This is an optimization exercise on Yosys and OpenROAD, whose aim is small area, not a production implementation.
Function was checked by simulation only, so behaviour that the tests miss may differ from the original.
Not every run is shown, and edits may drop behaviour that the tests do not exercise.
The clock cells of runs 5 to 11 come from the design's own scripts or RTL, not from TritonCTS.
The flow treats the clock pin as an ideal source. Dropping or thinning the clock tree relies on that and would not hold on a real chip.

$ cat flow/run.sh
#!/bin/bash
# synth_recipe.tcl (not shown) runs the flow's synth.tcl, then flattens the netlist and writes it again
# the make line also repeats each setting of config.mk as NAME=value (left out here)
make -C /OpenROAD-flow-scripts/flow DESIGN_CONFIG=/design/flow/config.mk WORK_HOME=/design/flow/orfs CLKGATE_MAP_FILE= SYNTH_SCRIPT=/design/flow/synth_recipe.tcl finish
$ cat flow/config.mk
export PLATFORM = sky130hd
export DESIGN_NAME = top
export DESIGN_NICKNAME = top
export VERILOG_FILES = /design/flow/design.v
export SDC_FILE = /design/flow/constraint.sdc
export NUM_CORES = 4
export LEC_CHECK = 0
export CAP_MARGIN = 20
export CORE_MARGIN = 2
export CORE_UTILIZATION = 40
export SLEW_MARGIN = 20
$ cat flow/constraint.sdc
create_clock -name core_clock -period 10.0 [get_ports {clk}]
set_input_delay 2.0000 -clock core_clock [delete_from_list [all_inputs] [get_ports {clk}]]
set_output_delay 2.0000 -clock core_clock [all_outputs]
set_load 0.01 [all_outputs]
$ cat flow/design.v
module fade #(
    parameter INC_DEC_INTERVAL = 12000,
    parameter INC_DEC_MAX = 200,
    parameter PWM_INTERVAL = 1200
)(
    input logic clk, 
    input logic rst,
    output logic [$clog2(PWM_INTERVAL) - 1:0] pwm_value_r,
    output logic [$clog2(PWM_INTERVAL) - 1:0] pwm_value_g,
    output logic [$clog2(PWM_INTERVAL) - 1:0] pwm_value_b
);
    logic [$clog2(PWM_INTERVAL) - 1:0] hue;
    logic [$clog2(INC_DEC_INTERVAL) - 1:0] count;
    always_ff @(posedge clk) begin
        if (rst) begin
            count <= 0;
            hue <= 0;
        end else if (count == INC_DEC_INTERVAL - 1) begin
            count <= 0;
            hue <= (hue + 1) % 360;
        end else begin
            count <= count + 1;
        end
    end
    always_comb begin
        if (hue < 120) begin
            pwm_value_r = (120 - hue) * (PWM_INTERVAL / 120);
            pwm_value_g = (hue) * (PWM_INTERVAL / 120);
            pwm_value_b = 0;
        end else if (hue < 240) begin
            pwm_value_r = 0;
            pwm_value_g = (240 - hue) * (PWM_INTERVAL / 120);
            pwm_value_b = (hue - 120) * (PWM_INTERVAL / 120);
        end else begin
            pwm_value_r = (hue - 240) * (PWM_INTERVAL / 120);
            pwm_value_g = 0;
            pwm_value_b = (360 - hue) * (PWM_INTERVAL / 120);
        end
    end
endmodule
module pwm #(
    parameter PWM_INTERVAL = 1200        
)(
    input logic clk, 
    input logic rst,
    input logic [$clog2(PWM_INTERVAL) - 1:0] pwm_value, 
    output logic pwm_out
);
    logic [$clog2(PWM_INTERVAL) - 1:0] pwm_count;
    always_ff @(posedge clk) begin
        if (rst) begin
            pwm_count <= 0;
        end
        else if (pwm_count == PWM_INTERVAL - 1) begin
            pwm_count <= 0;
        end
        else begin
            pwm_count <= pwm_count + 1;
        end
    end
    assign pwm_out = (pwm_count > pwm_value) ? 1'b0 : 1'b1;
endmodule
module top #(
    parameter PWM_INTERVAL = 1200        
)(
    input logic clk, 
    input logic rst,
    output logic RGB_R,
    output logic RGB_G,
    output logic RGB_B
);
    logic [$clog2(PWM_INTERVAL) - 1:0] pwm_value_r, pwm_value_g, pwm_value_b;
    logic pwm_out_r, pwm_out_g, pwm_out_b;
    fade #(
        .PWM_INTERVAL   (PWM_INTERVAL)
    ) u1 (
        .clk            (clk), 
        .rst            (rst),
        .pwm_value_r    (pwm_value_r),
        .pwm_value_g    (pwm_value_g),
        .pwm_value_b    (pwm_value_b)
    );
    pwm #(
        .PWM_INTERVAL   (PWM_INTERVAL)
    ) u2 (
        .clk            (clk), 
        .rst            (rst),
        .pwm_value      (pwm_value_r), 
        .pwm_out        (pwm_out_r)
    );
    pwm #(
        .PWM_INTERVAL   (PWM_INTERVAL)
    ) u3 (
        .clk            (clk), 
        .rst            (rst),
        .pwm_value      (pwm_value_g), 
        .pwm_out        (pwm_out_g)
    );
    pwm #(
        .PWM_INTERVAL   (PWM_INTERVAL)
    ) u4 (
        .clk            (clk), 
        .rst            (rst),
        .pwm_value      (pwm_value_b), 
        .pwm_out        (pwm_out_b)
    );
    assign RGB_R = ~pwm_out_r;
    assign RGB_G = ~pwm_out_g;
    assign RGB_B = ~pwm_out_b;
endmodule
Figure 1. Logic cells by family (run 1).
Scale: 4 px per micron.
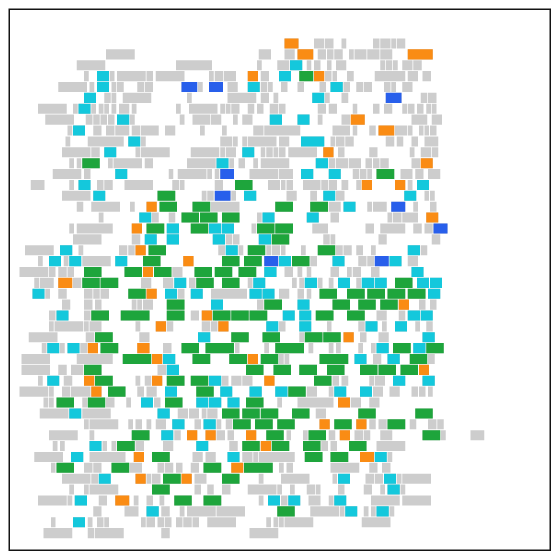
Cyan is xor and xnor cells, cells 121. Blue is mux cells, cells 9. Green is fa/ha/maj cells, cells 123. Orange is non-inverting ao/oa cells, cells 47.

Figure 2. Power grid (run 1).
Scale: 4 px per micron. Pins as bars on the die edge. Tap cells in grey.
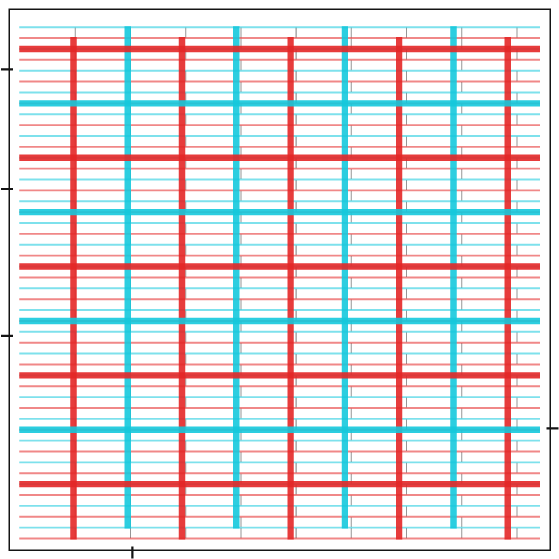
Cyan is VDD. Red is VSS.
The core has 47 rows. 9 straps on met4. 48 met1 rails follow the rows.

Figure 3. The whole layout, all layers (run 1).
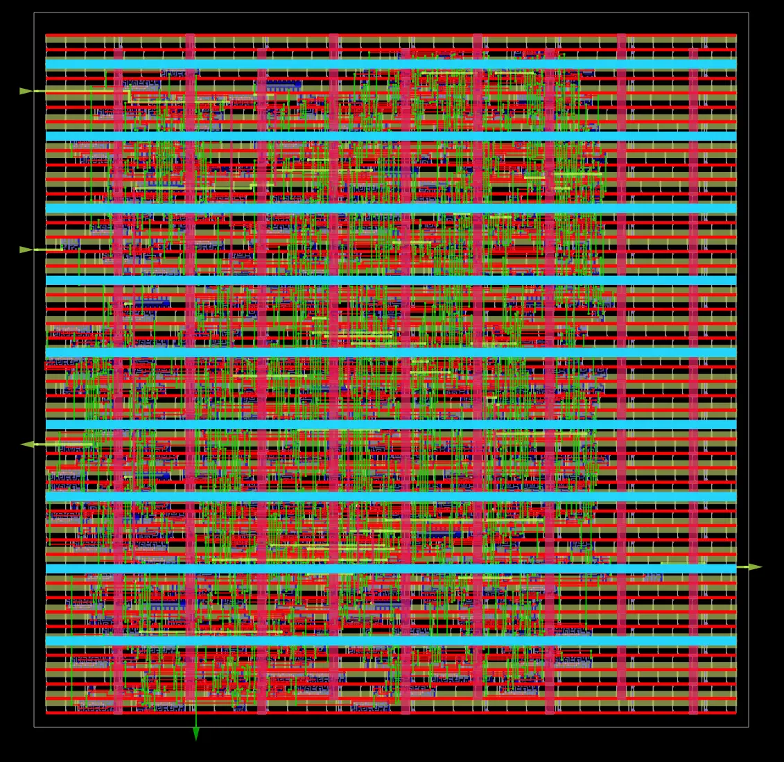
std cell rows: 47
final core utilization: 44.3%

Figure 4. Metal layers overlaid (run 1).
Scale: 4 px per micron.
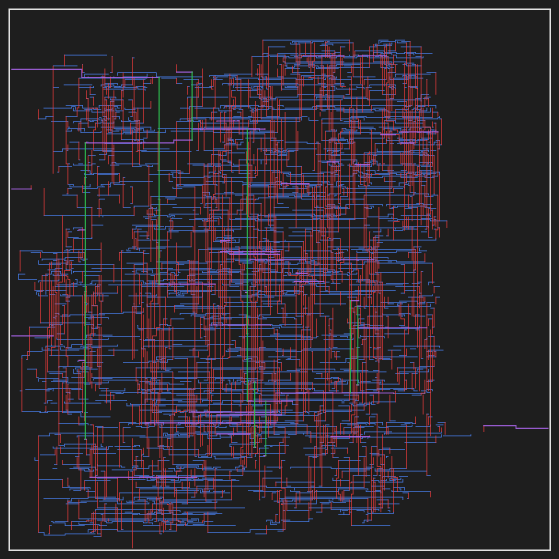
Purple is metal 3, wire length 443 microns. Green is metal 4, wire length 284 microns. Blue is metal 1, wire length 8180 microns. Red is metal 2, wire length 7200 microns.

==> flow_metrics.py, run 1 <==
metrics = {
    "worst_setup_path": {
        "cp.required_ns": 8.00,
        "reg2reg_depth": 18,
        "crit_top_cell": "inv_1",
        "end_kind": "output port",
        "cpPeakStageDelay_ns": 0.59,
        "worst_path_max_delay_cell": "dfxtp_1",
        "crit_type": "reg -> out",
        "critical_path_arrival_ns": 5.39,
        "r2r_setup_slack_ns": 4.52,
        "r2r-start": "u1.hue[3]",
        "crit_start": "u1.hue[0]",
        "worstSetupStartpointType": "register",
        "cp_max_fo": 11,
        "worstPathCellList": "inv_1 > ha_1 > nand2_1 > nand2_1 > xnor2_1 > inv_1 > ha_1 > inv_1 > fa_1 > inv_1 > a21oi_1 > o21bai_1 > a21o_1 > a21oi_1 > xnor2_1 > xnor2_1 > o21ai_0 > ha_1 > nand4b_1 > nor3_1 > nor2_1 > clkdlybuf4s50_1",
        "r2r_end": "u1.hue[4]",
    },
    "die": {
        "initial_core_util_pct": 41.2,
        "fp.dieH_microns": 135,
        "die_x_microns": 135,
        "dieArea_sq_mm": 0.0182,
        "ios": 5,
        "coreArea_sq_mm": 0.0166,
    },
    "routing": {
        "drtIter0Drc": 228,
        "detail_route.first_pass.iterations": 4,
        "ant_nets": 0,
        "routed_wl_mm": 16.1,
        "dr_total_vias": 5717,
        "routedWlPerCell_microns": 15.2,
        "drcViolationCount": 0,
        "vias_per_cell": 5.39,
    },
    "outcome": {
        "status": "no timing/DRC/antenna violations",
    },
    "clocking": {
        "cts_setup_buffers": 0,
        "cts.path.max_buffers": 2,
        "cts_hold_buf": 0,
        "ctsResizeCount": 0,
        "clk_latency_ns": 0.34,
        "cts_htree_levels": 3,
        "path_clk_slew_ns": 0.05,
        "cts_tree": "built",
        "cts_made_buffers": 9,
        "cts_root_buffer": "clkbuf_16",
        "cts.sinks": 58,
    },
    "grt": {
        "grt_pass1_vias": 5575,
        "grtUsageTotal_pct": 18.6,
        "overflow": 0,
        "grt_max_degree": 31,
        "antenna_found_initial": 0,
        "grt_pass1_wl_mm": 27.2,
    },
    "finish": {
        "syn_to_final_growth_pct": 7.54,
        "layout_commonest_cell": "ha_1",
        "diodes": 0,
        "layout-drive-gt1-share_pct": 4.52,
        "nets": 959,
        "final_cells": 1060,
        "final_cell_mix": "116 x ha_1, 87 x nor2_1, 69 x xnor2_1",
    },
    "logic_synthesis": {
        "synthesis.instances": 840,
        "synth_fa_ha_area_share_pct": 23.1,
        "synthArstFlopShare_pct": 0,
        "synthSimpleGateAreaFrac_pct": 21.5,
        "yosysWarningCount": 2,
        "synth_edf_count": 0,
        "synth_top_area_share_pct": 21.2,
        "synth_mux_area_share_pct": 1.37,
        "ys_seq_elements": 58,
        "synth_fp_nets": 964,
        "synthFlopType": "dfxtp_1",
        "synth_xor_area_share_pct": 15.6,
        "synth_area_sq_mm": 0.00685,
        "syn_avg_cell_area_sq_um": 8.15,
        "ys_types": 75,
        "synth_top_family_by_area": "adder cells",
        "yosys.area.top_type": "ha_1",
        "synth_compound_area_share_pct": 17.5,
        "synth_sequential_area_ratio_pct": 17.0,
        "synth_area_leaders": "ha_1 21%, dfxtp_1 17%, xnor2_1 8.8%",
    },
    "sta": {
        "setup_viol": 0,
        "max_freq_mhz": 135,
        "grt_setup_unrepaired": "no",
        "max_slew_margin_pct": 32.9,
        "hold_viol": 0,
        "fin_crit_ns": 7.39,
        "worstMarginPinSlew_ns": 1.00,
        "skew_ns": 0.00440,
        "period_share_pct": 73.9,
        "worst_slack_ns": 2.61,
        "tns_ns": 0,
        "slew_viol_final": 0,
    },
    "placement": {
        "io_buffers": 4,
        "placed_cells": 1044,
        "place.gp.congestion": 0.882,
        "pre_cts_ws_ns": 2.98,
        "detailed_place_hpwl_mm": 12.3,
    },
    "worst_hold_path": {
        "hold_path_class": "reg -> reg",
        "min_path_cells": 1,
        "min_to": "u1.count[0]",
        "hp-start": "u1.count[0]",
    },
    "run": {
        "max_cap_viol_count": 0,
    },
}
-- run 1: cells in the mapped netlist (5+ instances only) --
cell type / number
a21o_1: 24
a21oi_1: 49
a22oi_1: 19
a31oi_1: 6
and2_1: 9
and3_1: 16
buf_1: 8
buf_2: 5
clkbuf_1: 10
dfxtp_1: 58
fa_1: 6
ha_1: 116
inv_1: 40
mux2i_1: 6
nand2_1: 47
nand2b_1: 13
nand3_1: 23
nand4_1: 11
nor2_1: 87
nor2b_1: 12
nor3_1: 18
nor4_1: 8
o21a_1: 10
o21ai_0: 27
o21bai_1: 6
or3_1: 13
xnor2_1: 69
xor2_1: 51
-- run 1: worst max-delay path, delay by kind of cell (launching register included) --
kind	cells	cell delay, ns
buffers and inverters	5	1.04
AND/OR/NAND/NOR	5	0.62
XOR/XNOR	3	0.72
flip-flops	1	0.59
AO/OA/AOI/OAI	5	0.61
adder cells (fa/ha/maj)	4	1.44
-- run 1: kinds of logic after synthesis --
logic type | Yosys count
adders and majority gates | 123
muxes | 9
xor gates and xnor gates | 121
buffers and inverters | 67
DFF | 58
AOI/OAI and AO/OA | 179
and+or+nand+nor | 283
-- run 1: flip-flops by register name, summed over array words and instances (netlist names) --
register / flops
u3.pwm_count: 11
u1.hue: 11
u4.pwm_count: 11
u2.pwm_count: 11
u1.count: 14
-- run 1: area by class of cell --
class | instances | area [sq um]
Tap cell | 220 | 275
Clock inverter | 3 | 15.0
Timing Repair Buffer | 10 | 85.1
Clock buffer | 13 | 250
Fill cell | 1689 | 9280
Sequential cell | 58 | 1160
Inverter | 41 | 154
Multi-Input combinational cell | 715 | 5430
-- run 1: per-stage QoR --
stage	instance area (sq um)	hold WS, ns	util, %
floorplan	6850	0.421	-
global placement	7100	0.447	42.7
detailed placement	7100	0.453	42.7
CTS	7370	0.463	44.3
global route	7370	0.483	44.3
finish	7370	0.460	44.3
-- run 1: worst max path at each step --
stage / cells past startpoint / to / slack, ns
floorplan: 21 / RGB_B / 4.37
global placement: 22 / RGB_B / 3.01
detailed placement: 22 / RGB_B / 2.98
CTS: 22 / RGB_B / 2.60
global route: 22 / RGB_B / 2.15
finish: 22 / RGB_B / 2.61
-- run 1: layer usage --
layer | part of all wire (%) | track usage, % | vias up
met4 | 1.8 | 6.78 | 0
li1 | - | - | 2999
met5 | 0 | 0 | -
met3 | 2.7 | 2.36 | 21
met2 | 45 | 30.1 | 71
met1 | 51 | 25.4 | 2626
Figure 5. I/O nets highlighted (run 1).
Scale: 3 px per micron.
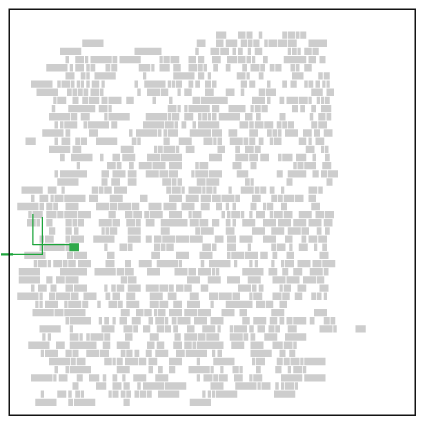

==> inputs of run 2 (changes only) <==
==> flow/design.v (replaced) <==
module top #(
    parameter PWM_INTERVAL = 1200        
)(
    input logic clk,
    input logic rst,
    output logic RGB_R,
    output logic RGB_G,
    output logic RGB_B
);
    logic [3:0] b;
    logic [6:0] A;
    logic [3:0] c;
    logic [6:0] H;
    logic [1:0] s;
    logic b0, b9, p_end, c_end, h_end;
    assign b0    = (b == 4'd0);
    assign b9    = (b == 4'd9);
    assign p_end = b9 && (A == 7'd123);
    assign c_end = (c == 4'd9);
    assign h_end = (H == 7'd122);
    always_ff @(posedge clk) begin
        if (rst) begin
            b <= 4'd0;
            A <= 7'd3;
            c <= 4'd0;
            H <= 7'd3;
            s <= 2'd0;
        end else begin
            b <= b9 ? 4'd0 : b + 4'd1;
            if (p_end)
                A <= 7'd3;
            else if (b0)
                A <= A + 7'd1;
            if (p_end) begin
                c <= c_end ? 4'd0 : c + 4'd1;
                if (c_end) begin
                    H <= h_end ? 7'd3 : H + 7'd1;
                    if (h_end)
                        s <= (s == 2'd2) ? 2'd0 : s + 2'd1;
                end
            end
        end
    end
    logic lit_rise, lit_fall, lit_zero;
    assign lit_rise = (A <= H);
    assign lit_fall = (A < ~H);
    assign lit_zero = (A == 7'd3);
    always_comb begin
        case (s)
            2'd0:    {RGB_R, RGB_G, RGB_B} = ~{lit_fall, lit_rise, lit_zero};
            2'd1:    {RGB_R, RGB_G, RGB_B} = ~{lit_zero, lit_fall, lit_rise};
            default: {RGB_R, RGB_G, RGB_B} = ~{lit_rise, lit_zero, lit_fall};
        endcase
    end
endmodule
Figure 6. I/O nets highlighted (run 2).
Scale: 6 px per micron.
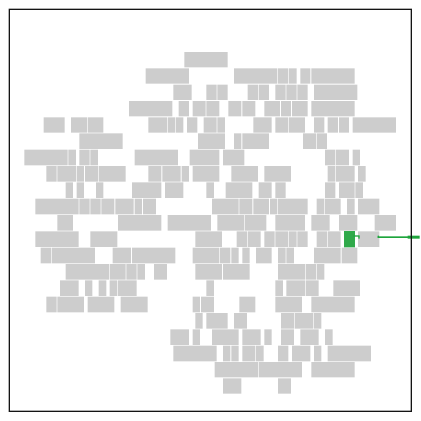
Green is `RGB_R`, bits 1, direction output, edge east, end cells 1, buffers 1, wire 6.40 microns.

Figure 7. Power grid (run 2).
Scale: 8 px per micron. Pins as bars on the die edge. Tap cells in grey.
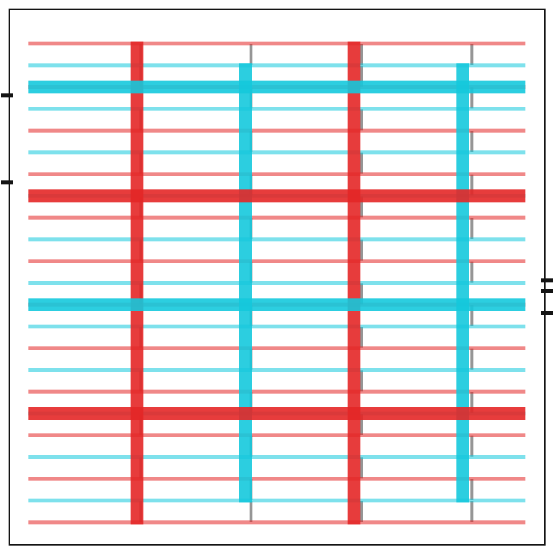
Red is VSS. Cyan is VDD.
48 tap cells. 23 met1 rails follow the rows. 5 signal pins sit on the boundary.

==> flow_metrics.py, run 2 <==
metrics = {
    "logic_synthesis": {
        "synth_area_leaders": "dfxtp_1 31%, ha_1 16%, a21oi_1 4.4%",
        "syn_avg_cell_area_sq_um": 8.29,
        "ys_seq_elements": 24,
        "synthesis.instances": 190,
        "synth_fp_nets": 212,
        "synth_edf_count": 0,
        "synth_area_sq_mm": 0.00158,
        "synth_top_cells_by_count": "24 x dfxtp_1, 20 x ha_1, 15 x inv_1, 15 x nor2_1, 14 x a21oi_1",
        "synthArstFlopShare_pct": 0,
        "synthFlopType": "dfxtp_1",
        "yosysMostFrequentCell": "dfxtp_1",
        "yosysWarningCount": 1,
        "synth_top_area_share_pct": 30.5,
        "yosys.area.top_type": "dfxtp_1",
        "synth_sequential_area_ratio_pct": 30.5,
        "ys_types": 44,
    },
    "routing": {
        "drcViolationCount": 0,
        "detail_route.first_pass.iterations": 4,
        "ant_nets": 0,
        "routedWlPerCell_microns": 12.6,
        "routed_wl_mm": 3.02,
        "dr_total_vias": 1333,
        "vias_per_cell": 5.55,
        "drtIter0Drc": 76,
    },
    "clocking": {
        "cts_htree_levels": 1,
        "clk_latency_ns": 0.27,
        "cts_hold_buf": 0,
        "cts_root_buffer": "clkbuf_8",
        "cts_setup_buffers": 0,
        "ctsResizeCount": 0,
        "cts_made_buffers": 3,
        "cts.path.max_buffers": 2,
        "cts_tree": "built",
        "cts.sinks": 24,
        "path_clk_slew_ns": 0.08,
    },
    "grt": {
        "grtUsageMet1_pct": 19.3,
        "grt_pass1_vias": 1211,
        "grtUsageTotal_pct": 15.5,
        "grt_use_met3_pct": 4.05,
        "top_usage_layer": "met2",
        "grt_pass1_wl_mm": 5.33,
        "use_met2_pct": 26.9,
        "antenna_found_initial": 0,
        "grt_max_degree": 22,
        "overflow": 0,
    },
    "die": {
        "dieArea_sq_mm": 0.00446,
        "num_rows": 22,
        "initial_core_util_pct": 42.4,
        "fp.dieH_microns": 66.8,
        "coreArea_sq_mm": 0.00372,
        "die_x_microns": 66.8,
        "ios": 5,
    },
    "finish": {
        "nets": 215,
        "utilization_pct": 45.8,
        "final_cell_mix": "24 x dfxtp_1, 20 x ha_1, 15 x inv_1, 15 x nor2_1, 14 x a21oi_1",
        "fillers": 372,
        "largestRegisters": "A: 7 flops, H: 7 flops",
        "diodes": 0,
        "syn_to_final_growth_pct": 8.02,
        "layout_commonest_cell": "dfxtp_1",
        "layout-drive-gt1-share_pct": 2.60,
    },
    "placement": {
        "detailed_place_hpwl_mm": 2.34,
        "place.gp.congestion": 0.956,
        "io_buffers": 4,
    },
    "worst_setup_path": {
        "worstSetupStartpointType": "register",
        "critical_path_arrival_ns": 2.56,
        "end_kind": "output port",
        "cp_top_family": "buffers and inverters",
        "worst_path_max_delay_cell": "clkdlybuf4s50_1",
        "cp.required_ns": 8.00,
        "cpPeakStageDelay_ns": 0.60,
        "path_buf_inv": 2,
        "worstPathCellList": "inv_1 > ha_1 > nor3_1 > o311a_1 > nor3_1 > o311ai_0 > clkdlybuf4s50_1",
        "crit_top_cell": "nor3_1",
        "cp_max_fo": 7,
        "crit_type": "reg -> out",
    },
    "sta": {
        "hold_slack_ns": 0.514,
        "hold_viol": 0,
        "setup_viol": 0,
        "grt_setup_unrepaired": "no",
        "skew_ns": 0.00531,
        "worstMarginPinSlew_ns": 0.731,
        "max_freq_mhz": 219,
        "max_slew_margin_pct": 51.1,
        "period_share_pct": 45.6,
        "slew_viol_final": 0,
        "tns_ns": 0,
        "fin_crit_ns": 4.56,
    },
    "outcome": {
        "status": "no timing/DRC/antenna violations",
    },
    "worst_hold_path": {
        "hold_path_class": "reg -> reg",
    },
    "run": {
        "max_cap_viol_count": 0,
    },
}
-- run 2: layer usage --
layer / part of all wire (%) / vias to the layer above
li1: - / 686
met1: 47 / 617
met2: 49 / 25
met3: 4.0 / 5
met4: 0.63 / 0
met5: 0 / -
-- run 2: area by class of cell --
class	count	area (sq um)	share of cell area (%)
tap	48	60.1	3.53
timing repair buffer	4	40.0	2.35
inverter	15	56.3	3.31
clock buffer	4	55.1	3.24
multi-input combinational	145	1010	59.3
sequential	24	480	28.2
-- run 2: cell families (layout without fill, tap and decap cells) --
group | after synthesis | count (layout) | share of synthesized area, %
AOI/OAI and AO/OA | 41 | 41 | 16.5
DFF | 24 | 24 | 30.5
muxes | 1 | 1 | 0.635
adders and majority gates | 20 | 20 | 15.9
and+or+nand+nor | 74 | 74 | 26.1
buffers and inverters | 21 | 23 | 5.40
xor gates and xnor gates | 9 | 9 | 5.00
-- run 2: metrics by stage --
step	cell area [sq um]	instances	setup slack, ns
global placement	1650	236	5.80
floorplan	1580	190	6.24
finish	1700	240	5.44
detailed placement	1650	236	5.74
global route	1700	240	5.28
CTS	1700	240	5.44
-- run 2: worst register-to-register path: stages (launching register included) --
cell     delay, ns
dfxtp_1       0.41
ha_1          0.18
and3b_1       0.31
nand4_1       0.38
or4_1         0.59
a21oi_1       0.15
-- run 2: final timing paths --
kind,startpoint,to,slack [ns],cells past startpoint
max,H[2],RGB_G,5.44,7
min,c[2],c[2],0.51,2
max reg2reg,b[0],H[5],7.91,5
min reg2reg,c[2],c[2],0.51,2
Figure 8. Logic cells by family (run 2).
Scale: 8 px per micron.
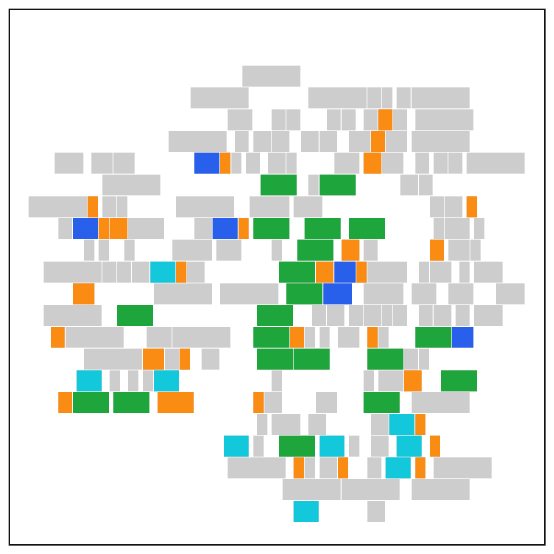

==> inputs of run 3 (changes only) <==
==> flow/design.v (replaced) <==
module top #(
    parameter PWM_INTERVAL = 1200        
)(
    input logic clk,
    input logic rst,
    output logic RGB_R,
    output logic RGB_G,
    output logic RGB_B
);
    logic [3:0] b;
    logic [6:0] A;
    logic [3:0] c;
    logic [6:0] H;
    logic [1:0] s;
    logic b0, b9, p_end, c_end, h_end;
    assign b0    = ~|b;
    assign b9    = b[3] & b[0];
    assign p_end = b9 & A[6] & A[5] & A[4] & A[3] & A[1] & A[0];    
    assign c_end = c[3] & c[0];                                      
    assign h_end = H[6] & H[5] & H[4] & H[3] & H[1];                 
    logic [7:0] ca, ch, cb, cc;
    assign cb[0] = 1'b1;
    assign ca[0] = b0;
    assign cc[0] = p_end;
    assign ch[0] = p_end & c_end;
    genvar i;
    generate
        for (i = 0; i < 7; i++) begin : g_inc7
            assign ca[i+1] = ca[i] & A[i];
            assign ch[i+1] = ch[i] & H[i];
        end
        for (i = 0; i < 4; i++) begin : g_inc4
            assign cb[i+1] = cb[i] & b[i];
            assign cc[i+1] = cc[i] & c[i];
        end
    endgenerate
    always_ff @(posedge clk) begin
        if (rst || b9)
            b <= 4'd0;
        else
            b <= b ^ cb[3:0];
        if (rst || p_end)
            A <= 7'd3;
        else
            A <= A ^ ca[6:0];
        if (rst || (p_end && c_end))
            c <= 4'd0;
        else
            c <= c ^ cc[3:0];
        if (rst || (ch[0] && h_end))
            H <= 7'd3;
        else
            H <= H ^ ch[6:0];
        if (rst || (ch[0] && h_end && s[1]))
            s <= 2'd0;
        else if (ch[0] && h_end)
            s <= {s[0], ~s[0]};
    end
    logic [7:0] gr, lf;
    assign gr[0] = 1'b0;
    assign lf[0] = 1'b0;
    generate
        for (i = 0; i < 7; i++) begin : g_cmp
            assign gr[i+1] = (A[i] & ~H[i]) | ((A[i] | ~H[i]) & gr[i]);
            assign lf[i+1] = (~H[i] & ~A[i]) | ((~H[i] | ~A[i]) & lf[i]);
        end
    endgenerate
    logic lit_rise, lit_fall, lit_zero;
    assign lit_rise = ~gr[7];
    assign lit_fall = lf[7];
    assign lit_zero = ~|A[6:2];      
    always_comb begin
        case (s)
            2'd0:    {RGB_R, RGB_G, RGB_B} = ~{lit_fall, lit_rise, lit_zero};
            2'd1:    {RGB_R, RGB_G, RGB_B} = ~{lit_zero, lit_fall, lit_rise};
            default: {RGB_R, RGB_G, RGB_B} = ~{lit_rise, lit_zero, lit_fall};
        endcase
    end
endmodule
==> flow/flow/run.sh (new file) <==
#!/bin/bash
# Standard ORFS flow with: area-oriented ABC script and no adder-cell
# extraction in synthesis, buf_1 port buffers, a small clock tree.
set -uo pipefail
HERE=$PWD
export MY_ABC_SCRIPT=$HERE/flow/area.abc
bash standard.sh finish \
  SYNTH_SCRIPT=$HERE/flow/synth.tcl \
  ADDER_MAP_FILE= \
  BUFFER_PORTS_ARGS="-buffer_cell sky130_fd_sc_hd__buf_1" \
  CTS_ARGS="-sink_clustering_enable -sink_clustering_size 32 -sink_clustering_max_diameter 300 -repair_clock_nets -buf_list sky130_fd_sc_hd__clkbuf_8 -root_buf sky130_fd_sc_hd__clkbuf_8 -dont_use_dummy_load" \
  > $HERE/flow_make.log 2>&1
==> flow/flow/area.abc (new file) <==
strash
&get -n
&st
&syn2
&dch
&nf -a -R 1000
&put
==> flow/flow/synth.tcl (new file) <==
# synth_recipe.tcl with ABC's script swapped for an area-oriented one
proc synth {args} { yosys synth -nofsm -noshare {*}$args }
proc abc {args} {
  set i [lsearch -exact $args -script]
  if { $i >= 0 } {
    set args [lreplace $args [expr {$i+1}] [expr {$i+1}] $::env(MY_ABC_SCRIPT)]
  }
  yosys abc {*}$args
}
source $::env(SCRIPTS_DIR)/synth.tcl
# left out here: clear keep_hierarchy, flatten, clean up, hide names made inside functions, write 1_2_yosys.v
==> flow/standard.sh (new file) <==
#!/bin/bash
# synth_recipe.tcl (not shown) runs the flow's synth.tcl, then flattens the netlist and writes it again
# the make line also repeats each setting of config.mk as NAME=value (left out here)
make -C /OpenROAD-flow-scripts/flow DESIGN_CONFIG=/design/flow/config.mk WORK_HOME=/design/flow/orfs CLKGATE_MAP_FILE= SYNTH_SCRIPT=/design/flow/synth_recipe.tcl "${@:-finish}"
removed: flow/run.sh
Figure 9. Logic cells by family (run 3).
Scale: 8 px per micron.
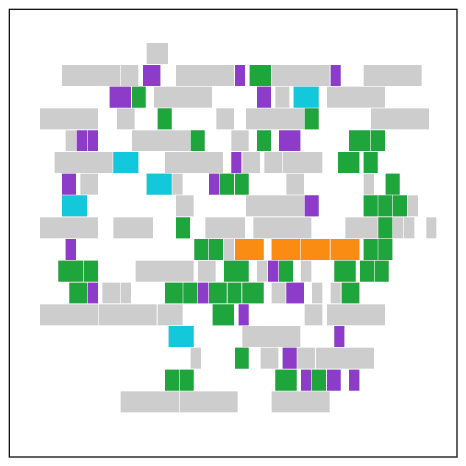
fraction of area in multi-input gates: 49.1%
commonest non-fill, non-tap cell in the layout: dfxtp_1
Finished Layout Cells: 164

==> flow_metrics.py, run 3 <==
metrics = {
    "sta": {
        "setup_viol": 0,
        "hold_viol": 0,
        "skew_ns": 0.00684,
        "slew_viol_final": 0,
        "max_freq_mhz": 202,
        "tns_ns": 0,
        "max_slew_margin_pct": 39.0,
        "grt_setup_unrepaired": "no",
    },
    "worst_setup_path": {
        "cp_max_fo": 7,
        "cp_top_family": "adder cells",
        "r2r-start": "A[4]",
        "critical_path_arrival_ns": 2.95,
        "worstSetupStartpointType": "register",
        "crit_top_cell": "maj3_1",
        "worstPathCellList": "nor2_1 > a21oi_1 > a21oi_1 > maj3_1 > nand2_1 > a21oi_1 > maj3_1 > maj3_1 > maj3_1 > o21ai_0 > o21ai_0 > buf_1",
        "reg2reg_depth": 7,
        "r2r_end": "H[3]",
        "crit_type": "reg -> out",
        "end_kind": "output port",
    },
    "logic_synthesis": {
        "synth_fp_nets": 129,
        "synth_mux_area_share_pct": 1.05,
        "synth_sequential_area_ratio_pct": 44.8,
        "synthesis.instances": 127,
        "synthArstFlopShare_pct": 0,
        "yosys.area.top_type": "dfxtp_1",
        "synth_compound_area_share_pct": 23.1,
        "synth_xor_area_share_pct": 4.08,
        "yosysWarningCount": 1,
        "synth_top_area_share_pct": 44.8,
        "synth_area_leaders": "dfxtp_1 45%, a21oi_1 9.3%, nor2_1 4.9%",
        "synth_area_sq_mm": 0.00107,
    },
    "run": {
        "max_cap_viol_count": 0,
    },
    "routing": {
        "dr_total_vias": 919,
        "detail_route.first_pass.iterations": 4,
        "vias_per_cell": 5.60,
        "drtIter0Drc": 52,
        "dr_wl_met3_microns": 66,
        "drcViolationCount": 0,
        "ant_nets": 0,
    },
    "clocking": {
        "cts_root_buffer": "clkbuf_8",
        "clk_latency_ns": 0.26,
        "cts.sinks": 24,
        "cts_hold_buf": 0,
        "cts_setup_buffers": 0,
        "path_clk_slew_ns": 0.08,
    },
    "placement": {
        "io_buffers": 4,
        "place.gp.congestion": 0.787,
        "detailed_place_hpwl_mm": 1.50,
        "pre_cts_ws_ns": 5.34,
    },
    "worst_hold_path": {
        "hp-start": "c[2]",
        "hold_path_class": "reg -> reg",
        "min_path_cells": 1,
        "min_to": "c[2]",
    },
    "finish": {
        "fillers": 247,
        "largestRegisters": "A: 7 flops, H: 7 flops",
        "syn_to_final_growth_pct": 8.75,
        "nets": 138,
    },
    "die": {
        "dieArea_sq_mm": 0.00311,
        "initial_core_util_pct": 42.9,
        "die_x_microns": 55.8,
        "coreArea_sq_mm": 0.00250,
        "fp.dieH_microns": 55.8,
    },
    "grt": {
        "grtUsageTotal_pct": 13.3,
        "antenna_found_initial": 0,
        "grt_pass1_wl_mm": 3.37,
        "overflow": 0,
    },
    "outcome": {
        "status": "no timing/DRC/antenna violations",
    },
}
Figure 10. Metal layers overlaid (run 3).
Scale: 12 px per micron.
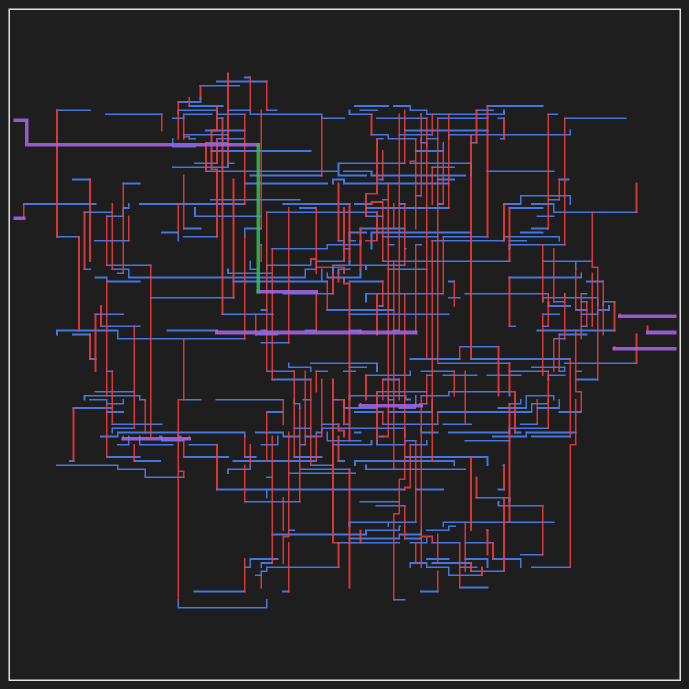
Purple is metal 3, wire length 66.7 microns. Red is metal 2, wire length 945 microns. Green is metal 4, wire length 12.2 microns. Blue is metal 1, wire length 1020 microns.

[run 3: cell type report]
type | instances | area, sq um | share of cell area [%]
Sequential cell | 24 | 480 | 41.2
Clock buffer | 3 | 41.3 | 3.54
Timing Repair Buffer | 4 | 15.0 | 1.29
Inverter | 5 | 18.8 | 1.61
Tap cell | 30 | 37.5 | 3.22
Multi-Input combinational cell | 98 | 573 | 49.1
[run 3: cells by family after synthesis]
logic type,count (synthesis)
AND/OR/NAND/NOR,45
AO/OA/AOI/OAI,43
flip-flops,24
XOR/XNOR,5
buffers and inverters,5
adder cells (fa/ha/maj),4
multiplexers,1
[run 3: worst max-delay path by stage]
stage	slack [ns]	start	end
floorplan	5.52	H[1]	RGB_G
global placement	5.39	H[1]	RGB_G
detailed placement	5.34	H[1]	RGB_G
CTS	5.05	H[1]	RGB_G
global route	4.88	H[1]	RGB_G
finish	5.05	H[1]	RGB_G
[run 3: routing by layer]
layer  GRT usage [%]  vias to the layer above
met5               0                        -
met4            3.14                        0
met3            4.19                        2
met2            21.6                       12
met1            17.3                      420
li1                -                      485
[run 3: worst reg2reg max path, cell delays in order (launching register included)]
cell and delay, ns:
dfxtp_1 0.49, nand4_1 0.13, nor2_1 0.24, and2_0 0.39, nand2_1 0.19, nor4_1 0.72
or2_0 0.30, nor3_1 0.09
[run 3: through the flow]
step           hold slack, ns  instance area, sq um  instances
6_report                0.491                  1170        164
5_1_grt                 0.535                  1170        164
4_1_cts                 0.498                  1170        164
3_5_place_dp            0.481                  1120        161
3_3_place_gp            0.471                  1120        161
2_1_floorplan           0.455                  1070        127
Figure 11. I/O nets highlighted (run 3).
Scale: 6 px per micron.
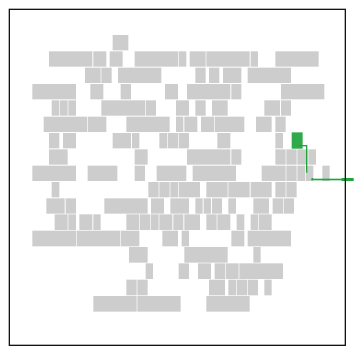

==> inputs of run 4 (changes only) <==
--- a/flow/flow/run.sh
+++ b/flow/flow/run.sh
@@ -10,3 +10,3 @@
   BUFFER_PORTS_ARGS="-buffer_cell sky130_fd_sc_hd__buf_1" \
-  CTS_ARGS="-sink_clustering_enable -sink_clustering_size 32 -sink_clustering_max_diameter 300 -repair_clock_nets -buf_list sky130_fd_sc_hd__clkbuf_8 -root_buf sky130_fd_sc_hd__clkbuf_8 -dont_use_dummy_load" \
+  CTS_ARGS="-repair_clock_nets -buf_list sky130_fd_sc_hd__clkbuf_8 -root_buf sky130_fd_sc_hd__clkbuf_8 -dont_use_dummy_load" \
   > $HERE/flow_make.log 2>&1
--- a/flow/config.mk
+++ b/flow/config.mk
@@ -8,4 +8,4 @@
 export CAP_MARGIN = 20
-export CORE_MARGIN = 2
-export CORE_UTILIZATION = 40
+export CORE_AREA = 2 2 68 68
+export DIE_AREA = 0 0 70 70
 export SLEW_MARGIN = 20
Figure 12. I/O nets highlighted (run 4).
Scale: 6 px per micron.
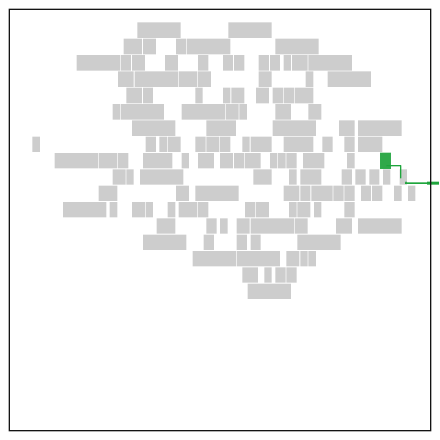
# IOs: 5
IO buf count: 4

Figure 13. Power grid (run 4).
Scale: 6 px per micron. Pins as bars on the die edge. Tap cells in grey.
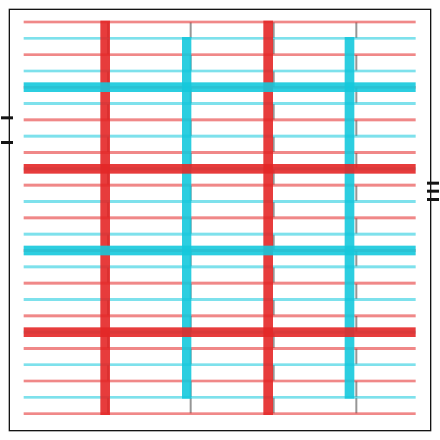
Cyan is VDD. Red is VSS.
The core has 24 rows. 4 straps on met5. 52 tap cells. 5 signal pins sit on the boundary.

==> flow_metrics.py, run 4 <==
metrics = {
    "sta": {
        "worstMarginPinSlew_ns": 0.899,
        "tns_ns": 0,
        "max_slew_margin_pct": 39.5,
        "hold_viol": 0,
        "slew_viol_final": 0,
        "skew_ns": 0.00788,
        "worst_slack_ns": 5.00,
        "max_freq_mhz": 200,
        "period_share_pct": 50.0,
        "fin_crit_ns": 5.00,
        "setup_viol": 0,
        "hold_slack_ns": 0.491,
        "grt_setup_unrepaired": "no",
    },
    "die": {
        "initial_core_util_pct": 25.1,
        "fp.dieH_microns": 70,
        "dieArea_sq_mm": 0.00490,
        "coreArea_sq_mm": 0.00426,
        "die_x_microns": 70,
        "num_rows": 24,
    },
    "clocking": {
        "cts_tree": "built",
        "cts_made_buffers": 3,
        "path_clk_slew_ns": 0.08,
        "cts_htree_levels": 1,
        "cts_setup_buffers": 0,
        "cts_hold_buf": 0,
        "cts_root_buffer": "clkbuf_8",
        "clk_latency_ns": 0.26,
        "cts.path.max_buffers": 2,
        "ctsResizeCount": 0,
        "cts.sinks": 24,
    },
    "worst_setup_path": {
        "crit_type": "reg -> out",
        "worstPathCellList": "nor2_1 > a21oi_1 > a21oi_1 > maj3_1 > nor2_1 > a21oi_1 > maj3_1 > maj3_1 > maj3_1 > o21ai_0 > o21ai_0 > buf_1",
        "cp_max_fo": 7,
        "path_buf_inv": 1,
        "critical_path_arrival_ns": 3.00,
        "end_kind": "output port",
        "r2r_setup_slack_ns": 7.35,
        "crit_top_cell": "maj3_1",
        "cp_top_family": "adder cells",
        "worstSetupStartpointType": "register",
        "cp.required_ns": 8.00,
        "cpPeakStageDelay_ns": 0.44,
        "worst_path_max_delay_cell": "dfxtp_1",
    },
    "finish": {
        "nets": 138,
        "final_cell_mix": "24 x dfxtp_1, 20 x a21oi_1, 14 x nor2_1",
        "largestRegisters": "A: 7 flops, H: 7 flops",
        "regArea_sq_um": 480,
        "syn_to_final_growth_pct": 11.3,
        "multi_input_area_sq_um": 573,
        "fillers": 473,
        "diodes": 0,
        "layout_commonest_cell": "dfxtp_1",
        "layout-drive-gt1-share_pct": 2.24,
        "utilization_pct": 28.0,
        "final_cell_area_sq_mm": 0.00119,
    },
    "placement": {
        "place.gp.congestion": 0.725,
        "placed_area_sq_mm": 0.00115,
        "detailed_place_hpwl_mm": 1.38,
        "pre_cts_ws_ns": 5.30,
    },
    "grt": {
        "grt_pass1_vias": 722,
        "grt_max_degree": 14,
        "grtUsageTotal_pct": 7.98,
        "antenna_found_initial": 0,
        "grt_pass1_wl_mm": 3.28,
        "overflow": 0,
    },
    "logic_synthesis": {
        "ys_types": 28,
        "yosysWarningCount": 1,
        "synth_area_sq_mm": 0.00107,
        "synth_top_cells_by_count": "24 x dfxtp_1, 20 x a21oi_1, 14 x nor2_1",
        "ys_seq_elements": 24,
        "synthArstFlopShare_pct": 0,
        "synth_sequential_area_ratio_pct": 44.8,
        "synth_area_leaders": "dfxtp_1 45%, a21oi_1 9.3%, nor2_1 4.9%",
        "synth_top_area_share_pct": 44.8,
        "syn_avg_cell_area_sq_um": 8.44,
        "yosys.area.top_type": "dfxtp_1",
        "yosysMostFrequentCell": "dfxtp_1",
        "synthFlopType": "dfxtp_1",
        "synth_edf_count": 0,
        "synthesis.instances": 127,
        "synth_fp_nets": 129,
    },
    "routing": {
        "dr_total_vias": 884,
        "drtIter0Drc": 56,
        "detail_route.first_pass.iterations": 4,
        "vias_per_cell": 4.75,
        "routedWlPerCell_microns": 10.5,
        "routed_wl_mm": 1.96,
        "drcViolationCount": 0,
        "ant_nets": 0,
    },
    "worst_hold_path": {
        "hold_path_class": "reg -> reg",
    },
    "run": {
        "max_cap_viol_count": 0,
    },
    "outcome": {
        "status": "no timing/DRC/antenna violations",
    },
}
[run 4: cell counts after synthesis]
Identical to the previous run, type by type.
[run 4: area by class of cell]
cell class / instances / area share, %
well taps: 52 / 5.45
clock buffers: 3 / 3.46
inverters: 5 / 1.57
repair buffers: 4 / 1.26
flip-flops and latches: 24 / 40.3
multi-input cells: 98 / 48.0
[run 4: per-stage QoR]
step / std cells
floorplan: 127
global placement: 183
detailed placement: 183
CTS: 186
global route: 186
finish: 186
[run 4: cells by family after synthesis]
family / Yosys count / synth area share [%]
flip-flops: 24 / 44.8
AND/OR/NAND/NOR: 45 / 21.5
XOR/XNOR: 5 / 4.08
adder cells (fa/ha/maj): 4 / 3.73
buffers and inverters: 5 / 1.75
AO/OA/AOI/OAI: 43 / 23.1
multiplexers: 1 / 1.05
[run 4: worst paths after layout]
check                           start    end  depth (start not counted)
worst min register to register   c[2]   c[2]                          1
worst max register to register   A[4]   H[3]                          7
worst min-delay path             c[2]   c[2]                          1
worst max-delay path             H[1]  RGB_G                         12
[run 4: routing by layer]
layer / wire [microns] / GRT usage (%)
met1: 1110 / 11.7
met4: 0 / 0.641
met2: 779 / 11.5
met3: 67 / 3.03
met5: 0 / 0
Figure 14. Metal layers overlaid (run 4).
Scale: 10 px per micron.
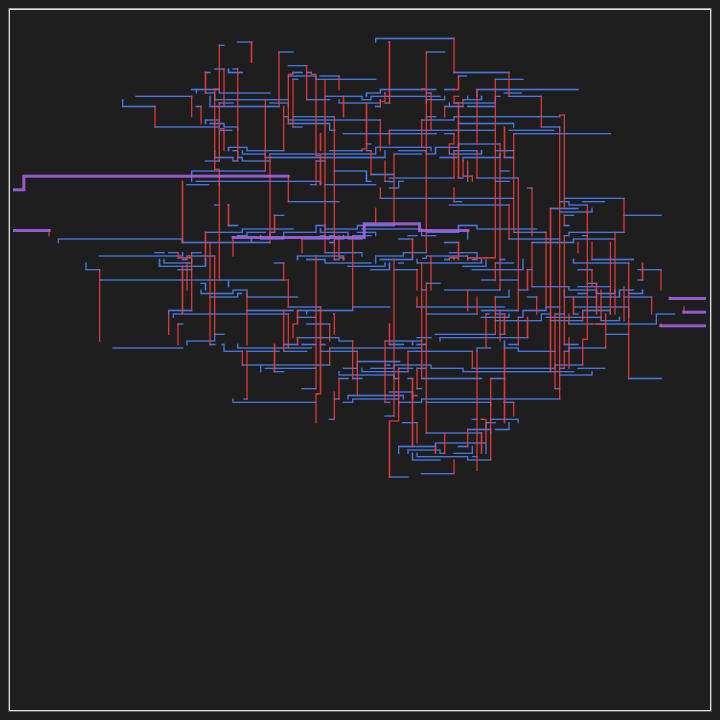

==> inputs of run 5 (changes only) <==
==> flow/flow/run.sh (replaced) <==
#!/bin/bash
# Standard ORFS flow with: area-oriented ABC script and no adder-cell
# extraction in synthesis, buf_1 port buffers, and a one-level clock tree
# built by flow/cts_pre.tcl in place of TritonCTS.
set -uo pipefail
HERE=$PWD
export MY_ABC_SCRIPT=$HERE/flow/area.abc
export CLK_BUF=${CLK_BUF:-sky130_fd_sc_hd__clkbuf_16}
export CLK_NBUF=${CLK_NBUF:-1}
bash standard.sh finish \
  SYNTH_SCRIPT=$HERE/flow/synth.tcl \
  ADDER_MAP_FILE= \
  BUFFER_PORTS_ARGS="-buffer_cell sky130_fd_sc_hd__buf_1" \
  PRE_CTS_TCL=$HERE/flow/cts_pre.tcl \
  > $HERE/flow_make.log 2>&1
==> flow/flow/cts_pre.tcl (new file) <==
# Replaces TritonCTS with a one-level clock tree: the clock port drives
# CLK_NBUF buffers of type CLK_BUF, each next to the registers it drives
# (registers split into groups by position). The rest of ORFS's cts.tcl
# (legalisation, timing repair) runs as usual.
set clk_buf $::env(CLK_BUF)
set nbuf $::env(CLK_NBUF)
set block [ord::get_db_block]
set clk_net [$block findNet clk]
set sinks {}
foreach it [$clk_net getITerms] {
  set inst [$it getInst]
  set bbox [$inst getBBox]
  set x [expr {([$bbox xMin] + [$bbox xMax]) / 2}]
  set y [expr {([$bbox yMin] + [$bbox yMax]) / 2}]
  lappend sinks [list $x $y "[$inst getName]/[[$it getMTerm] getName]"]
}
set n [llength $sinks]
puts "manual clock tree: $n sinks, $nbuf x $clk_buf"
# split into groups: sort by x, then by y inside each group
set sinks [lsort -integer -index 0 $sinks]
set per [expr {int(ceil(double($n) / $nbuf))}]
set dbu [$block getDbUnitsPerMicron]
for {set g 0} {$g < $nbuf} {incr g} {
  set grp [lrange $sinks [expr {$g * $per}] [expr {($g + 1) * $per - 1}]]
  if {[llength $grp] == 0} { continue }
  set sx 0; set sy 0; set pins {}
  foreach s $grp {
    set sx [expr {$sx + [lindex $s 0]}]
    set sy [expr {$sy + [lindex $s 1]}]
    lappend pins [get_pins [lindex $s 2]]
  }
  set cx [expr {double($sx) / [llength $grp] / $dbu}]
  set cy [expr {double($sy) / [llength $grp] / $dbu}]
  insert_buffer -buffer_cell $clk_buf -net clk -load_pins $pins \
    -location [list $cx $cy] -buffer_name clkbuf_$g -net_name clknet_$g
}
foreach net [$block getNets] {
  if {[string match clknet_* [$net getName]]} { $net setSigType CLOCK }
}
$clk_net setSigType CLOCK
proc clock_tree_synthesis {args} { puts "clock_tree_synthesis skipped: manual clock tree" }
set_propagated_clock [all_clocks]
Figure 15. Metal layers overlaid (run 5).
Scale: 10 px per micron.
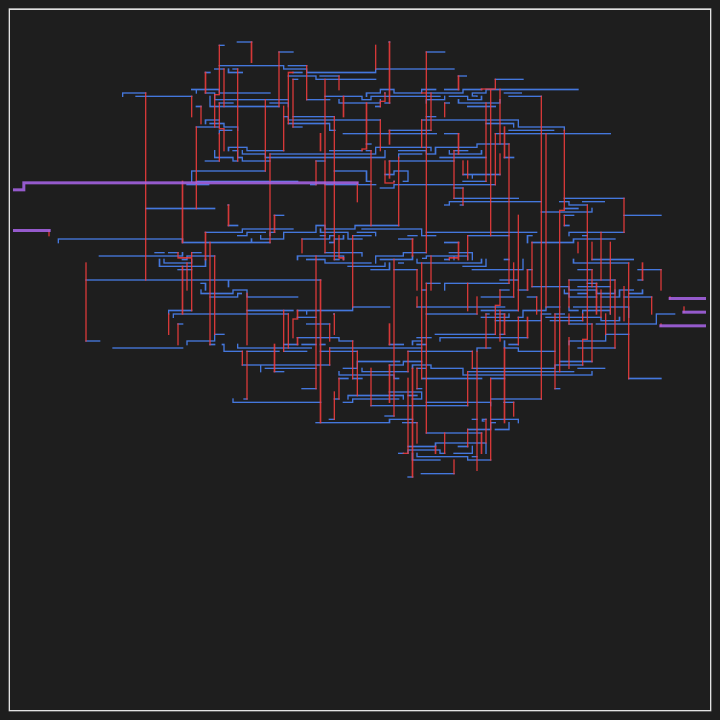
Red is metal 2, wire length 762 microns. Blue is metal 1, wire length 1130 microns. Purple is metal 3, wire length 48.3 microns.

Figure 16. Logic cells by family (run 5).
Scale: 6 px per micron.
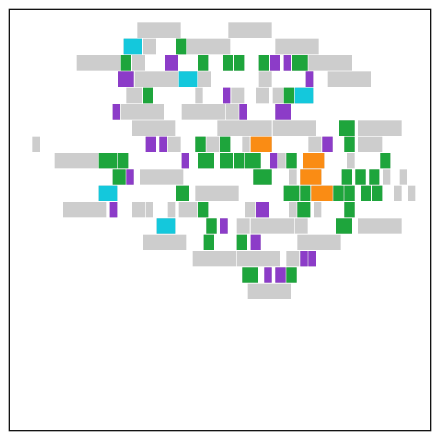
Finished Layout Cells: 184
fraction of area in multi-input gates: 48.7%

==> flow_metrics.py, run 5 <==
metrics = {
    "sta": {
        "slew_viol_final": 0,
        "max_slew_margin_pct": 39.5,
        "worstMarginPinSlew_ns": 0.899,
        "skew_ns": 0.00848,
        "tns_ns": 0,
        "setup_viol": 0,
        "period_share_pct": 49.0,
    },
    "grt": {
        "overflow": 0,
        "grtUsageTotal_pct": 7.32,
        "grt_pass1_vias": 701,
        "antenna_found_initial": 0,
    },
    "die": {
        "die_x_microns": 70,
        "coreArea_sq_mm": 0.00426,
    },
    "placement": {
        "detailed_place_hpwl_mm": 1.38,
        "io_buffers": 4,
        "place.gp.congestion": 0.725,
    },
    "worst_setup_path": {
        "critical_path_arrival_ns": 2.90,
        "cpPeakStageDelay_ns": 0.44,
        "r2r-start": "A[4]",
        "cp.required_ns": 8.00,
        "worst_path_max_delay_cell": "dfxtp_1",
        "worstPathCellList": "nor2_1 > a21oi_1 > a21oi_1 > maj3_1 > nor2_1 > a21oi_1 > maj3_1 > maj3_1 > maj3_1 > o21ai_0 > o21ai_0 > buf_1",
        "cp_max_fo": 7,
        "r2r_setup_slack_ns": 7.35,
        "worstSetupStartpointType": "register",
        "cp_top_family": "adder cells",
    },
    "logic_synthesis": {
        "synth_xor_area_share_pct": 4.08,
        "synth_top_area_share_pct": 44.8,
        "ys_types": 28,
        "synth_top_cells_by_count": "24 x dfxtp_1, 20 x a21oi_1, 14 x nor2_1",
        "synth_fa_ha_area_share_pct": 3.73,
        "synth_compound_area_share_pct": 23.1,
        "synth_area_leaders": "dfxtp_1 45%, a21oi_1 9.3%, nor2_1 4.9%",
        "synth_fp_nets": 129,
        "synthArstFlopShare_pct": 0,
        "yosysWarningCount": 1,
        "synth_edf_count": 0,
        "syn_avg_cell_area_sq_um": 8.44,
        "synth_mux_area_share_pct": 1.05,
        "synth_sequential_area_ratio_pct": 44.8,
        "yosys.area.top_type": "dfxtp_1",
    },
    "clocking": {
        "ctsResizeCount": 0,
        "path_clk_slew_ns": 0.10,
        "clk_latency_ns": 0.16,
        "cts_hold_buf": 0,
    },
    "finish": {
        "nets": 136,
        "final_cell_mix": "24 x dfxtp_1, 20 x a21oi_1, 14 x nor2_1",
        "fillers": 468,
        "layout_commonest_cell": "dfxtp_1",
        "layout-drive-gt1-share_pct": 0.758,
        "largestRegisters": "A: 7 flops, H: 7 flops",
    },
    "routing": {
        "detail_route.first_pass.iterations": 4,
        "ant_nets": 0,
        "drcViolationCount": 0,
        "vias_per_cell": 4.72,
        "routedWlPerCell_microns": 10.5,
    },
    "worst_hold_path": {
        "min_path_cells": 1,
        "min_to": "c[2]",
        "hp-start": "c[2]",
    },
    "outcome": {
        "status": "no timing/DRC/antenna violations",
    },
}
## run 5: cell counts after synthesis
No cell type changed its count.
## run 5: layout make-up, clock buffers not listed
type / count / area, sq um / area share (%)
timing repair buffer: 4 / 15.0 / 1.28
sequential: 24 / 480 / 40.8
tap: 52 / 65.1 / 5.53
inverter: 5 / 18.8 / 1.59
multi-input combinational: 98 / 573 / 48.7
## run 5: how the worst max path moves through the flow
stage / from / endpoint / slack (ns) / cells after the start
floorplan: H[1] / RGB_G / 5.52 / 11
global placement: H[1] / RGB_G / 5.36 / 12
detailed placement: H[1] / RGB_G / 5.30 / 12
CTS: H[1] / RGB_G / 5.10 / 12
global route: H[1] / RGB_G / 4.92 / 12
finish: H[1] / RGB_G / 5.10 / 12
## run 5: metrics by stage
stage	instance area [sq um]	hold WS, ns	cells	utilization, %
2_1_floorplan	1070	0.455	127	-
3_3_place_gp	1150	0.474	183	27.0
4_1_cts	1180	0.494	184	27.6
5_1_grt	1180	0.509	184	27.6
3_5_place_dp	1150	0.477	183	27.0
6_report	1180	0.493	184	27.6
## run 5: cells by family after synthesis
group	count (synthesis)
adders and majority gates	4
xor gates and xnor gates	5
muxes	1
DFF	24
buffers and inverters	5
and+or+nand+nor	45
AOI/OAI and AO/OA	43
## run 5: per-layer routing
layer / routed length, microns / share of wire [%] / vias up / GRT usage [%]
li1: - / - / 482 / -
met1: 1130 / 58 / 381 / 12.0
met2: 762 / 39 / 5 / 10.9
met3: 48 / 2.5 / 0 / 0.722
met4: 0 / 0 / 0 / 0
met5: 0 / 0 / - / 0
Figure 17. I/O nets highlighted (run 5).
Scale: 6 px per micron.
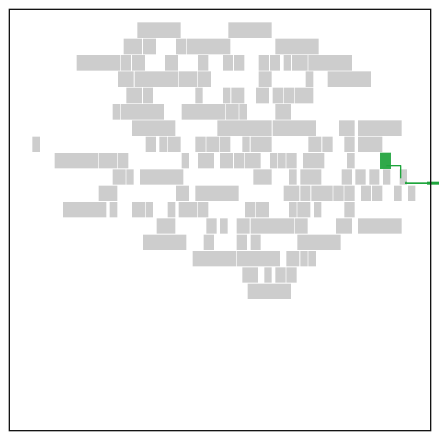

==> inputs of run 6 (changes only) <==
--- a/flow/flow/run.sh
+++ b/flow/flow/run.sh
@@ -7,3 +7,3 @@
 export MY_ABC_SCRIPT=$HERE/flow/area.abc
-export CLK_BUF=${CLK_BUF:-sky130_fd_sc_hd__clkbuf_16}
+export CLK_BUF=${CLK_BUF:-sky130_fd_sc_hd__buf_8}
 export CLK_NBUF=${CLK_NBUF:-1}
--- a/flow/config.mk
+++ b/flow/config.mk
@@ -10,2 +10,3 @@
 export DIE_AREA = 0 0 70 70
+export PLACE_DENSITY = 0.85
 export SLEW_MARGIN = 20
Figure 18. I/O nets highlighted (run 6).
Scale: 6 px per micron.
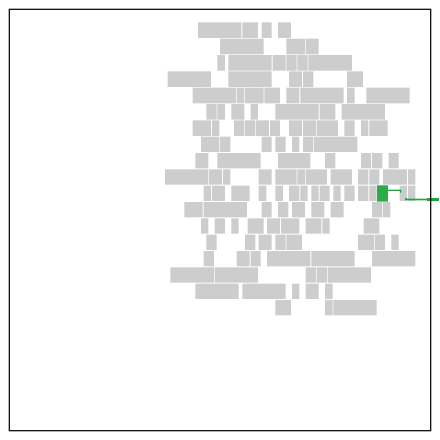
Green is `RGB_R`, bits 1, direction output, edge east, end cells 1, buffers 1, wire 6.30 microns.

Figure 19. Logic cells by family (run 6).
Scale: 6 px per micron.
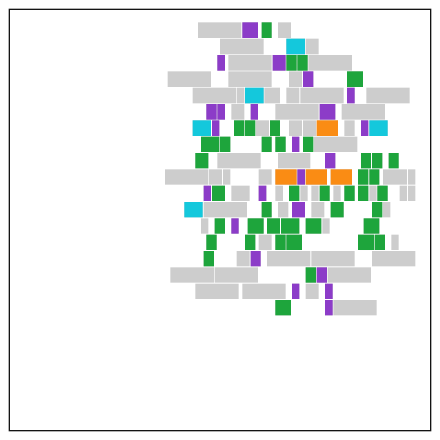
Cyan is xor and xnor cells, cells 5. Orange is fa/ha/maj cells, cells 4, where east. Purple is nor cells, cells 23. Green is aoi and oai cells, cells 42.

==> flow_metrics.py, run 6 <==
metrics = {
    "routing": {
        "drcViolationCount": 0,
        "drt-met1-wl_microns": 980,
        "wl_met2_microns": 952,
        "drtIter0Drc": 87,
        "dr_wl_met3_microns": 38,
        "routedWlPerCell_microns": 10.8,
        "detail_route.first_pass.iterations": 4,
        "top_layer": "met4",
        "ant_nets": 0,
        "routed_wl_mm": 1.99,
        "dr_total_vias": 914,
        "vias_per_cell": 4.97,
    },
    "logic_synthesis": {
        "synth_mux_area_share_pct": 1.05,
        "synth_fa_ha_area_share_pct": 3.73,
        "yosysMostFrequentCell": "dfxtp_1",
        "yosysWarningCount": 1,
        "synth_top_cells_by_count": "24 x dfxtp_1, 20 x a21oi_1, 14 x nor2_1",
        "syn_avg_cell_area_sq_um": 8.44,
        "synth_top_area_share_pct": 44.8,
        "synthArstFlopShare_pct": 0,
        "synthSimpleGateAreaFrac_pct": 21.5,
        "synth_area_leaders": "dfxtp_1 45%, a21oi_1 9.3%, nor2_1 4.9%",
        "synthFlopType": "dfxtp_1",
        "synth_compound_area_share_pct": 23.1,
        "synthesis.instances": 127,
        "synth_xor_area_share_pct": 4.08,
        "synth_edf_count": 0,
        "ys_types": 28,
        "synth_area_sq_mm": 0.00107,
        "yosys.area.top_type": "dfxtp_1",
        "synth_top_family_by_area": "compound AO/OA/AOI/OAI gates",
        "ys_seq_elements": 24,
        "synth_sequential_area_ratio_pct": 44.8,
        "synth_fp_nets": 129,
    },
    "worst_setup_path": {
        "cp_top_family": "adder cells",
        "worstSetupStartpointType": "register",
        "crit_top_cell": "maj3_1",
        "cp.required_ns": 8.00,
        "path_buf_inv": 1,
        "crit_type": "reg -> out",
        "end_kind": "output port",
        "cp_max_fo": 7,
        "critical_path_arrival_ns": 2.97,
        "worst_path_max_delay_cell": "dfxtp_1",
        "cpPeakStageDelay_ns": 0.46,
        "worstPathCellList": "nor2_1 > a21oi_1 > a21oi_1 > maj3_1 > nor2_1 > a21oi_1 > maj3_1 > maj3_1 > maj3_1 > o21ai_0 > o21ai_0 > buf_1",
    },
    "sta": {
        "tns_ns": 0,
        "setup_viol": 0,
        "grt_setup_unrepaired": "no",
        "worstMarginPinSlew_ns": 0.915,
        "period_share_pct": 49.7,
        "fin_crit_ns": 4.97,
        "max_freq_mhz": 201,
        "skew_ns": 0.00221,
        "max_slew_margin_pct": 38.4,
        "slew_viol_final": 0,
        "hold_viol": 0,
    },
    "finish": {
        "diodes": 0,
        "largestRegisters": "A: 7 flops, H: 7 flops",
        "fillers": 456,
        "multi_input_area_sq_um": 573,
        "final_cells": 184,
        "regArea_sq_um": 480,
        "layout-drive-gt1-share_pct": 0.758,
        "final_cell_mix": "24 x dfxtp_1, 20 x a21oi_1, 14 x nor2_1",
        "layout_commonest_cell": "dfxtp_1",
        "syn_to_final_growth_pct": 8.87,
        "nets": 136,
    },
    "placement": {
        "place.gp.congestion": 0.784,
        "detailed_place_hpwl_mm": 1.49,
        "io_buffers": 4,
        "placed_cells": 183,
    },
    "die": {
        "die_x_microns": 70,
        "coreArea_sq_mm": 0.00426,
        "initial_core_util_pct": 25.1,
        "ios": 5,
        "dieArea_sq_mm": 0.00490,
        "num_rows": 24,
        "fp.dieH_microns": 70,
    },
    "outcome": {
        "status": "no timing/DRC/antenna violations",
    },
    "clocking": {
        "cts_hold_buf": 0,
        "cts_setup_buffers": 0,
        "clk_latency_ns": 0.14,
        "ctsResizeCount": 0,
        "path_clk_slew_ns": 0.12,
    },
    "run": {
        "max_cap_viol_count": 0,
    },
    "worst_hold_path": {
        "hold_path_class": "reg -> reg",
    },
    "grt": {
        "antenna_found_initial": 0,
        "overflow": 0,
        "grtUsageTotal_pct": 8.44,
        "grt_pass1_wl_mm": 3.72,
        "grt_pass1_vias": 889,
        "grt_max_degree": 25,
    },
}
run 6: cell counts after synthesis:
No cell type changed its count.
run 6: worst paths after layout:
path	cells after the start	slack, ns	to	from
worst max-delay path	12	5.03	RGB_G	H[1]
worst min-delay path	2	0.50	c[0]	c[0]
worst max register to register	7	7.33	H[3]	A[4]
worst min register to register	2	0.50	c[0]	c[0]
run 6: metrics by stage:
stage	area (sq um)	worst slack [ns]	utilization, %	hold WS, ns
final	1170	5.03	27.4	0.497
after detailed placement	1150	5.26	27.0	0.480
after global routing	1170	4.76	27.4	0.544
after global placement	1150	5.39	27.0	0.475
after CTS	1170	5.05	27.4	0.498
after floorplan	1070	5.52	-	0.455
run 6: layer usage:
layer / global-route usage (%) / vias up
li1: - / 477
met1: 11.2 / 419
met2: 15.9 / 16
met3: 0.144 / 2
met4: 0.855 / 0
met5: 0 / -
run 6: layout make-up, clock buffers not listed:
type / instances / area share [%]
inverter: 5 / 1.61
multi-input combinational: 98 / 49.1
sequential: 24 / 41.2
tap: 52 / 5.57
timing repair buffer: 4 / 1.29
run 6: kinds of logic after synthesis:
logic type | Yosys count
AOI/OAI and AO/OA | 43
muxes | 1
adders and majority gates | 4
buffers and inverters | 5
and+or+nand+nor | 45
DFF | 24
xor gates and xnor gates | 5
run 6: worst register-to-register path, cell delays in order, from the launching register on:
cell and delay (ns):
dfxtp_1 0.51, nand4_1 0.14, nor2_1 0.22, and2_0 0.40
nand2_1 0.18, nor4_1 0.72, or2_0 0.31, nor3_1 0.09
Figure 20. The whole layout, all layers (run 6).
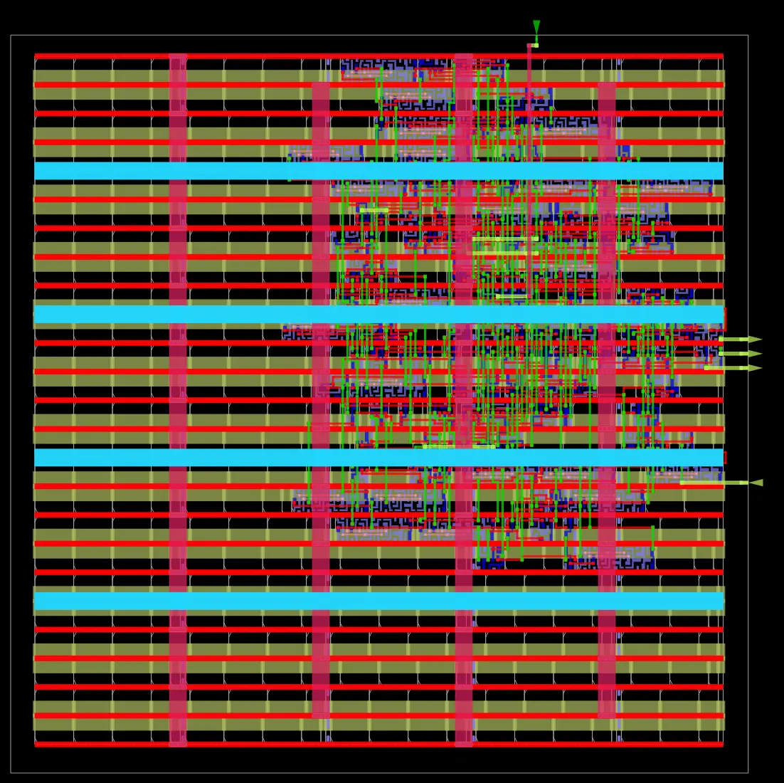

==> inputs of run 7 (changes only) <==
--- a/flow/flow/run.sh
+++ b/flow/flow/run.sh
@@ -7,4 +7,4 @@
 export MY_ABC_SCRIPT=$HERE/flow/area.abc
-export CLK_BUF=${CLK_BUF:-sky130_fd_sc_hd__buf_8}
-export CLK_NBUF=${CLK_NBUF:-1}
+export CLK_BUF=${CLK_BUF:-sky130_fd_sc_hd__clkbuf_4}
+export CLK_NBUF=${CLK_NBUF:-3}
 bash standard.sh finish \
Figure 21. The whole layout, all layers (run 7).
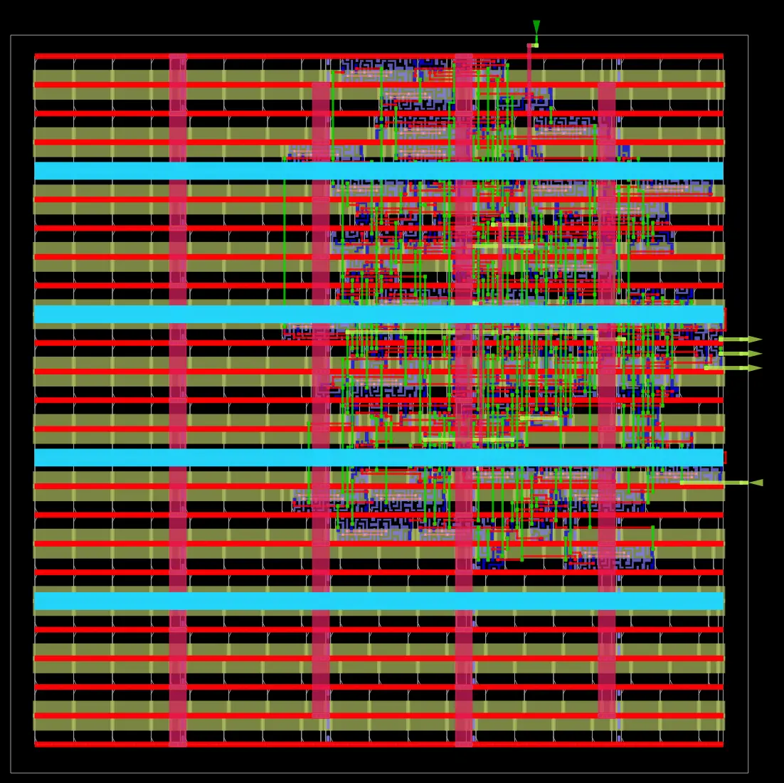
total die area: 0.00490 sq mm
std cell rows: 24
routed wire length: 2.05 mm

==> flow_metrics.py, run 7 <==
metrics = {
    "logic_synthesis": {
        "synth_fp_nets": 129,
        "ys_types": 28,
        "synth_compound_area_share_pct": 23.1,
        "yosysMostFrequentCell": "dfxtp_1",
        "synth_mux_area_share_pct": 1.05,
        "synth_xor_area_share_pct": 4.08,
        "syn_avg_cell_area_sq_um": 8.44,
        "synth_area_sq_mm": 0.00107,
        "synth_top_family_by_area": "compound AO/OA/AOI/OAI gates",
        "yosysWarningCount": 1,
        "synthFlopType": "dfxtp_1",
        "synth_edf_count": 0,
        "synthesis.instances": 127,
        "synthArstFlopShare_pct": 0,
        "yosys.area.top_type": "dfxtp_1",
        "synthSimpleGateAreaFrac_pct": 21.5,
        "synth_area_leaders": "dfxtp_1 45%, a21oi_1 9.3%, nor2_1 4.9%",
        "synth_fa_ha_area_share_pct": 3.73,
        "ys_seq_elements": 24,
        "synth_top_cells_by_count": "24 x dfxtp_1, 20 x a21oi_1, 14 x nor2_1",
        "synth_sequential_area_ratio_pct": 44.8,
        "synth_top_area_share_pct": 44.8,
    },
    "placement": {
        "io_buffers": 4,
        "placed_cells": 183,
        "detailed_place_hpwl_mm": 1.49,
        "place.gp.congestion": 0.784,
    },
    "finish": {
        "final_cell_mix": "24 x dfxtp_1, 20 x a21oi_1, 14 x nor2_1",
        "largestRegisters": "A: 7 flops, H: 7 flops",
        "layout-drive-gt1-share_pct": 2.24,
        "syn_to_final_growth_pct": 9.57,
        "nets": 138,
        "diodes": 0,
        "final_cells": 186,
        "layout_commonest_cell": "dfxtp_1",
        "fillers": 455,
    },
    "sta": {
        "skew_ns": 0.00717,
        "fin_crit_ns": 4.97,
        "tns_ns": 0,
        "hold_viol": 0,
        "hold_slack_ns": 0.490,
        "worstMarginPinSlew_ns": 0.919,
        "period_share_pct": 49.7,
        "max_slew_margin_pct": 38.1,
        "max_freq_mhz": 201,
        "slew_viol_final": 0,
        "grt_setup_unrepaired": "no",
        "setup_viol": 0,
    },
    "worst_setup_path": {
        "crit_start": "H[1]",
        "critical_path_arrival_ns": 2.97,
        "worstSetupStartpointType": "register",
        "reg2reg_depth": 7,
        "r2r-start": "A[4]",
        "r2r_end": "H[5]",
        "crit_type": "reg -> out",
        "end_kind": "output port",
        "cp_max_fo": 7,
        "cp.required_ns": 8.00,
        "r2r_setup_slack_ns": 7.36,
    },
    "die": {
        "ios": 5,
        "die_x_microns": 70,
        "coreArea_sq_mm": 0.00426,
        "fp.dieH_microns": 70,
        "initial_core_util_pct": 25.1,
    },
    "grt": {
        "overflow": 0,
        "grt_pass1_vias": 886,
        "antenna_found_initial": 0,
        "grt_pass1_wl_mm": 3.72,
        "grtUsageTotal_pct": 8.44,
        "grt_max_degree": 11,
    },
    "worst_hold_path": {
        "min_path_cells": 2,
        "hp-start": "c[0]",
        "hold_path_class": "reg -> reg",
        "min_to": "c[0]",
    },
    "outcome": {
        "status": "no timing/DRC/antenna violations",
    },
    "routing": {
        "top_layer": "met4",
        "dr_total_vias": 934,
        "drt-met1-wl_microns": 954,
        "routedWlPerCell_microns": 11.0,
        "detail_route.first_pass.iterations": 4,
        "vias_per_cell": 5.02,
        "dr_wl_met3_microns": 62,
        "drtIter0Drc": 59,
        "ant_nets": 0,
        "drcViolationCount": 0,
        "wl_met2_microns": 987,
    },
    "clocking": {
        "ctsResizeCount": 0,
        "cts_setup_buffers": 0,
        "clk_latency_ns": 0.15,
        "cts_hold_buf": 0,
        "path_clk_slew_ns": 0.08,
    },
    "run": {
        "max_cap_viol_count": 0,
    },
}
Figure 22. Metal layers overlaid (run 7).
Scale: 10 px per micron.
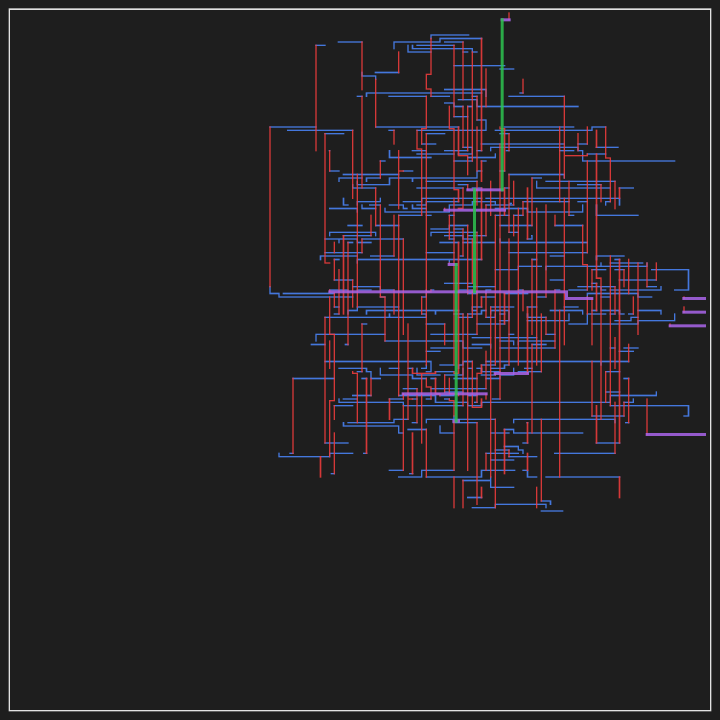
Red is metal 2, wire length 988 microns. Purple is metal 3, wire length 62.8 microns. Green is metal 4, wire length 42.8 microns. Blue is metal 1, wire length 955 microns.

## run 7: cell counts after synthesis
Identical to the previous run, type by type.
## run 7: layer usage
layer,global-route usage [%],up-vias
li1,-,484
met1,10.6,427
met2,15.9,17
met3,0.722,6
met4,1.28,0
met5,0,-
## run 7: area by class of cell, clock buffers not listed
cell class | instances | area, sq um | share of cell area (%)
well taps | 52 | 65.1 | 5.54
inverters | 5 | 18.8 | 1.60
flip-flops and latches | 24 | 480 | 40.9
repair buffers | 4 | 15.0 | 1.28
multi-input cells | 98 | 573 | 48.8
## run 7: how the worst max path moves through the flow
stage	end	cells past startpoint
after floorplan	RGB_G	11
after global placement	RGB_G	12
after detailed placement	RGB_G	12
after CTS	RGB_G	12
after global routing	RGB_G	12
final	RGB_G	12
## run 7: cell families after synthesis
family / Yosys count
buffers and inverters: 5
multiplexers: 1
adder cells (fa/ha/maj): 4
flip-flops: 24
AND/OR/NAND/NOR: 45
AO/OA/AOI/OAI: 43
XOR/XNOR: 5
## run 7: through the flow
step	utilization (%)	setup WS, ns	area [sq um]
finish	27.6	5.03	1170
global placement	27.0	5.39	1150
floorplan	-	5.52	1070
CTS	27.6	5.06	1170
detailed placement	27.0	5.26	1150
global route	27.6	4.78	1170
## run 7: critical path: stages (launching register included)
cell	delay (ns)
dfxtp_1	0.44
nor2_1	0.08
a21oi_1	0.19
a21oi_1	0.07
maj3_1	0.37
nor2_1	0.10
a21oi_1	0.05
maj3_1	0.36
maj3_1	0.37
maj3_1	0.39
o21ai_0	0.15
o21ai_0	0.10
buf_1	0.13
==> inputs of run 8 (changes only) <==
==> flow/flow/run.sh (replaced) <==
#!/bin/bash
# Standard ORFS flow with these changes:
#  - synthesis: no adder-cell extraction, and ABC run with several
#    area-oriented scripts (flow/abc_*.abc); the smallest netlist is kept
#  - buf_1 port buffers
#  - a one-level clock tree built by flow/cts_pre.tcl in place of TritonCTS
set -uo pipefail
HERE=$PWD
export CLK_BUF=${CLK_BUF:-sky130_fd_sc_hd__buf_8}
export CLK_NBUF=${CLK_NBUF:-1}
best=""; best_area=""
for s in $HERE/flow/abc_*.abc; do
  n=$(basename $s .abc)
  MY_ABC_SCRIPT=$s make -C $FLOW_HOME DESIGN_CONFIG=$HERE/config.mk \
    WORK_HOME=$HERE/try/$n CLKGATE_MAP_FILE= SYNTH_SCRIPT=$HERE/flow/synth.tcl \
    ADDER_MAP_FILE= synth > $HERE/try_$n.log 2>&1
  a=$(grep "Chip area for module" $HERE/try/$n/reports/*/*/*/synth_stat.txt | awk '{print $NF}')
  echo "$n $a" >> $HERE/abc_choice.log
  if [[ -n "$a" ]] && { [[ -z "$best" ]] || awk "BEGIN{exit !($a < $best_area)}"; }; then
    best=$s; best_area=$a
  fi
done
echo "chosen $best $best_area" >> $HERE/abc_choice.log
rm -rf $HERE/try
export MY_ABC_SCRIPT=$best
bash standard.sh finish \
  SYNTH_SCRIPT=$HERE/flow/synth.tcl \
  ADDER_MAP_FILE= \
  BUFFER_PORTS_ARGS="-buffer_cell sky130_fd_sc_hd__buf_1" \
  PRE_CTS_TCL=$HERE/flow/cts_pre.tcl \
  > $HERE/flow_make.log 2>&1
==> flow/flow/abc_a1.abc (new file) <==
strash
dch
map -a
topo
==> flow/flow/abc_a4.abc (new file) <==
strash
dch
amap
topo
==> flow/flow/abc_a7.abc (new file) <==
strash
&get -n
&st
&syn2
&dch
&nf -a -R 1000
&put
==> flow/flow/abc_b2.abc (new file) <==
strash
&get -n
&st
&dch -f
&nf -a -R 1000
&put
==> flow/flow/abc_b4.abc (new file) <==
strash
balance
rewrite
refactor
balance
rewrite -z
rewrite -z
balance
dch -f
amap
topo
==> flow/flow/abc_b5.abc (new file) <==
strash
&get -n
&st
&syn2
&synch2
&dch
&nf -a -R 1000
&put
removed: flow/flow/area.abc
Figure 23. Power grid (run 8).
Scale: 6 px per micron. Pins as bars on the die edge. Tap cells in grey.
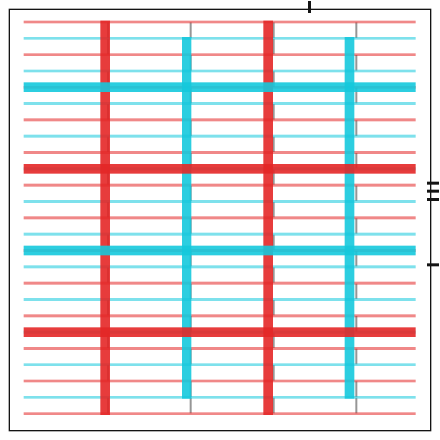
die span in x: 70 microns
core box area: 0.00426 sq mm

==> flow_metrics.py, run 8 <==
metrics = {
    "logic_synthesis": {
        "yosysMostFrequentCell": "dfxtp_1",
        "synth_fp_nets": 129,
        "yosysWarningCount": 1,
        "synthFlopType": "dfxtp_1",
        "synthesis.instances": 127,
        "ys_seq_elements": 24,
        "synth_top_area_share_pct": 44.8,
        "ys_types": 28,
        "synth_sequential_area_ratio_pct": 44.8,
        "synthArstFlopShare_pct": 0,
        "synth_edf_count": 0,
    },
    "routing": {
        "vias_per_cell": 4.97,
        "routed_wl_mm": 1.99,
        "drcViolationCount": 0,
        "detail_route.first_pass.iterations": 4,
        "ant_nets": 0,
        "drtIter0Drc": 87,
        "dr_total_vias": 914,
    },
    "finish": {
        "multi_input_area_sq_um": 573,
        "syn_to_final_growth_pct": 8.87,
        "final_cell_mix": "24 x dfxtp_1, 20 x a21oi_1, 14 x nor2_1",
        "largestRegisters": "A: 7 flops, H: 7 flops",
        "layout-drive-gt1-share_pct": 0.758,
        "fillers": 456,
        "nets": 136,
        "regArea_sq_um": 480,
    },
    "clocking": {
        "ctsResizeCount": 0,
        "clk_latency_ns": 0.14,
        "cts_hold_buf": 0,
        "path_clk_slew_ns": 0.12,
    },
    "worst_setup_path": {
        "crit_type": "reg -> out",
        "r2r_end": "H[3]",
        "crit_end": "RGB_G",
        "cpPeakStageDelay_ns": 0.46,
        "worstPathCellList": "nor2_1 > a21oi_1 > a21oi_1 > maj3_1 > nor2_1 > a21oi_1 > maj3_1 > maj3_1 > maj3_1 > o21ai_0 > o21ai_0 > buf_1",
        "critical_path_arrival_ns": 2.97,
        "crit_start": "H[1]",
        "worstSetupStartpointType": "register",
        "r2r_setup_slack_ns": 7.33,
        "cp_max_fo": 7,
        "end_kind": "output port",
        "reg2reg_depth": 7,
        "r2r-start": "A[4]",
        "crit_top_cell": "maj3_1",
        "worst_path_max_delay_cell": "dfxtp_1",
    },
    "sta": {
        "hold_slack_ns": 0.497,
        "worstMarginPinSlew_ns": 0.915,
        "setup_viol": 0,
        "fin_crit_ns": 4.97,
        "slew_viol_final": 0,
        "grt_setup_unrepaired": "no",
        "max_slew_margin_pct": 38.4,
        "max_freq_mhz": 201,
        "skew_ns": 0.00221,
        "hold_viol": 0,
        "tns_ns": 0,
    },
    "grt": {
        "grtUsageTotal_pct": 8.44,
        "top_usage_layer": "met2",
        "grtUsageMet1_pct": 11.2,
        "grt_max_degree": 25,
        "overflow": 0,
        "grt_use_met3_pct": 0.144,
        "antenna_found_initial": 0,
    },
    "worst_hold_path": {
        "hold_path_class": "reg -> reg",
    },
    "die": {
        "ios": 5,
        "initial_core_util_pct": 25.1,
    },
    "outcome": {
        "status": "no timing/DRC/antenna violations",
    },
    "placement": {
        "io_buffers": 4,
        "place.gp.congestion": 0.784,
        "detailed_place_hpwl_mm": 1.49,
    },
    "run": {
        "max_cap_viol_count": 0,
    },
}
Figure 24. Metal layers overlaid (run 8).
Scale: 10 px per micron.
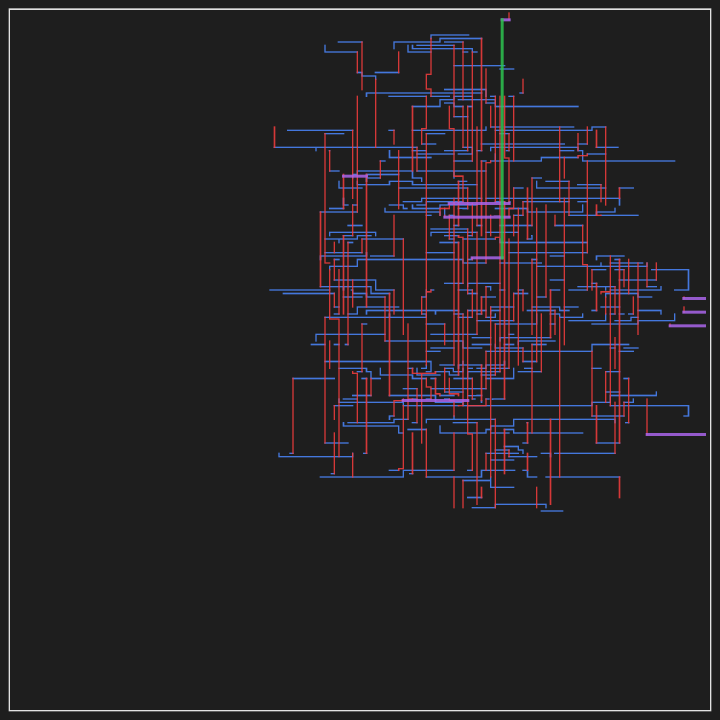
Blue is metal 1, wire length 981 microns. Green is metal 4, wire length 23.8 microns. Purple is metal 3, wire length 38.2 microns. Red is metal 2, wire length 952 microns.

[run 8: cell counts after synthesis]
Identical to the previous run, type by type.
[run 8: per-stage QoR]
| stage | std cells | setup slack [ns] | instance area [sq um] | utilization (%) |
|---|---|---|---|---|
| floorplan | 127 | 5.52 | 1070 | - |
| global placement | 183 | 5.39 | 1150 | 27.0 |
| detailed placement | 183 | 5.26 | 1150 | 27.0 |
| CTS | 184 | 5.05 | 1170 | 27.4 |
| global route | 184 | 4.76 | 1170 | 27.4 |
| finish | 184 | 5.03 | 1170 | 27.4 |
[run 8: worst min-delay path: stages, from the launching register on]
cell     delay, ns
dfxtp_1       0.33
nor2_1        0.10
nor3_1        0.05
[run 8: how the worst min path moves through the flow]
stage          start    to  slack, ns  depth (start not counted)
6_report        c[0]  c[0]       0.50                          2
5_1_grt         c[2]  c[2]       0.54                          1
4_1_cts         c[0]  c[0]       0.50                          2
3_5_place_dp    c[0]  c[0]       0.48                          2
3_3_place_gp    c[2]  c[2]       0.48                          1
2_1_floorplan   c[2]  c[2]       0.46                          1
[run 8: kinds of logic (layout without fill, tap and decap cells)]
group | count (synthesis) | count (layout) | share of synthesized area, %
simple gates | 45 | 45 | 21.5
compound gates | 43 | 43 | 23.1
flops | 24 | 24 | 44.8
xor+xnor | 5 | 5 | 4.08
buf+inv | 5 | 10 | 1.75
fa+ha+maj | 4 | 4 | 3.73
mux | 1 | 1 | 1.05
[run 8: cell type report, clock buffers not listed]
cell class | count | share of cell area [%]
Inverter | 5 | 1.61
Multi-Input combinational cell | 98 | 49.1
Sequential cell | 24 | 41.2
Tap cell | 52 | 5.57
Timing Repair Buffer | 4 | 1.29
[run 8: metal layers]
metal	vias to the layer above	wire length [microns]
met3	2	38
li1	477	-
met4	0	23
met1	419	980
met5	-	0
met2	16	952
==> inputs of run 9 (changes only) <==
--- a/flow/design.v
+++ b/flow/design.v
@@ -71,9 +71,7 @@
     assign lit_zero = ~|A[6:2];      
-    always_comb begin
-        case (s)
-            2'd0:    {RGB_R, RGB_G, RGB_B} = ~{lit_fall, lit_rise, lit_zero};
-            2'd1:    {RGB_R, RGB_G, RGB_B} = ~{lit_zero, lit_fall, lit_rise};
-            default: {RGB_R, RGB_G, RGB_B} = ~{lit_rise, lit_zero, lit_fall};
-        endcase
-    end
+    logic seg0;
+    assign seg0  = ~(s[1] | s[0]);
+    assign RGB_R = ~(lit_zero | (seg0 & lit_fall) | (s[1] & lit_rise));
+    assign RGB_G = ~(lit_zero | (seg0 & lit_rise) | (s[0] & lit_fall));
+    assign RGB_B = ~(lit_zero | (s[0] & lit_rise) | (s[1] & lit_fall));
 endmodule
==> flow/flow/run.sh (replaced) <==
#!/bin/bash
# Standard ORFS flow with these changes:
#  - synthesis: no adder-cell extraction, and ABC run with several
#    area-oriented scripts (flow/abc_*.abc, 4 at a time); the smallest
#    netlist is kept and the layout is made from it
#  - buf_1 port buffers
#  - a one-level clock tree built by flow/cts_pre.tcl in place of TritonCTS
set -uo pipefail
HERE=$PWD
export CLK_BUF=${CLK_BUF:-sky130_fd_sc_hd__buf_12}
export CLK_NBUF=${CLK_NBUF:-1}
try_one() {
  local s=$1 n
  n=$(basename $s .abc)
  MY_ABC_SCRIPT=$s make -C $FLOW_HOME DESIGN_CONFIG=$HERE/config.mk \
    WORK_HOME=$HERE/try/$n CLKGATE_MAP_FILE= SYNTH_SCRIPT=$HERE/flow/synth.tcl \
    ADDER_MAP_FILE= NUM_CORES=1 synth > $HERE/try_$n.log 2>&1
  a=$(grep "Chip area for module" $HERE/try/$n/reports/*/*/*/synth_stat.txt | awk '{print $NF}')
  echo "${a:-999999} $s"
}
export -f try_one
export HERE
ls $HERE/flow/abc_*.abc | xargs -P 4 -I{} bash -c 'try_one {}' | sort -n -k1 -s > $HERE/abc_choice.log
best=$(head -1 $HERE/abc_choice.log | awk '{print $2}')
echo "chosen $best" >> $HERE/abc_choice.log
rm -rf $HERE/try
export MY_ABC_SCRIPT=$best
bash standard.sh finish \
  SYNTH_SCRIPT=$HERE/flow/synth.tcl \
  ADDER_MAP_FILE= \
  BUFFER_PORTS_ARGS="-buffer_cell sky130_fd_sc_hd__buf_1" \
  PRE_CTS_TCL=$HERE/flow/cts_pre.tcl \
  > $HERE/flow_make.log 2>&1
==> flow/flow/abc_c2.abc (new file) <==
strash
&get -n
&deepsyn -T 20
&dch -f
&nf -a -R 1000
&put
==> flow/flow/abc_d4.abc (new file) <==
strash
&get -n
&st
&syn2
&dch
&nf -a -R 1000
&put
mfs2
strash
&get -n
&st
&dch
&nf -a -R 1000
&put
==> flow/flow/abc_g_ds_d_am.abc (new file) <==
strash
&get -n
&deepsyn -T 10
&put
dch
amap
topo
==> flow/flow/abc_g_ds_d_nfR.abc (new file) <==
strash
&get -n
&deepsyn -T 10
&dch
&nf -a -R 1000
&put
==> flow/flow/abc_g_ds_df_am.abc (new file) <==
strash
&get -n
&deepsyn -T 10
&put
dch -f
amap
topo
==> flow/flow/abc_g_ds_df_nf.abc (new file) <==
strash
&get -n
&deepsyn -T 10
&dch -f
&nf
&put
==> flow/flow/abc_g_ds_df_nfR.abc (new file) <==
strash
&get -n
&deepsyn -T 10
&dch -f
&nf -a -R 1000
&put
==> flow/flow/abc_g_s2_df_nfR.abc (new file) <==
strash
&get -n
&st
&syn2
&dch -f
&nf -a -R 1000
&put
==> flow/flow/abc_g_s3_d_am.abc (new file) <==
strash
&get -n
&st
&syn3
&put
dch
amap
topo
==> flow/flow/abc_g_s3_d_nfR.abc (new file) <==
strash
&get -n
&st
&syn3
&dch
&nf -a -R 1000
&put
==> flow/flow/abc_g_s3_df_am.abc (new file) <==
strash
&get -n
&st
&syn3
&put
dch -f
amap
topo
==> flow/flow/abc_g_s3_df_nfR.abc (new file) <==
strash
&get -n
&st
&syn3
&dch -f
&nf -a -R 1000
&put
removed: flow/flow/abc_a1.abc
removed: flow/flow/abc_a4.abc
removed: flow/flow/abc_b2.abc
removed: flow/flow/abc_b5.abc
Figure 25. The whole layout, all layers (run 9).
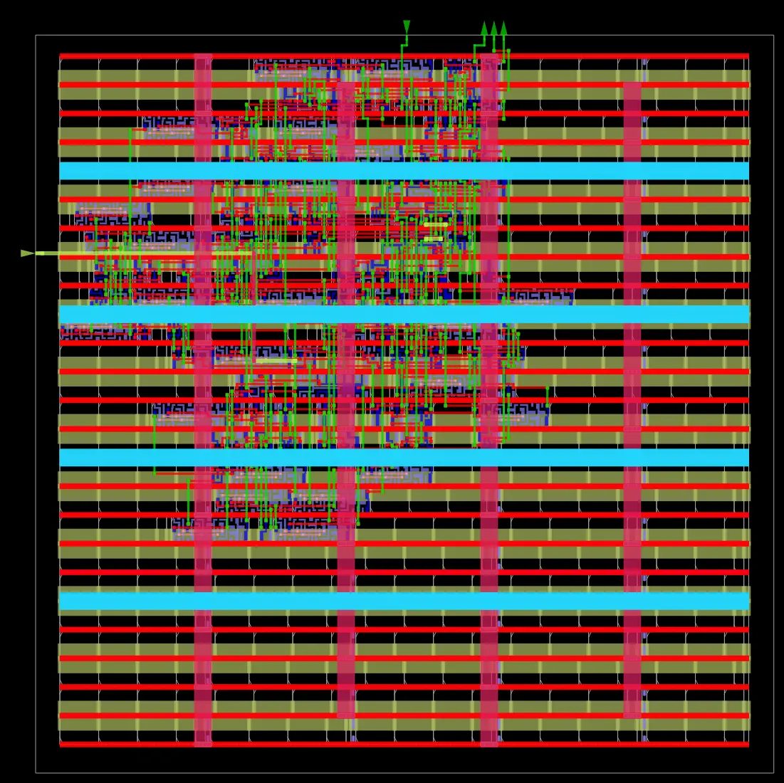
final core utilization: 27.1%
finished layout cell area: 0.00116 sq mm
Finished Layout Cells: 199

==> flow_metrics.py, run 9 <==
metrics = {
    "outcome": {
        "status": "no timing/DRC/antenna violations",
    },
    "sta": {
        "hold_viol": 0,
        "period_share_pct": 38.2,
        "worst_slack_ns": 6.18,
        "skew_ns": 0.00276,
        "slew_viol_final": 0,
        "max_slew_margin_pct": 60.2,
        "max_freq_mhz": 262,
        "tns_ns": 0,
        "fin_crit_ns": 3.82,
        "setup_viol": 0,
        "grt_setup_unrepaired": "no",
        "worstMarginPinSlew_ns": 0.591,
    },
    "worst_setup_path": {
        "cp.required_ns": 8.00,
        "critical_path_arrival_ns": 1.82,
        "crit_type": "reg -> out",
        "cpPeakStageDelay_ns": 0.41,
        "reg2reg_depth": 8,
        "cp_max_fo": 5,
        "worstSetupStartpointType": "register",
        "end_kind": "output port",
        "worst_path_max_delay_cell": "dfxtp_1",
        "crit_top_cell": "a21oi_1",
        "worstPathCellList": "clkinv_1 > o211ai_1 > o221ai_1 > a21oi_1 > a221oi_1 > a21oi_1 > nor2_1 > nor3_1 > buf_1",
        "path_buf_inv": 2,
        "path_depth": 9,
        "cp_top_family": "compound AO/OA/AOI/OAI gates",
    },
    "routing": {
        "drcViolationCount": 0,
        "ant_nets": 0,
        "routedWlPerCell_microns": 9.72,
        "routed_wl_mm": 1.94,
        "dr_total_vias": 954,
        "drtIter0Drc": 23,
        "vias_per_cell": 4.79,
        "detail_route.first_pass.iterations": 4,
    },
    "logic_synthesis": {
        "ys_seq_elements": 24,
        "synth_area_sq_mm": 0.00106,
        "synth_top_area_share_pct": 45.4,
        "synthArstFlopShare_pct": 0,
        "yosys.area.top_type": "dfxtp_1",
        "synth_sequential_area_ratio_pct": 45.4,
        "yosysWarningCount": 1,
        "synth_fp_nets": 144,
        "synthesis.instances": 142,
        "synthFlopType": "dfxtp_1",
        "synth_area_leaders": "dfxtp_1 45%, nor2_1 11%, clkinv_1 6.0%",
        "yosysMostFrequentCell": "nor2_1",
        "synth_top_cells_by_count": "31 x nor2_1, 24 x dfxtp_1, 17 x clkinv_1",
        "ys_types": 22,
        "synth_edf_count": 0,
        "syn_avg_cell_area_sq_um": 7.45,
    },
    "placement": {
        "detailed_place_hpwl_mm": 1.55,
        "place.gp.congestion": 0.796,
        "pre_cts_ws_ns": 6.37,
        "io_buffers": 4,
    },
    "grt": {
        "grt_pass1_vias": 895,
        "grt_pass1_wl_mm": 3.75,
        "overflow": 0,
        "grt_max_degree": 25,
        "grtUsageTotal_pct": 8.56,
        "antenna_found_initial": 0,
    },
    "finish": {
        "nets": 151,
        "largestRegisters": "A: 7 flops, H: 7 flops",
        "syn_to_final_growth_pct": 9.47,
        "layout-drive-gt1-share_pct": 0.680,
        "layout_commonest_cell": "nor2_1",
        "diodes": 0,
        "final_cell_mix": "31 x nor2_1, 24 x dfxtp_1, 17 x clkinv_1",
    },
    "clocking": {
        "clk_latency_ns": 0.13,
        "cts_setup_buffers": 0,
        "path_clk_slew_ns": 0.09,
        "ctsResizeCount": 0,
        "cts_hold_buf": 0,
    },
    "die": {
        "num_rows": 24,
        "fp.dieH_microns": 70,
        "ios": 5,
        "die_x_microns": 70,
        "initial_core_util_pct": 24.8,
        "dieArea_sq_mm": 0.00490,
        "coreArea_sq_mm": 0.00426,
    },
    "run": {
        "max_cap_viol_count": 0,
    },
    "worst_hold_path": {
        "min_path_cells": 2,
        "hold_path_class": "reg -> reg",
    },
}
Figure 26. Power grid (run 9).
Scale: 6 px per micron. Pins as bars on the die edge. Tap cells in grey.
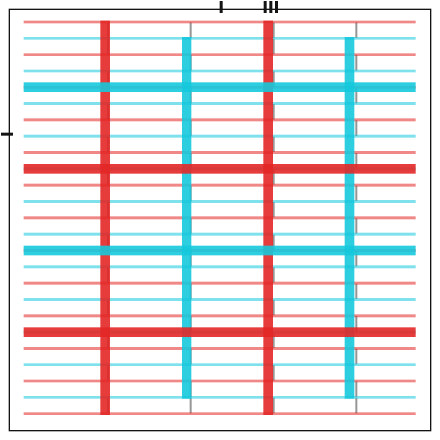
Red is VSS. Cyan is VDD.
5 signal pins sit on the boundary. 52 tap cells. The core has 24 rows. 4 straps on met5. 4 straps on met4.

run 9: final cells by class, clock buffers not listed:
cell class | instances | area, sq um
sequential | 24 | 480
tap | 52 | 65.1
multi-input combinational | 101 | 513
timing repair buffer | 4 | 15.0
fill | 477 | 3110
inverter | 17 | 63.8
run 9: kinds of logic after synthesis:
kind of cell / count (synthesis) / share of synthesized area (%)
flip-flops: 24 / 45.4
buffers and inverters: 17 / 6.04
AO/OA/AOI/OAI: 31 / 18.7
AND/OR/NAND/NOR: 70 / 29.8
run 9: worst register-to-register path: stages, from the launching register on:
cell	delay, ns
dfxtp_1	0.43
clkinv_1	0.17
nor4_1	0.51
and2_0	0.31
nand2_1	0.15
nor4_1	0.56
nor2_1	0.17
clkinv_1	0.15
o22ai_1	0.08
run 9: path summary, 6_finish.rpt:
check	startpoint	endpoint	slack, ns
max	H[1]	RGB_R	6.18
max reg2reg	A[6]	s[1]	7.36
min reg2reg	c[3]	c[3]	0.48
min	c[3]	c[3]	0.48
run 9: through the flow:
stage	hold WS [ns]	cell area, sq um	std cells
6_report	0.479	1160	199
5_1_grt	0.528	1160	199
4_1_cts	0.487	1160	199
3_5_place_dp	0.465	1140	198
3_3_place_gp	0.455	1140	198
2_1_floorplan	0.440	1060	142
run 9: layer usage:
layer / share of wire (%) / global-route usage, %
met1: 52 / 11.2
met2: 46 / 16.2
met3: 1.4 / 0.433
met4: 0.52 / 0.427
met5: 0 / 0
Figure 27. Metal layers overlaid (run 9).
Scale: 10 px per micron.
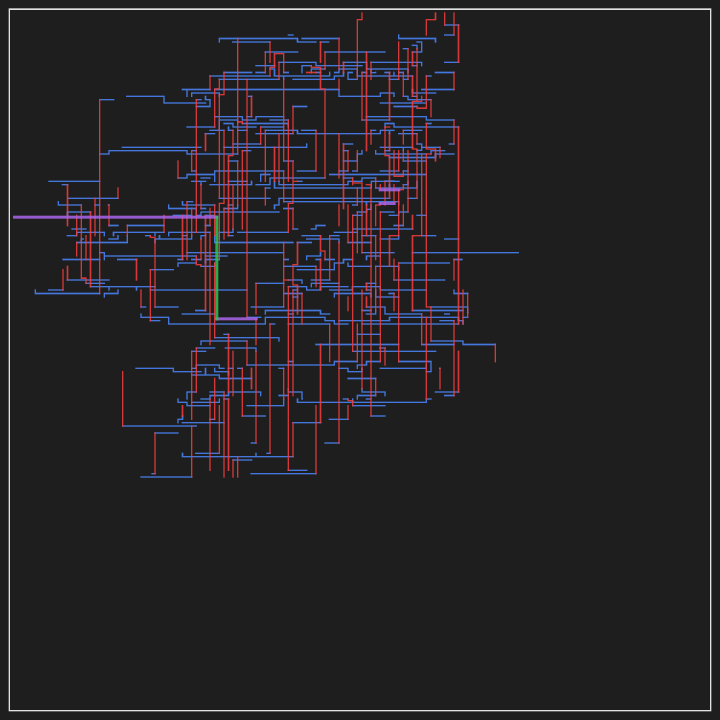

==> inputs of run 10 (changes only) <==
--- a/flow/flow/run.sh
+++ b/flow/flow/run.sh
@@ -9,4 +9,4 @@
 HERE=$PWD
-export CLK_BUF=${CLK_BUF:-sky130_fd_sc_hd__buf_12}
-export CLK_NBUF=${CLK_NBUF:-1}
+export CLK_BUF=${CLK_BUF:-sky130_fd_sc_hd__buf_4}
+export CLK_NBUF=${CLK_NBUF:-2}
 try_one() {
--- a/flow/config.mk
+++ b/flow/config.mk
@@ -10,3 +10,3 @@
 export DIE_AREA = 0 0 70 70
-export PLACE_DENSITY = 0.85
+export PLACE_DENSITY = 0.95
 export SLEW_MARGIN = 20
Figure 28. Metal layers overlaid (run 10).
Scale: 10 px per micron.
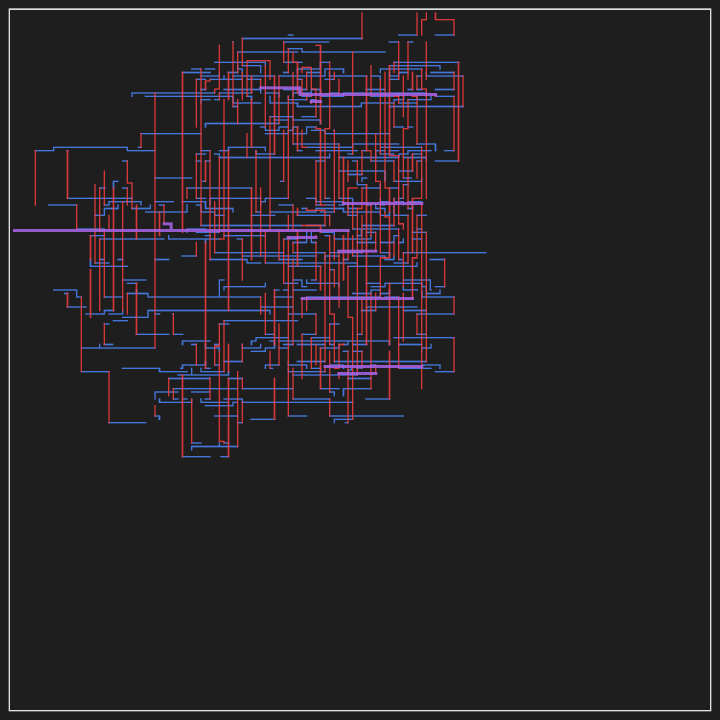
Blue is metal 1, wire length 953 microns. Purple is metal 3, wire length 92.4 microns. Red is metal 2, wire length 1050 microns.

Figure 29. I/O nets highlighted (run 10).
Scale: 6 px per micron.
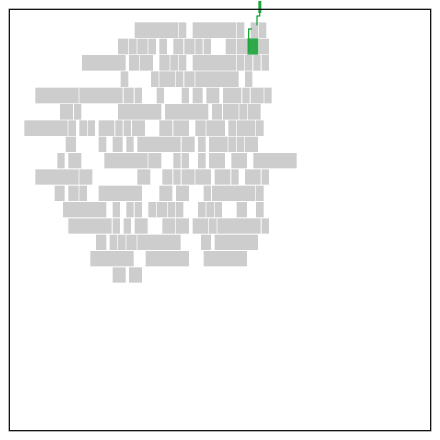
Green is `RGB_R`, bits 1, direction output, edge north, end cells 1, buffers 1, wire 6.90 microns.

==> flow_metrics.py, run 10 <==
metrics = {
    "logic_synthesis": {
        "synth_area_leaders": "dfxtp_1 45%, nor2_1 11%, clkinv_1 6.0%",
        "syn_avg_cell_area_sq_um": 7.45,
        "synth_mux_area_share_pct": 0,
        "yosysWarningCount": 1,
        "synth_top_cells_by_count": "31 x nor2_1, 24 x dfxtp_1, 17 x clkinv_1",
        "synth_edf_count": 0,
        "synth_area_sq_mm": 0.00106,
        "synthFlopType": "dfxtp_1",
        "ys_seq_elements": 24,
        "synth_compound_area_share_pct": 18.7,
        "synth_xor_area_share_pct": 0,
        "yosys.area.top_type": "dfxtp_1",
        "ys_types": 22,
        "synth_top_family_by_area": "simple AND/OR/NAND/NOR gates",
        "synthesis.instances": 142,
        "synth_fp_nets": 144,
        "synth_fa_ha_area_share_pct": 0,
        "synth_sequential_area_ratio_pct": 45.4,
        "synth_top_area_share_pct": 45.4,
        "synthArstFlopShare_pct": 0,
        "yosysMostFrequentCell": "nor2_1",
        "synthSimpleGateAreaFrac_pct": 29.8,
    },
    "worst_setup_path": {
        "cp.required_ns": 8.00,
        "critical_path_arrival_ns": 1.89,
        "path_buf_inv": 2,
        "worstPathCellList": "clkinv_1 > o211ai_1 > o221ai_1 > a21oi_1 > a221oi_1 > a21oi_1 > nor2_1 > nor3_1 > buf_1",
        "cp_max_fo": 4,
        "crit_type": "reg -> out",
        "end_kind": "output port",
        "worst_path_max_delay_cell": "dfxtp_1",
        "worstSetupStartpointType": "register",
        "crit_top_cell": "a21oi_1",
        "cpPeakStageDelay_ns": 0.40,
        "cp_top_family": "compound AO/OA/AOI/OAI gates",
    },
    "finish": {
        "layout_commonest_cell": "nor2_1",
        "final_cells": 200,
        "nets": 152,
        "diodes": 0,
        "fillers": 465,
        "largestRegisters": "A: 7 flops, H: 7 flops",
        "syn_to_final_growth_pct": 8.99,
        "final_cell_mix": "31 x nor2_1, 24 x dfxtp_1, 17 x clkinv_1",
        "final_cell_area_sq_mm": 0.00115,
        "layout-drive-gt1-share_pct": 1.35,
    },
    "clocking": {
        "cts_setup_buffers": 0,
        "path_clk_slew_ns": 0.11,
        "clk_latency_ns": 0.14,
        "cts_hold_buf": 0,
        "ctsResizeCount": 0,
    },
    "grt": {
        "grtUsageTotal_pct": 8.82,
        "antenna_found_initial": 0,
        "grt_pass1_wl_mm": 3.87,
        "grt_max_degree": 13,
        "overflow": 0,
        "grt_pass1_vias": 934,
    },
    "sta": {
        "hold_viol": 0,
        "worst_slack_ns": 6.11,
        "grt_setup_unrepaired": "no",
        "tns_ns": 0,
        "period_share_pct": 38.9,
        "slew_viol_final": 0,
        "max_freq_mhz": 257,
        "skew_ns": 0.00493,
        "fin_crit_ns": 3.89,
        "worstMarginPinSlew_ns": 0.614,
        "max_slew_margin_pct": 58.7,
        "setup_viol": 0,
    },
    "run": {
        "max_cap_viol_count": 0,
    },
    "die": {
        "coreArea_sq_mm": 0.00426,
        "num_rows": 24,
        "fp.dieH_microns": 70,
        "dieArea_sq_mm": 0.00490,
        "die_x_microns": 70,
        "initial_core_util_pct": 24.8,
        "ios": 5,
    },
    "worst_hold_path": {
        "hold_path_class": "reg -> reg",
    },
    "outcome": {
        "status": "no timing/DRC/antenna violations",
    },
    "routing": {
        "vias_per_cell": 5.04,
        "drt-met1-wl_microns": 952,
        "dr_total_vias": 1007,
        "dr_wl_met3_microns": 92,
        "drtIter0Drc": 47,
        "routed_wl_mm": 2.09,
        "drcViolationCount": 0,
        "routedWlPerCell_microns": 10.5,
        "top_layer": "met3",
        "wl_met2_mm": 1.05,
        "detail_route.first_pass.iterations": 4,
        "ant_nets": 0,
    },
    "placement": {
        "io_buffers": 4,
        "place.gp.congestion": 0.841,
        "placed_area_sq_mm": 0.00114,
        "detailed_place_hpwl_mm": 1.62,
        "pre_cts_ws_ns": 6.33,
        "placed_cells": 198,
    },
}
run 10: cell type report, clock buffers not listed:
type / count / area (sq um) / share of cell area [%]
repair buffers: 4 / 15.0 / 1.30
inverters: 17 / 63.8 / 5.54
flip-flops and latches: 24 / 480 / 41.7
well taps: 52 / 65.1 / 5.65
multi-input cells: 101 / 513 / 44.5
run 10: cell families (layout without fill, tap and decap cells):
| kind of cell | Yosys count | after routing |
|---|---|---|
| and+or+nand+nor | 70 | 70 |
| AOI/OAI and AO/OA | 31 | 31 |
| DFF | 24 | 24 |
| buffers and inverters | 17 | 23 |
run 10: metal layers:
layer | vias to the layer above | track usage [%]
li1 | 511 | -
met1 | 477 | 11.0
met2 | 19 | 16.7
met3 | 0 | 0.866
met4 | 0 | 1.07
met5 | - | 0
run 10: per-stage QoR:
stage / hold WS [ns] / utilization [%]
3_5_place_dp: 0.478 / 26.7
5_1_grt: 0.527 / 27.0
6_report: 0.494 / 27.0
4_1_cts: 0.502 / 27.0
2_1_floorplan: 0.440 / -
3_3_place_gp: 0.456 / 26.7
run 10: worst paths after layout:
kind              startpoint  endpoint  slack [ns]  cells past startpoint
setup reg to reg        A[6]      s[1]        7.34                      8
setup / recovery        A[1]     RGB_G        6.11                      9
hold reg to reg         b[0]      b[0]        0.49                      1
hold / removal          b[0]      b[0]        0.49                      1
Figure 30. Logic cells by family (run 10).
Scale: 6 px per micron.
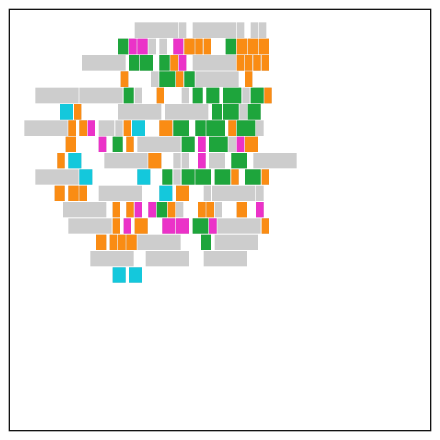

==> inputs of run 11 (changes only) <==
--- a/flow/design.v
+++ b/flow/design.v
@@ -12,3 +12,5 @@
     logic [3:0] c;
+    logic [6:0] Hn;    
     logic [6:0] H;
+    assign H = ~Hn;
     logic [1:0] s;
@@ -50,5 +52,5 @@
         if (rst || (ch[0] && h_end))
-            H <= 7'd3;
+            Hn <= ~(7'd3);
         else
-            H <= H ^ ch[6:0];
+            Hn <= ~(H ^ ch[6:0]);
         if (rst || (ch[0] && h_end && s[1]))
Figure 31. Logic cells by family (run 11).
Scale: 6 px per micron.
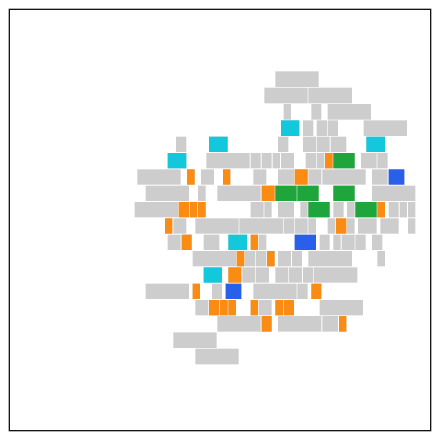
Cyan is xor and xnor cells, cells 6. Green is fa/ha/maj cells, cells 6, where east. Orange is nor cells, cells 26. Blue is non-inverting ao/oa cells, cells 3.

==> flow_metrics.py, run 11 <==
metrics = {
    "outcome": {
        "status": "no timing/DRC/antenna violations",
    },
    "worst_setup_path": {
        "crit_top_cell": "maj3_1",
        "end_kind": "output port",
        "worst_path_max_delay_cell": "dfxtp_1",
        "cp_top_family": "adder cells",
        "r2r_setup_slack_ns": 7.33,
        "crit_start": "A[0]",
        "crit_end": "RGB_B",
        "worstPathCellList": "nor2b_1 > maj3_1 > maj3_1 > maj3_1 > maj3_1 > maj3_1 > maj3_1 > a221oi_1 > buf_1",
        "path_depth": 9,
        "worstSetupStartpointType": "register",
        "r2r-start": "A[6]",
        "cpPeakStageDelay_ns": 0.44,
        "r2r_end": "Hn[5]",
        "cp.required_ns": 8.00,
        "path_buf_inv": 1,
        "critical_path_arrival_ns": 3.32,
        "cp_max_fo": 6,
        "reg2reg_depth": 9,
        "crit_type": "reg -> out",
    },
    "logic_synthesis": {
        "ys_seq_elements": 24,
        "yosys.area.top_type": "dfxtp_1",
        "synth_edf_count": 0,
        "synthesis.instances": 124,
        "synth_fp_nets": 126,
        "yosysWarningCount": 1,
        "synthArstFlopShare_pct": 0,
        "synth_area_sq_mm": 0.00105,
        "syn_avg_cell_area_sq_um": 8.51,
        "yosysMostFrequentCell": "dfxtp_1",
        "synth_area_leaders": "dfxtp_1 46%, a21oi_1 5.7%, maj3_1 5.7%",
        "synth_top_cells_by_count": "24 x dfxtp_1, 16 x nor2_1, 12 x a21oi_1",
        "synth_top_area_share_pct": 45.6,
        "ys_types": 26,
        "synthFlopType": "dfxtp_1",
        "synth_sequential_area_ratio_pct": 45.6,
    },
    "routing": {
        "vias_per_cell": 4.76,
        "ant_nets": 0,
        "dr_total_vias": 866,
        "drtIter0Drc": 97,
        "routed_wl_mm": 1.84,
        "drcViolationCount": 0,
        "routedWlPerCell_microns": 10.1,
        "detail_route.first_pass.iterations": 4,
    },
    "finish": {
        "syn_to_final_growth_pct": 9.02,
        "diodes": 0,
        "final_cell_mix": "24 x dfxtp_1, 16 x nor2_1, 12 x a21oi_1",
        "utilization_pct": 27.0,
        "nets": 134,
        "layout-drive-gt1-share_pct": 1.54,
        "largestRegisters": "A: 7 flops, Hn: 7 flops",
        "fillers": 449,
        "layout_commonest_cell": "dfxtp_1",
        "final_cells": 182,
        "regArea_sq_um": 480,
        "multi_input_area_sq_um": 552,
    },
    "grt": {
        "grtUsageTotal_pct": 7.62,
        "grt_pass1_vias": 765,
        "grt_max_degree": 13,
        "grt_pass1_wl_mm": 3.31,
        "antenna_found_initial": 0,
        "overflow": 0,
    },
    "die": {
        "num_rows": 24,
        "coreArea_sq_mm": 0.00426,
        "die_x_microns": 70,
        "initial_core_util_pct": 24.7,
        "fp.dieH_microns": 70,
        "dieArea_sq_mm": 0.00490,
        "ios": 5,
    },
    "clocking": {
        "path_clk_slew_ns": 0.10,
        "cts_hold_buf": 0,
        "clk_latency_ns": 0.15,
        "ctsResizeCount": 0,
        "cts_setup_buffers": 0,
    },
    "placement": {
        "place.gp.congestion": 0.768,
        "pre_cts_ws_ns": 4.87,
        "detailed_place_hpwl_mm": 1.39,
        "io_buffers": 4,
        "placed_cells": 180,
    },
    "sta": {
        "setup_viol": 0,
        "hold_viol": 0,
        "fin_crit_ns": 5.32,
        "worstMarginPinSlew_ns": 0.891,
        "max_slew_margin_pct": 40.0,
        "tns_ns": 0,
        "max_freq_mhz": 188,
        "grt_setup_unrepaired": "no",
        "period_share_pct": 53.2,
        "slew_viol_final": 0,
        "worst_slack_ns": 4.68,
        "skew_ns": 0.00902,
    },
    "worst_hold_path": {
        "hold_path_class": "reg -> reg",
        "min_path_cells": 2,
    },
    "run": {
        "max_cap_viol_count": 0,
    },
}
Figure 32. I/O nets highlighted (run 11).
Scale: 6 px per micron.
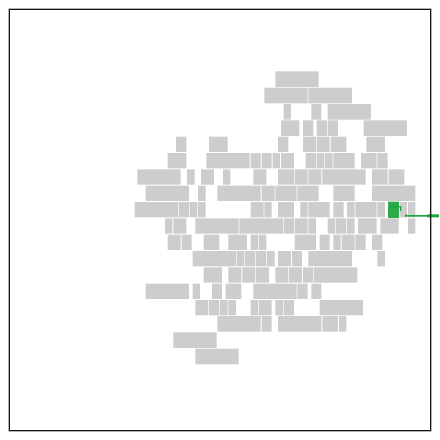

run 11: final cells by class, clock buffers not listed:
class	instances	share of cell area (%)
Sequential cell	24	41.8
Inverter	6	1.96
Multi-Input combinational cell	94	48.0
Timing Repair Buffer	4	1.31
Tap cell	52	5.66
run 11: tightest hold or removal path: stages, from the launching register on:
cell,delay (ns)
dfxtp_1,0.32
nor2_1,0.09
nor2_1,0.05
run 11: worst min-delay path by stage:
stage                     from   end  slack, ns
after CTS                 c[3]  c[3]       0.50
final                     c[3]  c[3]       0.50
after floorplan           c[3]  c[3]       0.44
after global placement    c[3]  c[3]       0.45
after global routing      c[3]  c[3]       0.51
after detailed placement  c[3]  c[3]       0.48
run 11: metrics by stage:
| step | instance area [sq um] | hold slack (ns) |
|---|---|---|
| after global placement | 1130 | 0.451 |
| after global routing | 1150 | 0.510 |
| after detailed placement | 1130 | 0.479 |
| after floorplan | 1050 | 0.440 |
| final | 1150 | 0.497 |
| after CTS | 1150 | 0.498 |
run 11: kinds of logic after synthesis:
logic type | count (synthesis) | share of synthesized area [%]
AOI/OAI and AO/OA | 31 | 17.8
xor gates and xnor gates | 6 | 4.98
adders and majority gates | 6 | 5.69
buffers and inverters | 6 | 2.14
DFF | 24 | 45.6
and+or+nand+nor | 51 | 23.8
run 11: per-layer routing:
metal | track usage, % | routed length (microns) | vias to the layer above | share of wire [%]
li1 | - | - | 459 | -
met1 | 10.8 | 898 | 394 | 49
met2 | 12.8 | 835 | 11 | 45
met3 | 1.01 | 90 | 2 | 4.9
met4 | 0.855 | 16 | 0 | 0.87
met5 | 0 | 0 | - | 0

==> gallery <==
Power grid.
picture 1
Scale: 6 px per micron. Pins as bars on the die edge. Tap cells in grey.
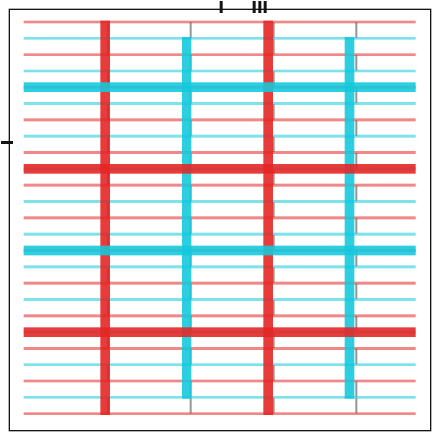
picture 2
Scale: 8 px per micron. Pins as bars on the die edge. Tap cells in grey.
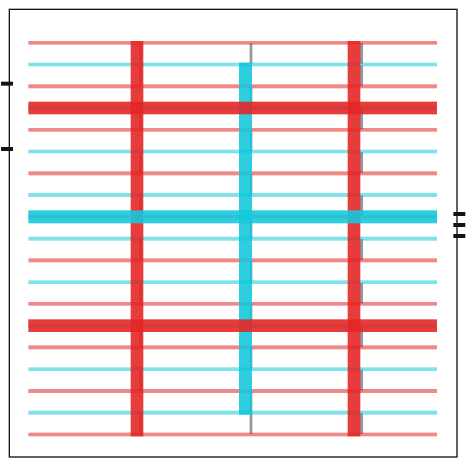
- largest die: picture 1
| from | picture |
|---|---|
| run 10 | picture 1 |
| run 3 | picture 2 |

==> afterwards: timing with drivers on the ports <==
How much do the figures lean on ideal ports? The routed layouts below were timed once more, with nothing changed but the port constraints.
Step 1 sets driving cells, clkbuf_16 on the clock port and buf_2 on the other inputs (assumed; they add their load-dependent delay and slew).
Step 2, shift: input delay + t, output delay - t, t = (earliest + latest rising clock arrival at the registers) / 2. This alone moves slack from input paths to output paths.
Slacks: no drivers / after step 1 / after step 2; pairs: no drivers / after step 1.
run | t, ns | setup slack, ns | worst setup path at the end | slew at the worst register clock pin (ns) | cell pins on the clock port's net
run 1 | 0.377 | 2.606 / 2.566 / 2.943 | register to output | 0.05 / 0.05 | 1
run 2 | 0.288 | 5.440 / 5.417 / 5.705 | register to output | 0.08 / 0.08 | 1
run 3 | 0.283 | 5.045 / 5.021 / 5.305 | register to output | 0.08 / 0.08 | 1
run 4 | 0.281 | 4.997 / 4.975 / 5.257 | register to output | 0.08 / 0.08 | 1
run 5 | 0.182 | 5.102 / 5.075 / 5.258 | register to output | 0.10 / 0.10 | 1
run 6 | 0.167 | 5.031 / 5.004 / 5.171 | register to output | 0.12 / 0.12 | 1
run 7 | 0.184 | 5.033 / 5.000 / 5.184 | register to output | 0.09 / 0.09 | 3
run 8 | 0.167 | 5.031 / 5.004 / 5.171 | register to output | 0.12 / 0.12 | 1
run 9 | 0.155 | 6.177 / 6.147 / 6.302 | register to output | 0.09 / 0.09 | 1
run 10 | 0.168 | 6.108 / 6.082 / 6.250 | register to output | 0.11 / 0.11 | 2
run 11 | 0.171 | 4.683 / 4.654 / 4.825 | register to output | 0.11 / 0.11 | 2
After both steps setup and hold are still met in every run listed.
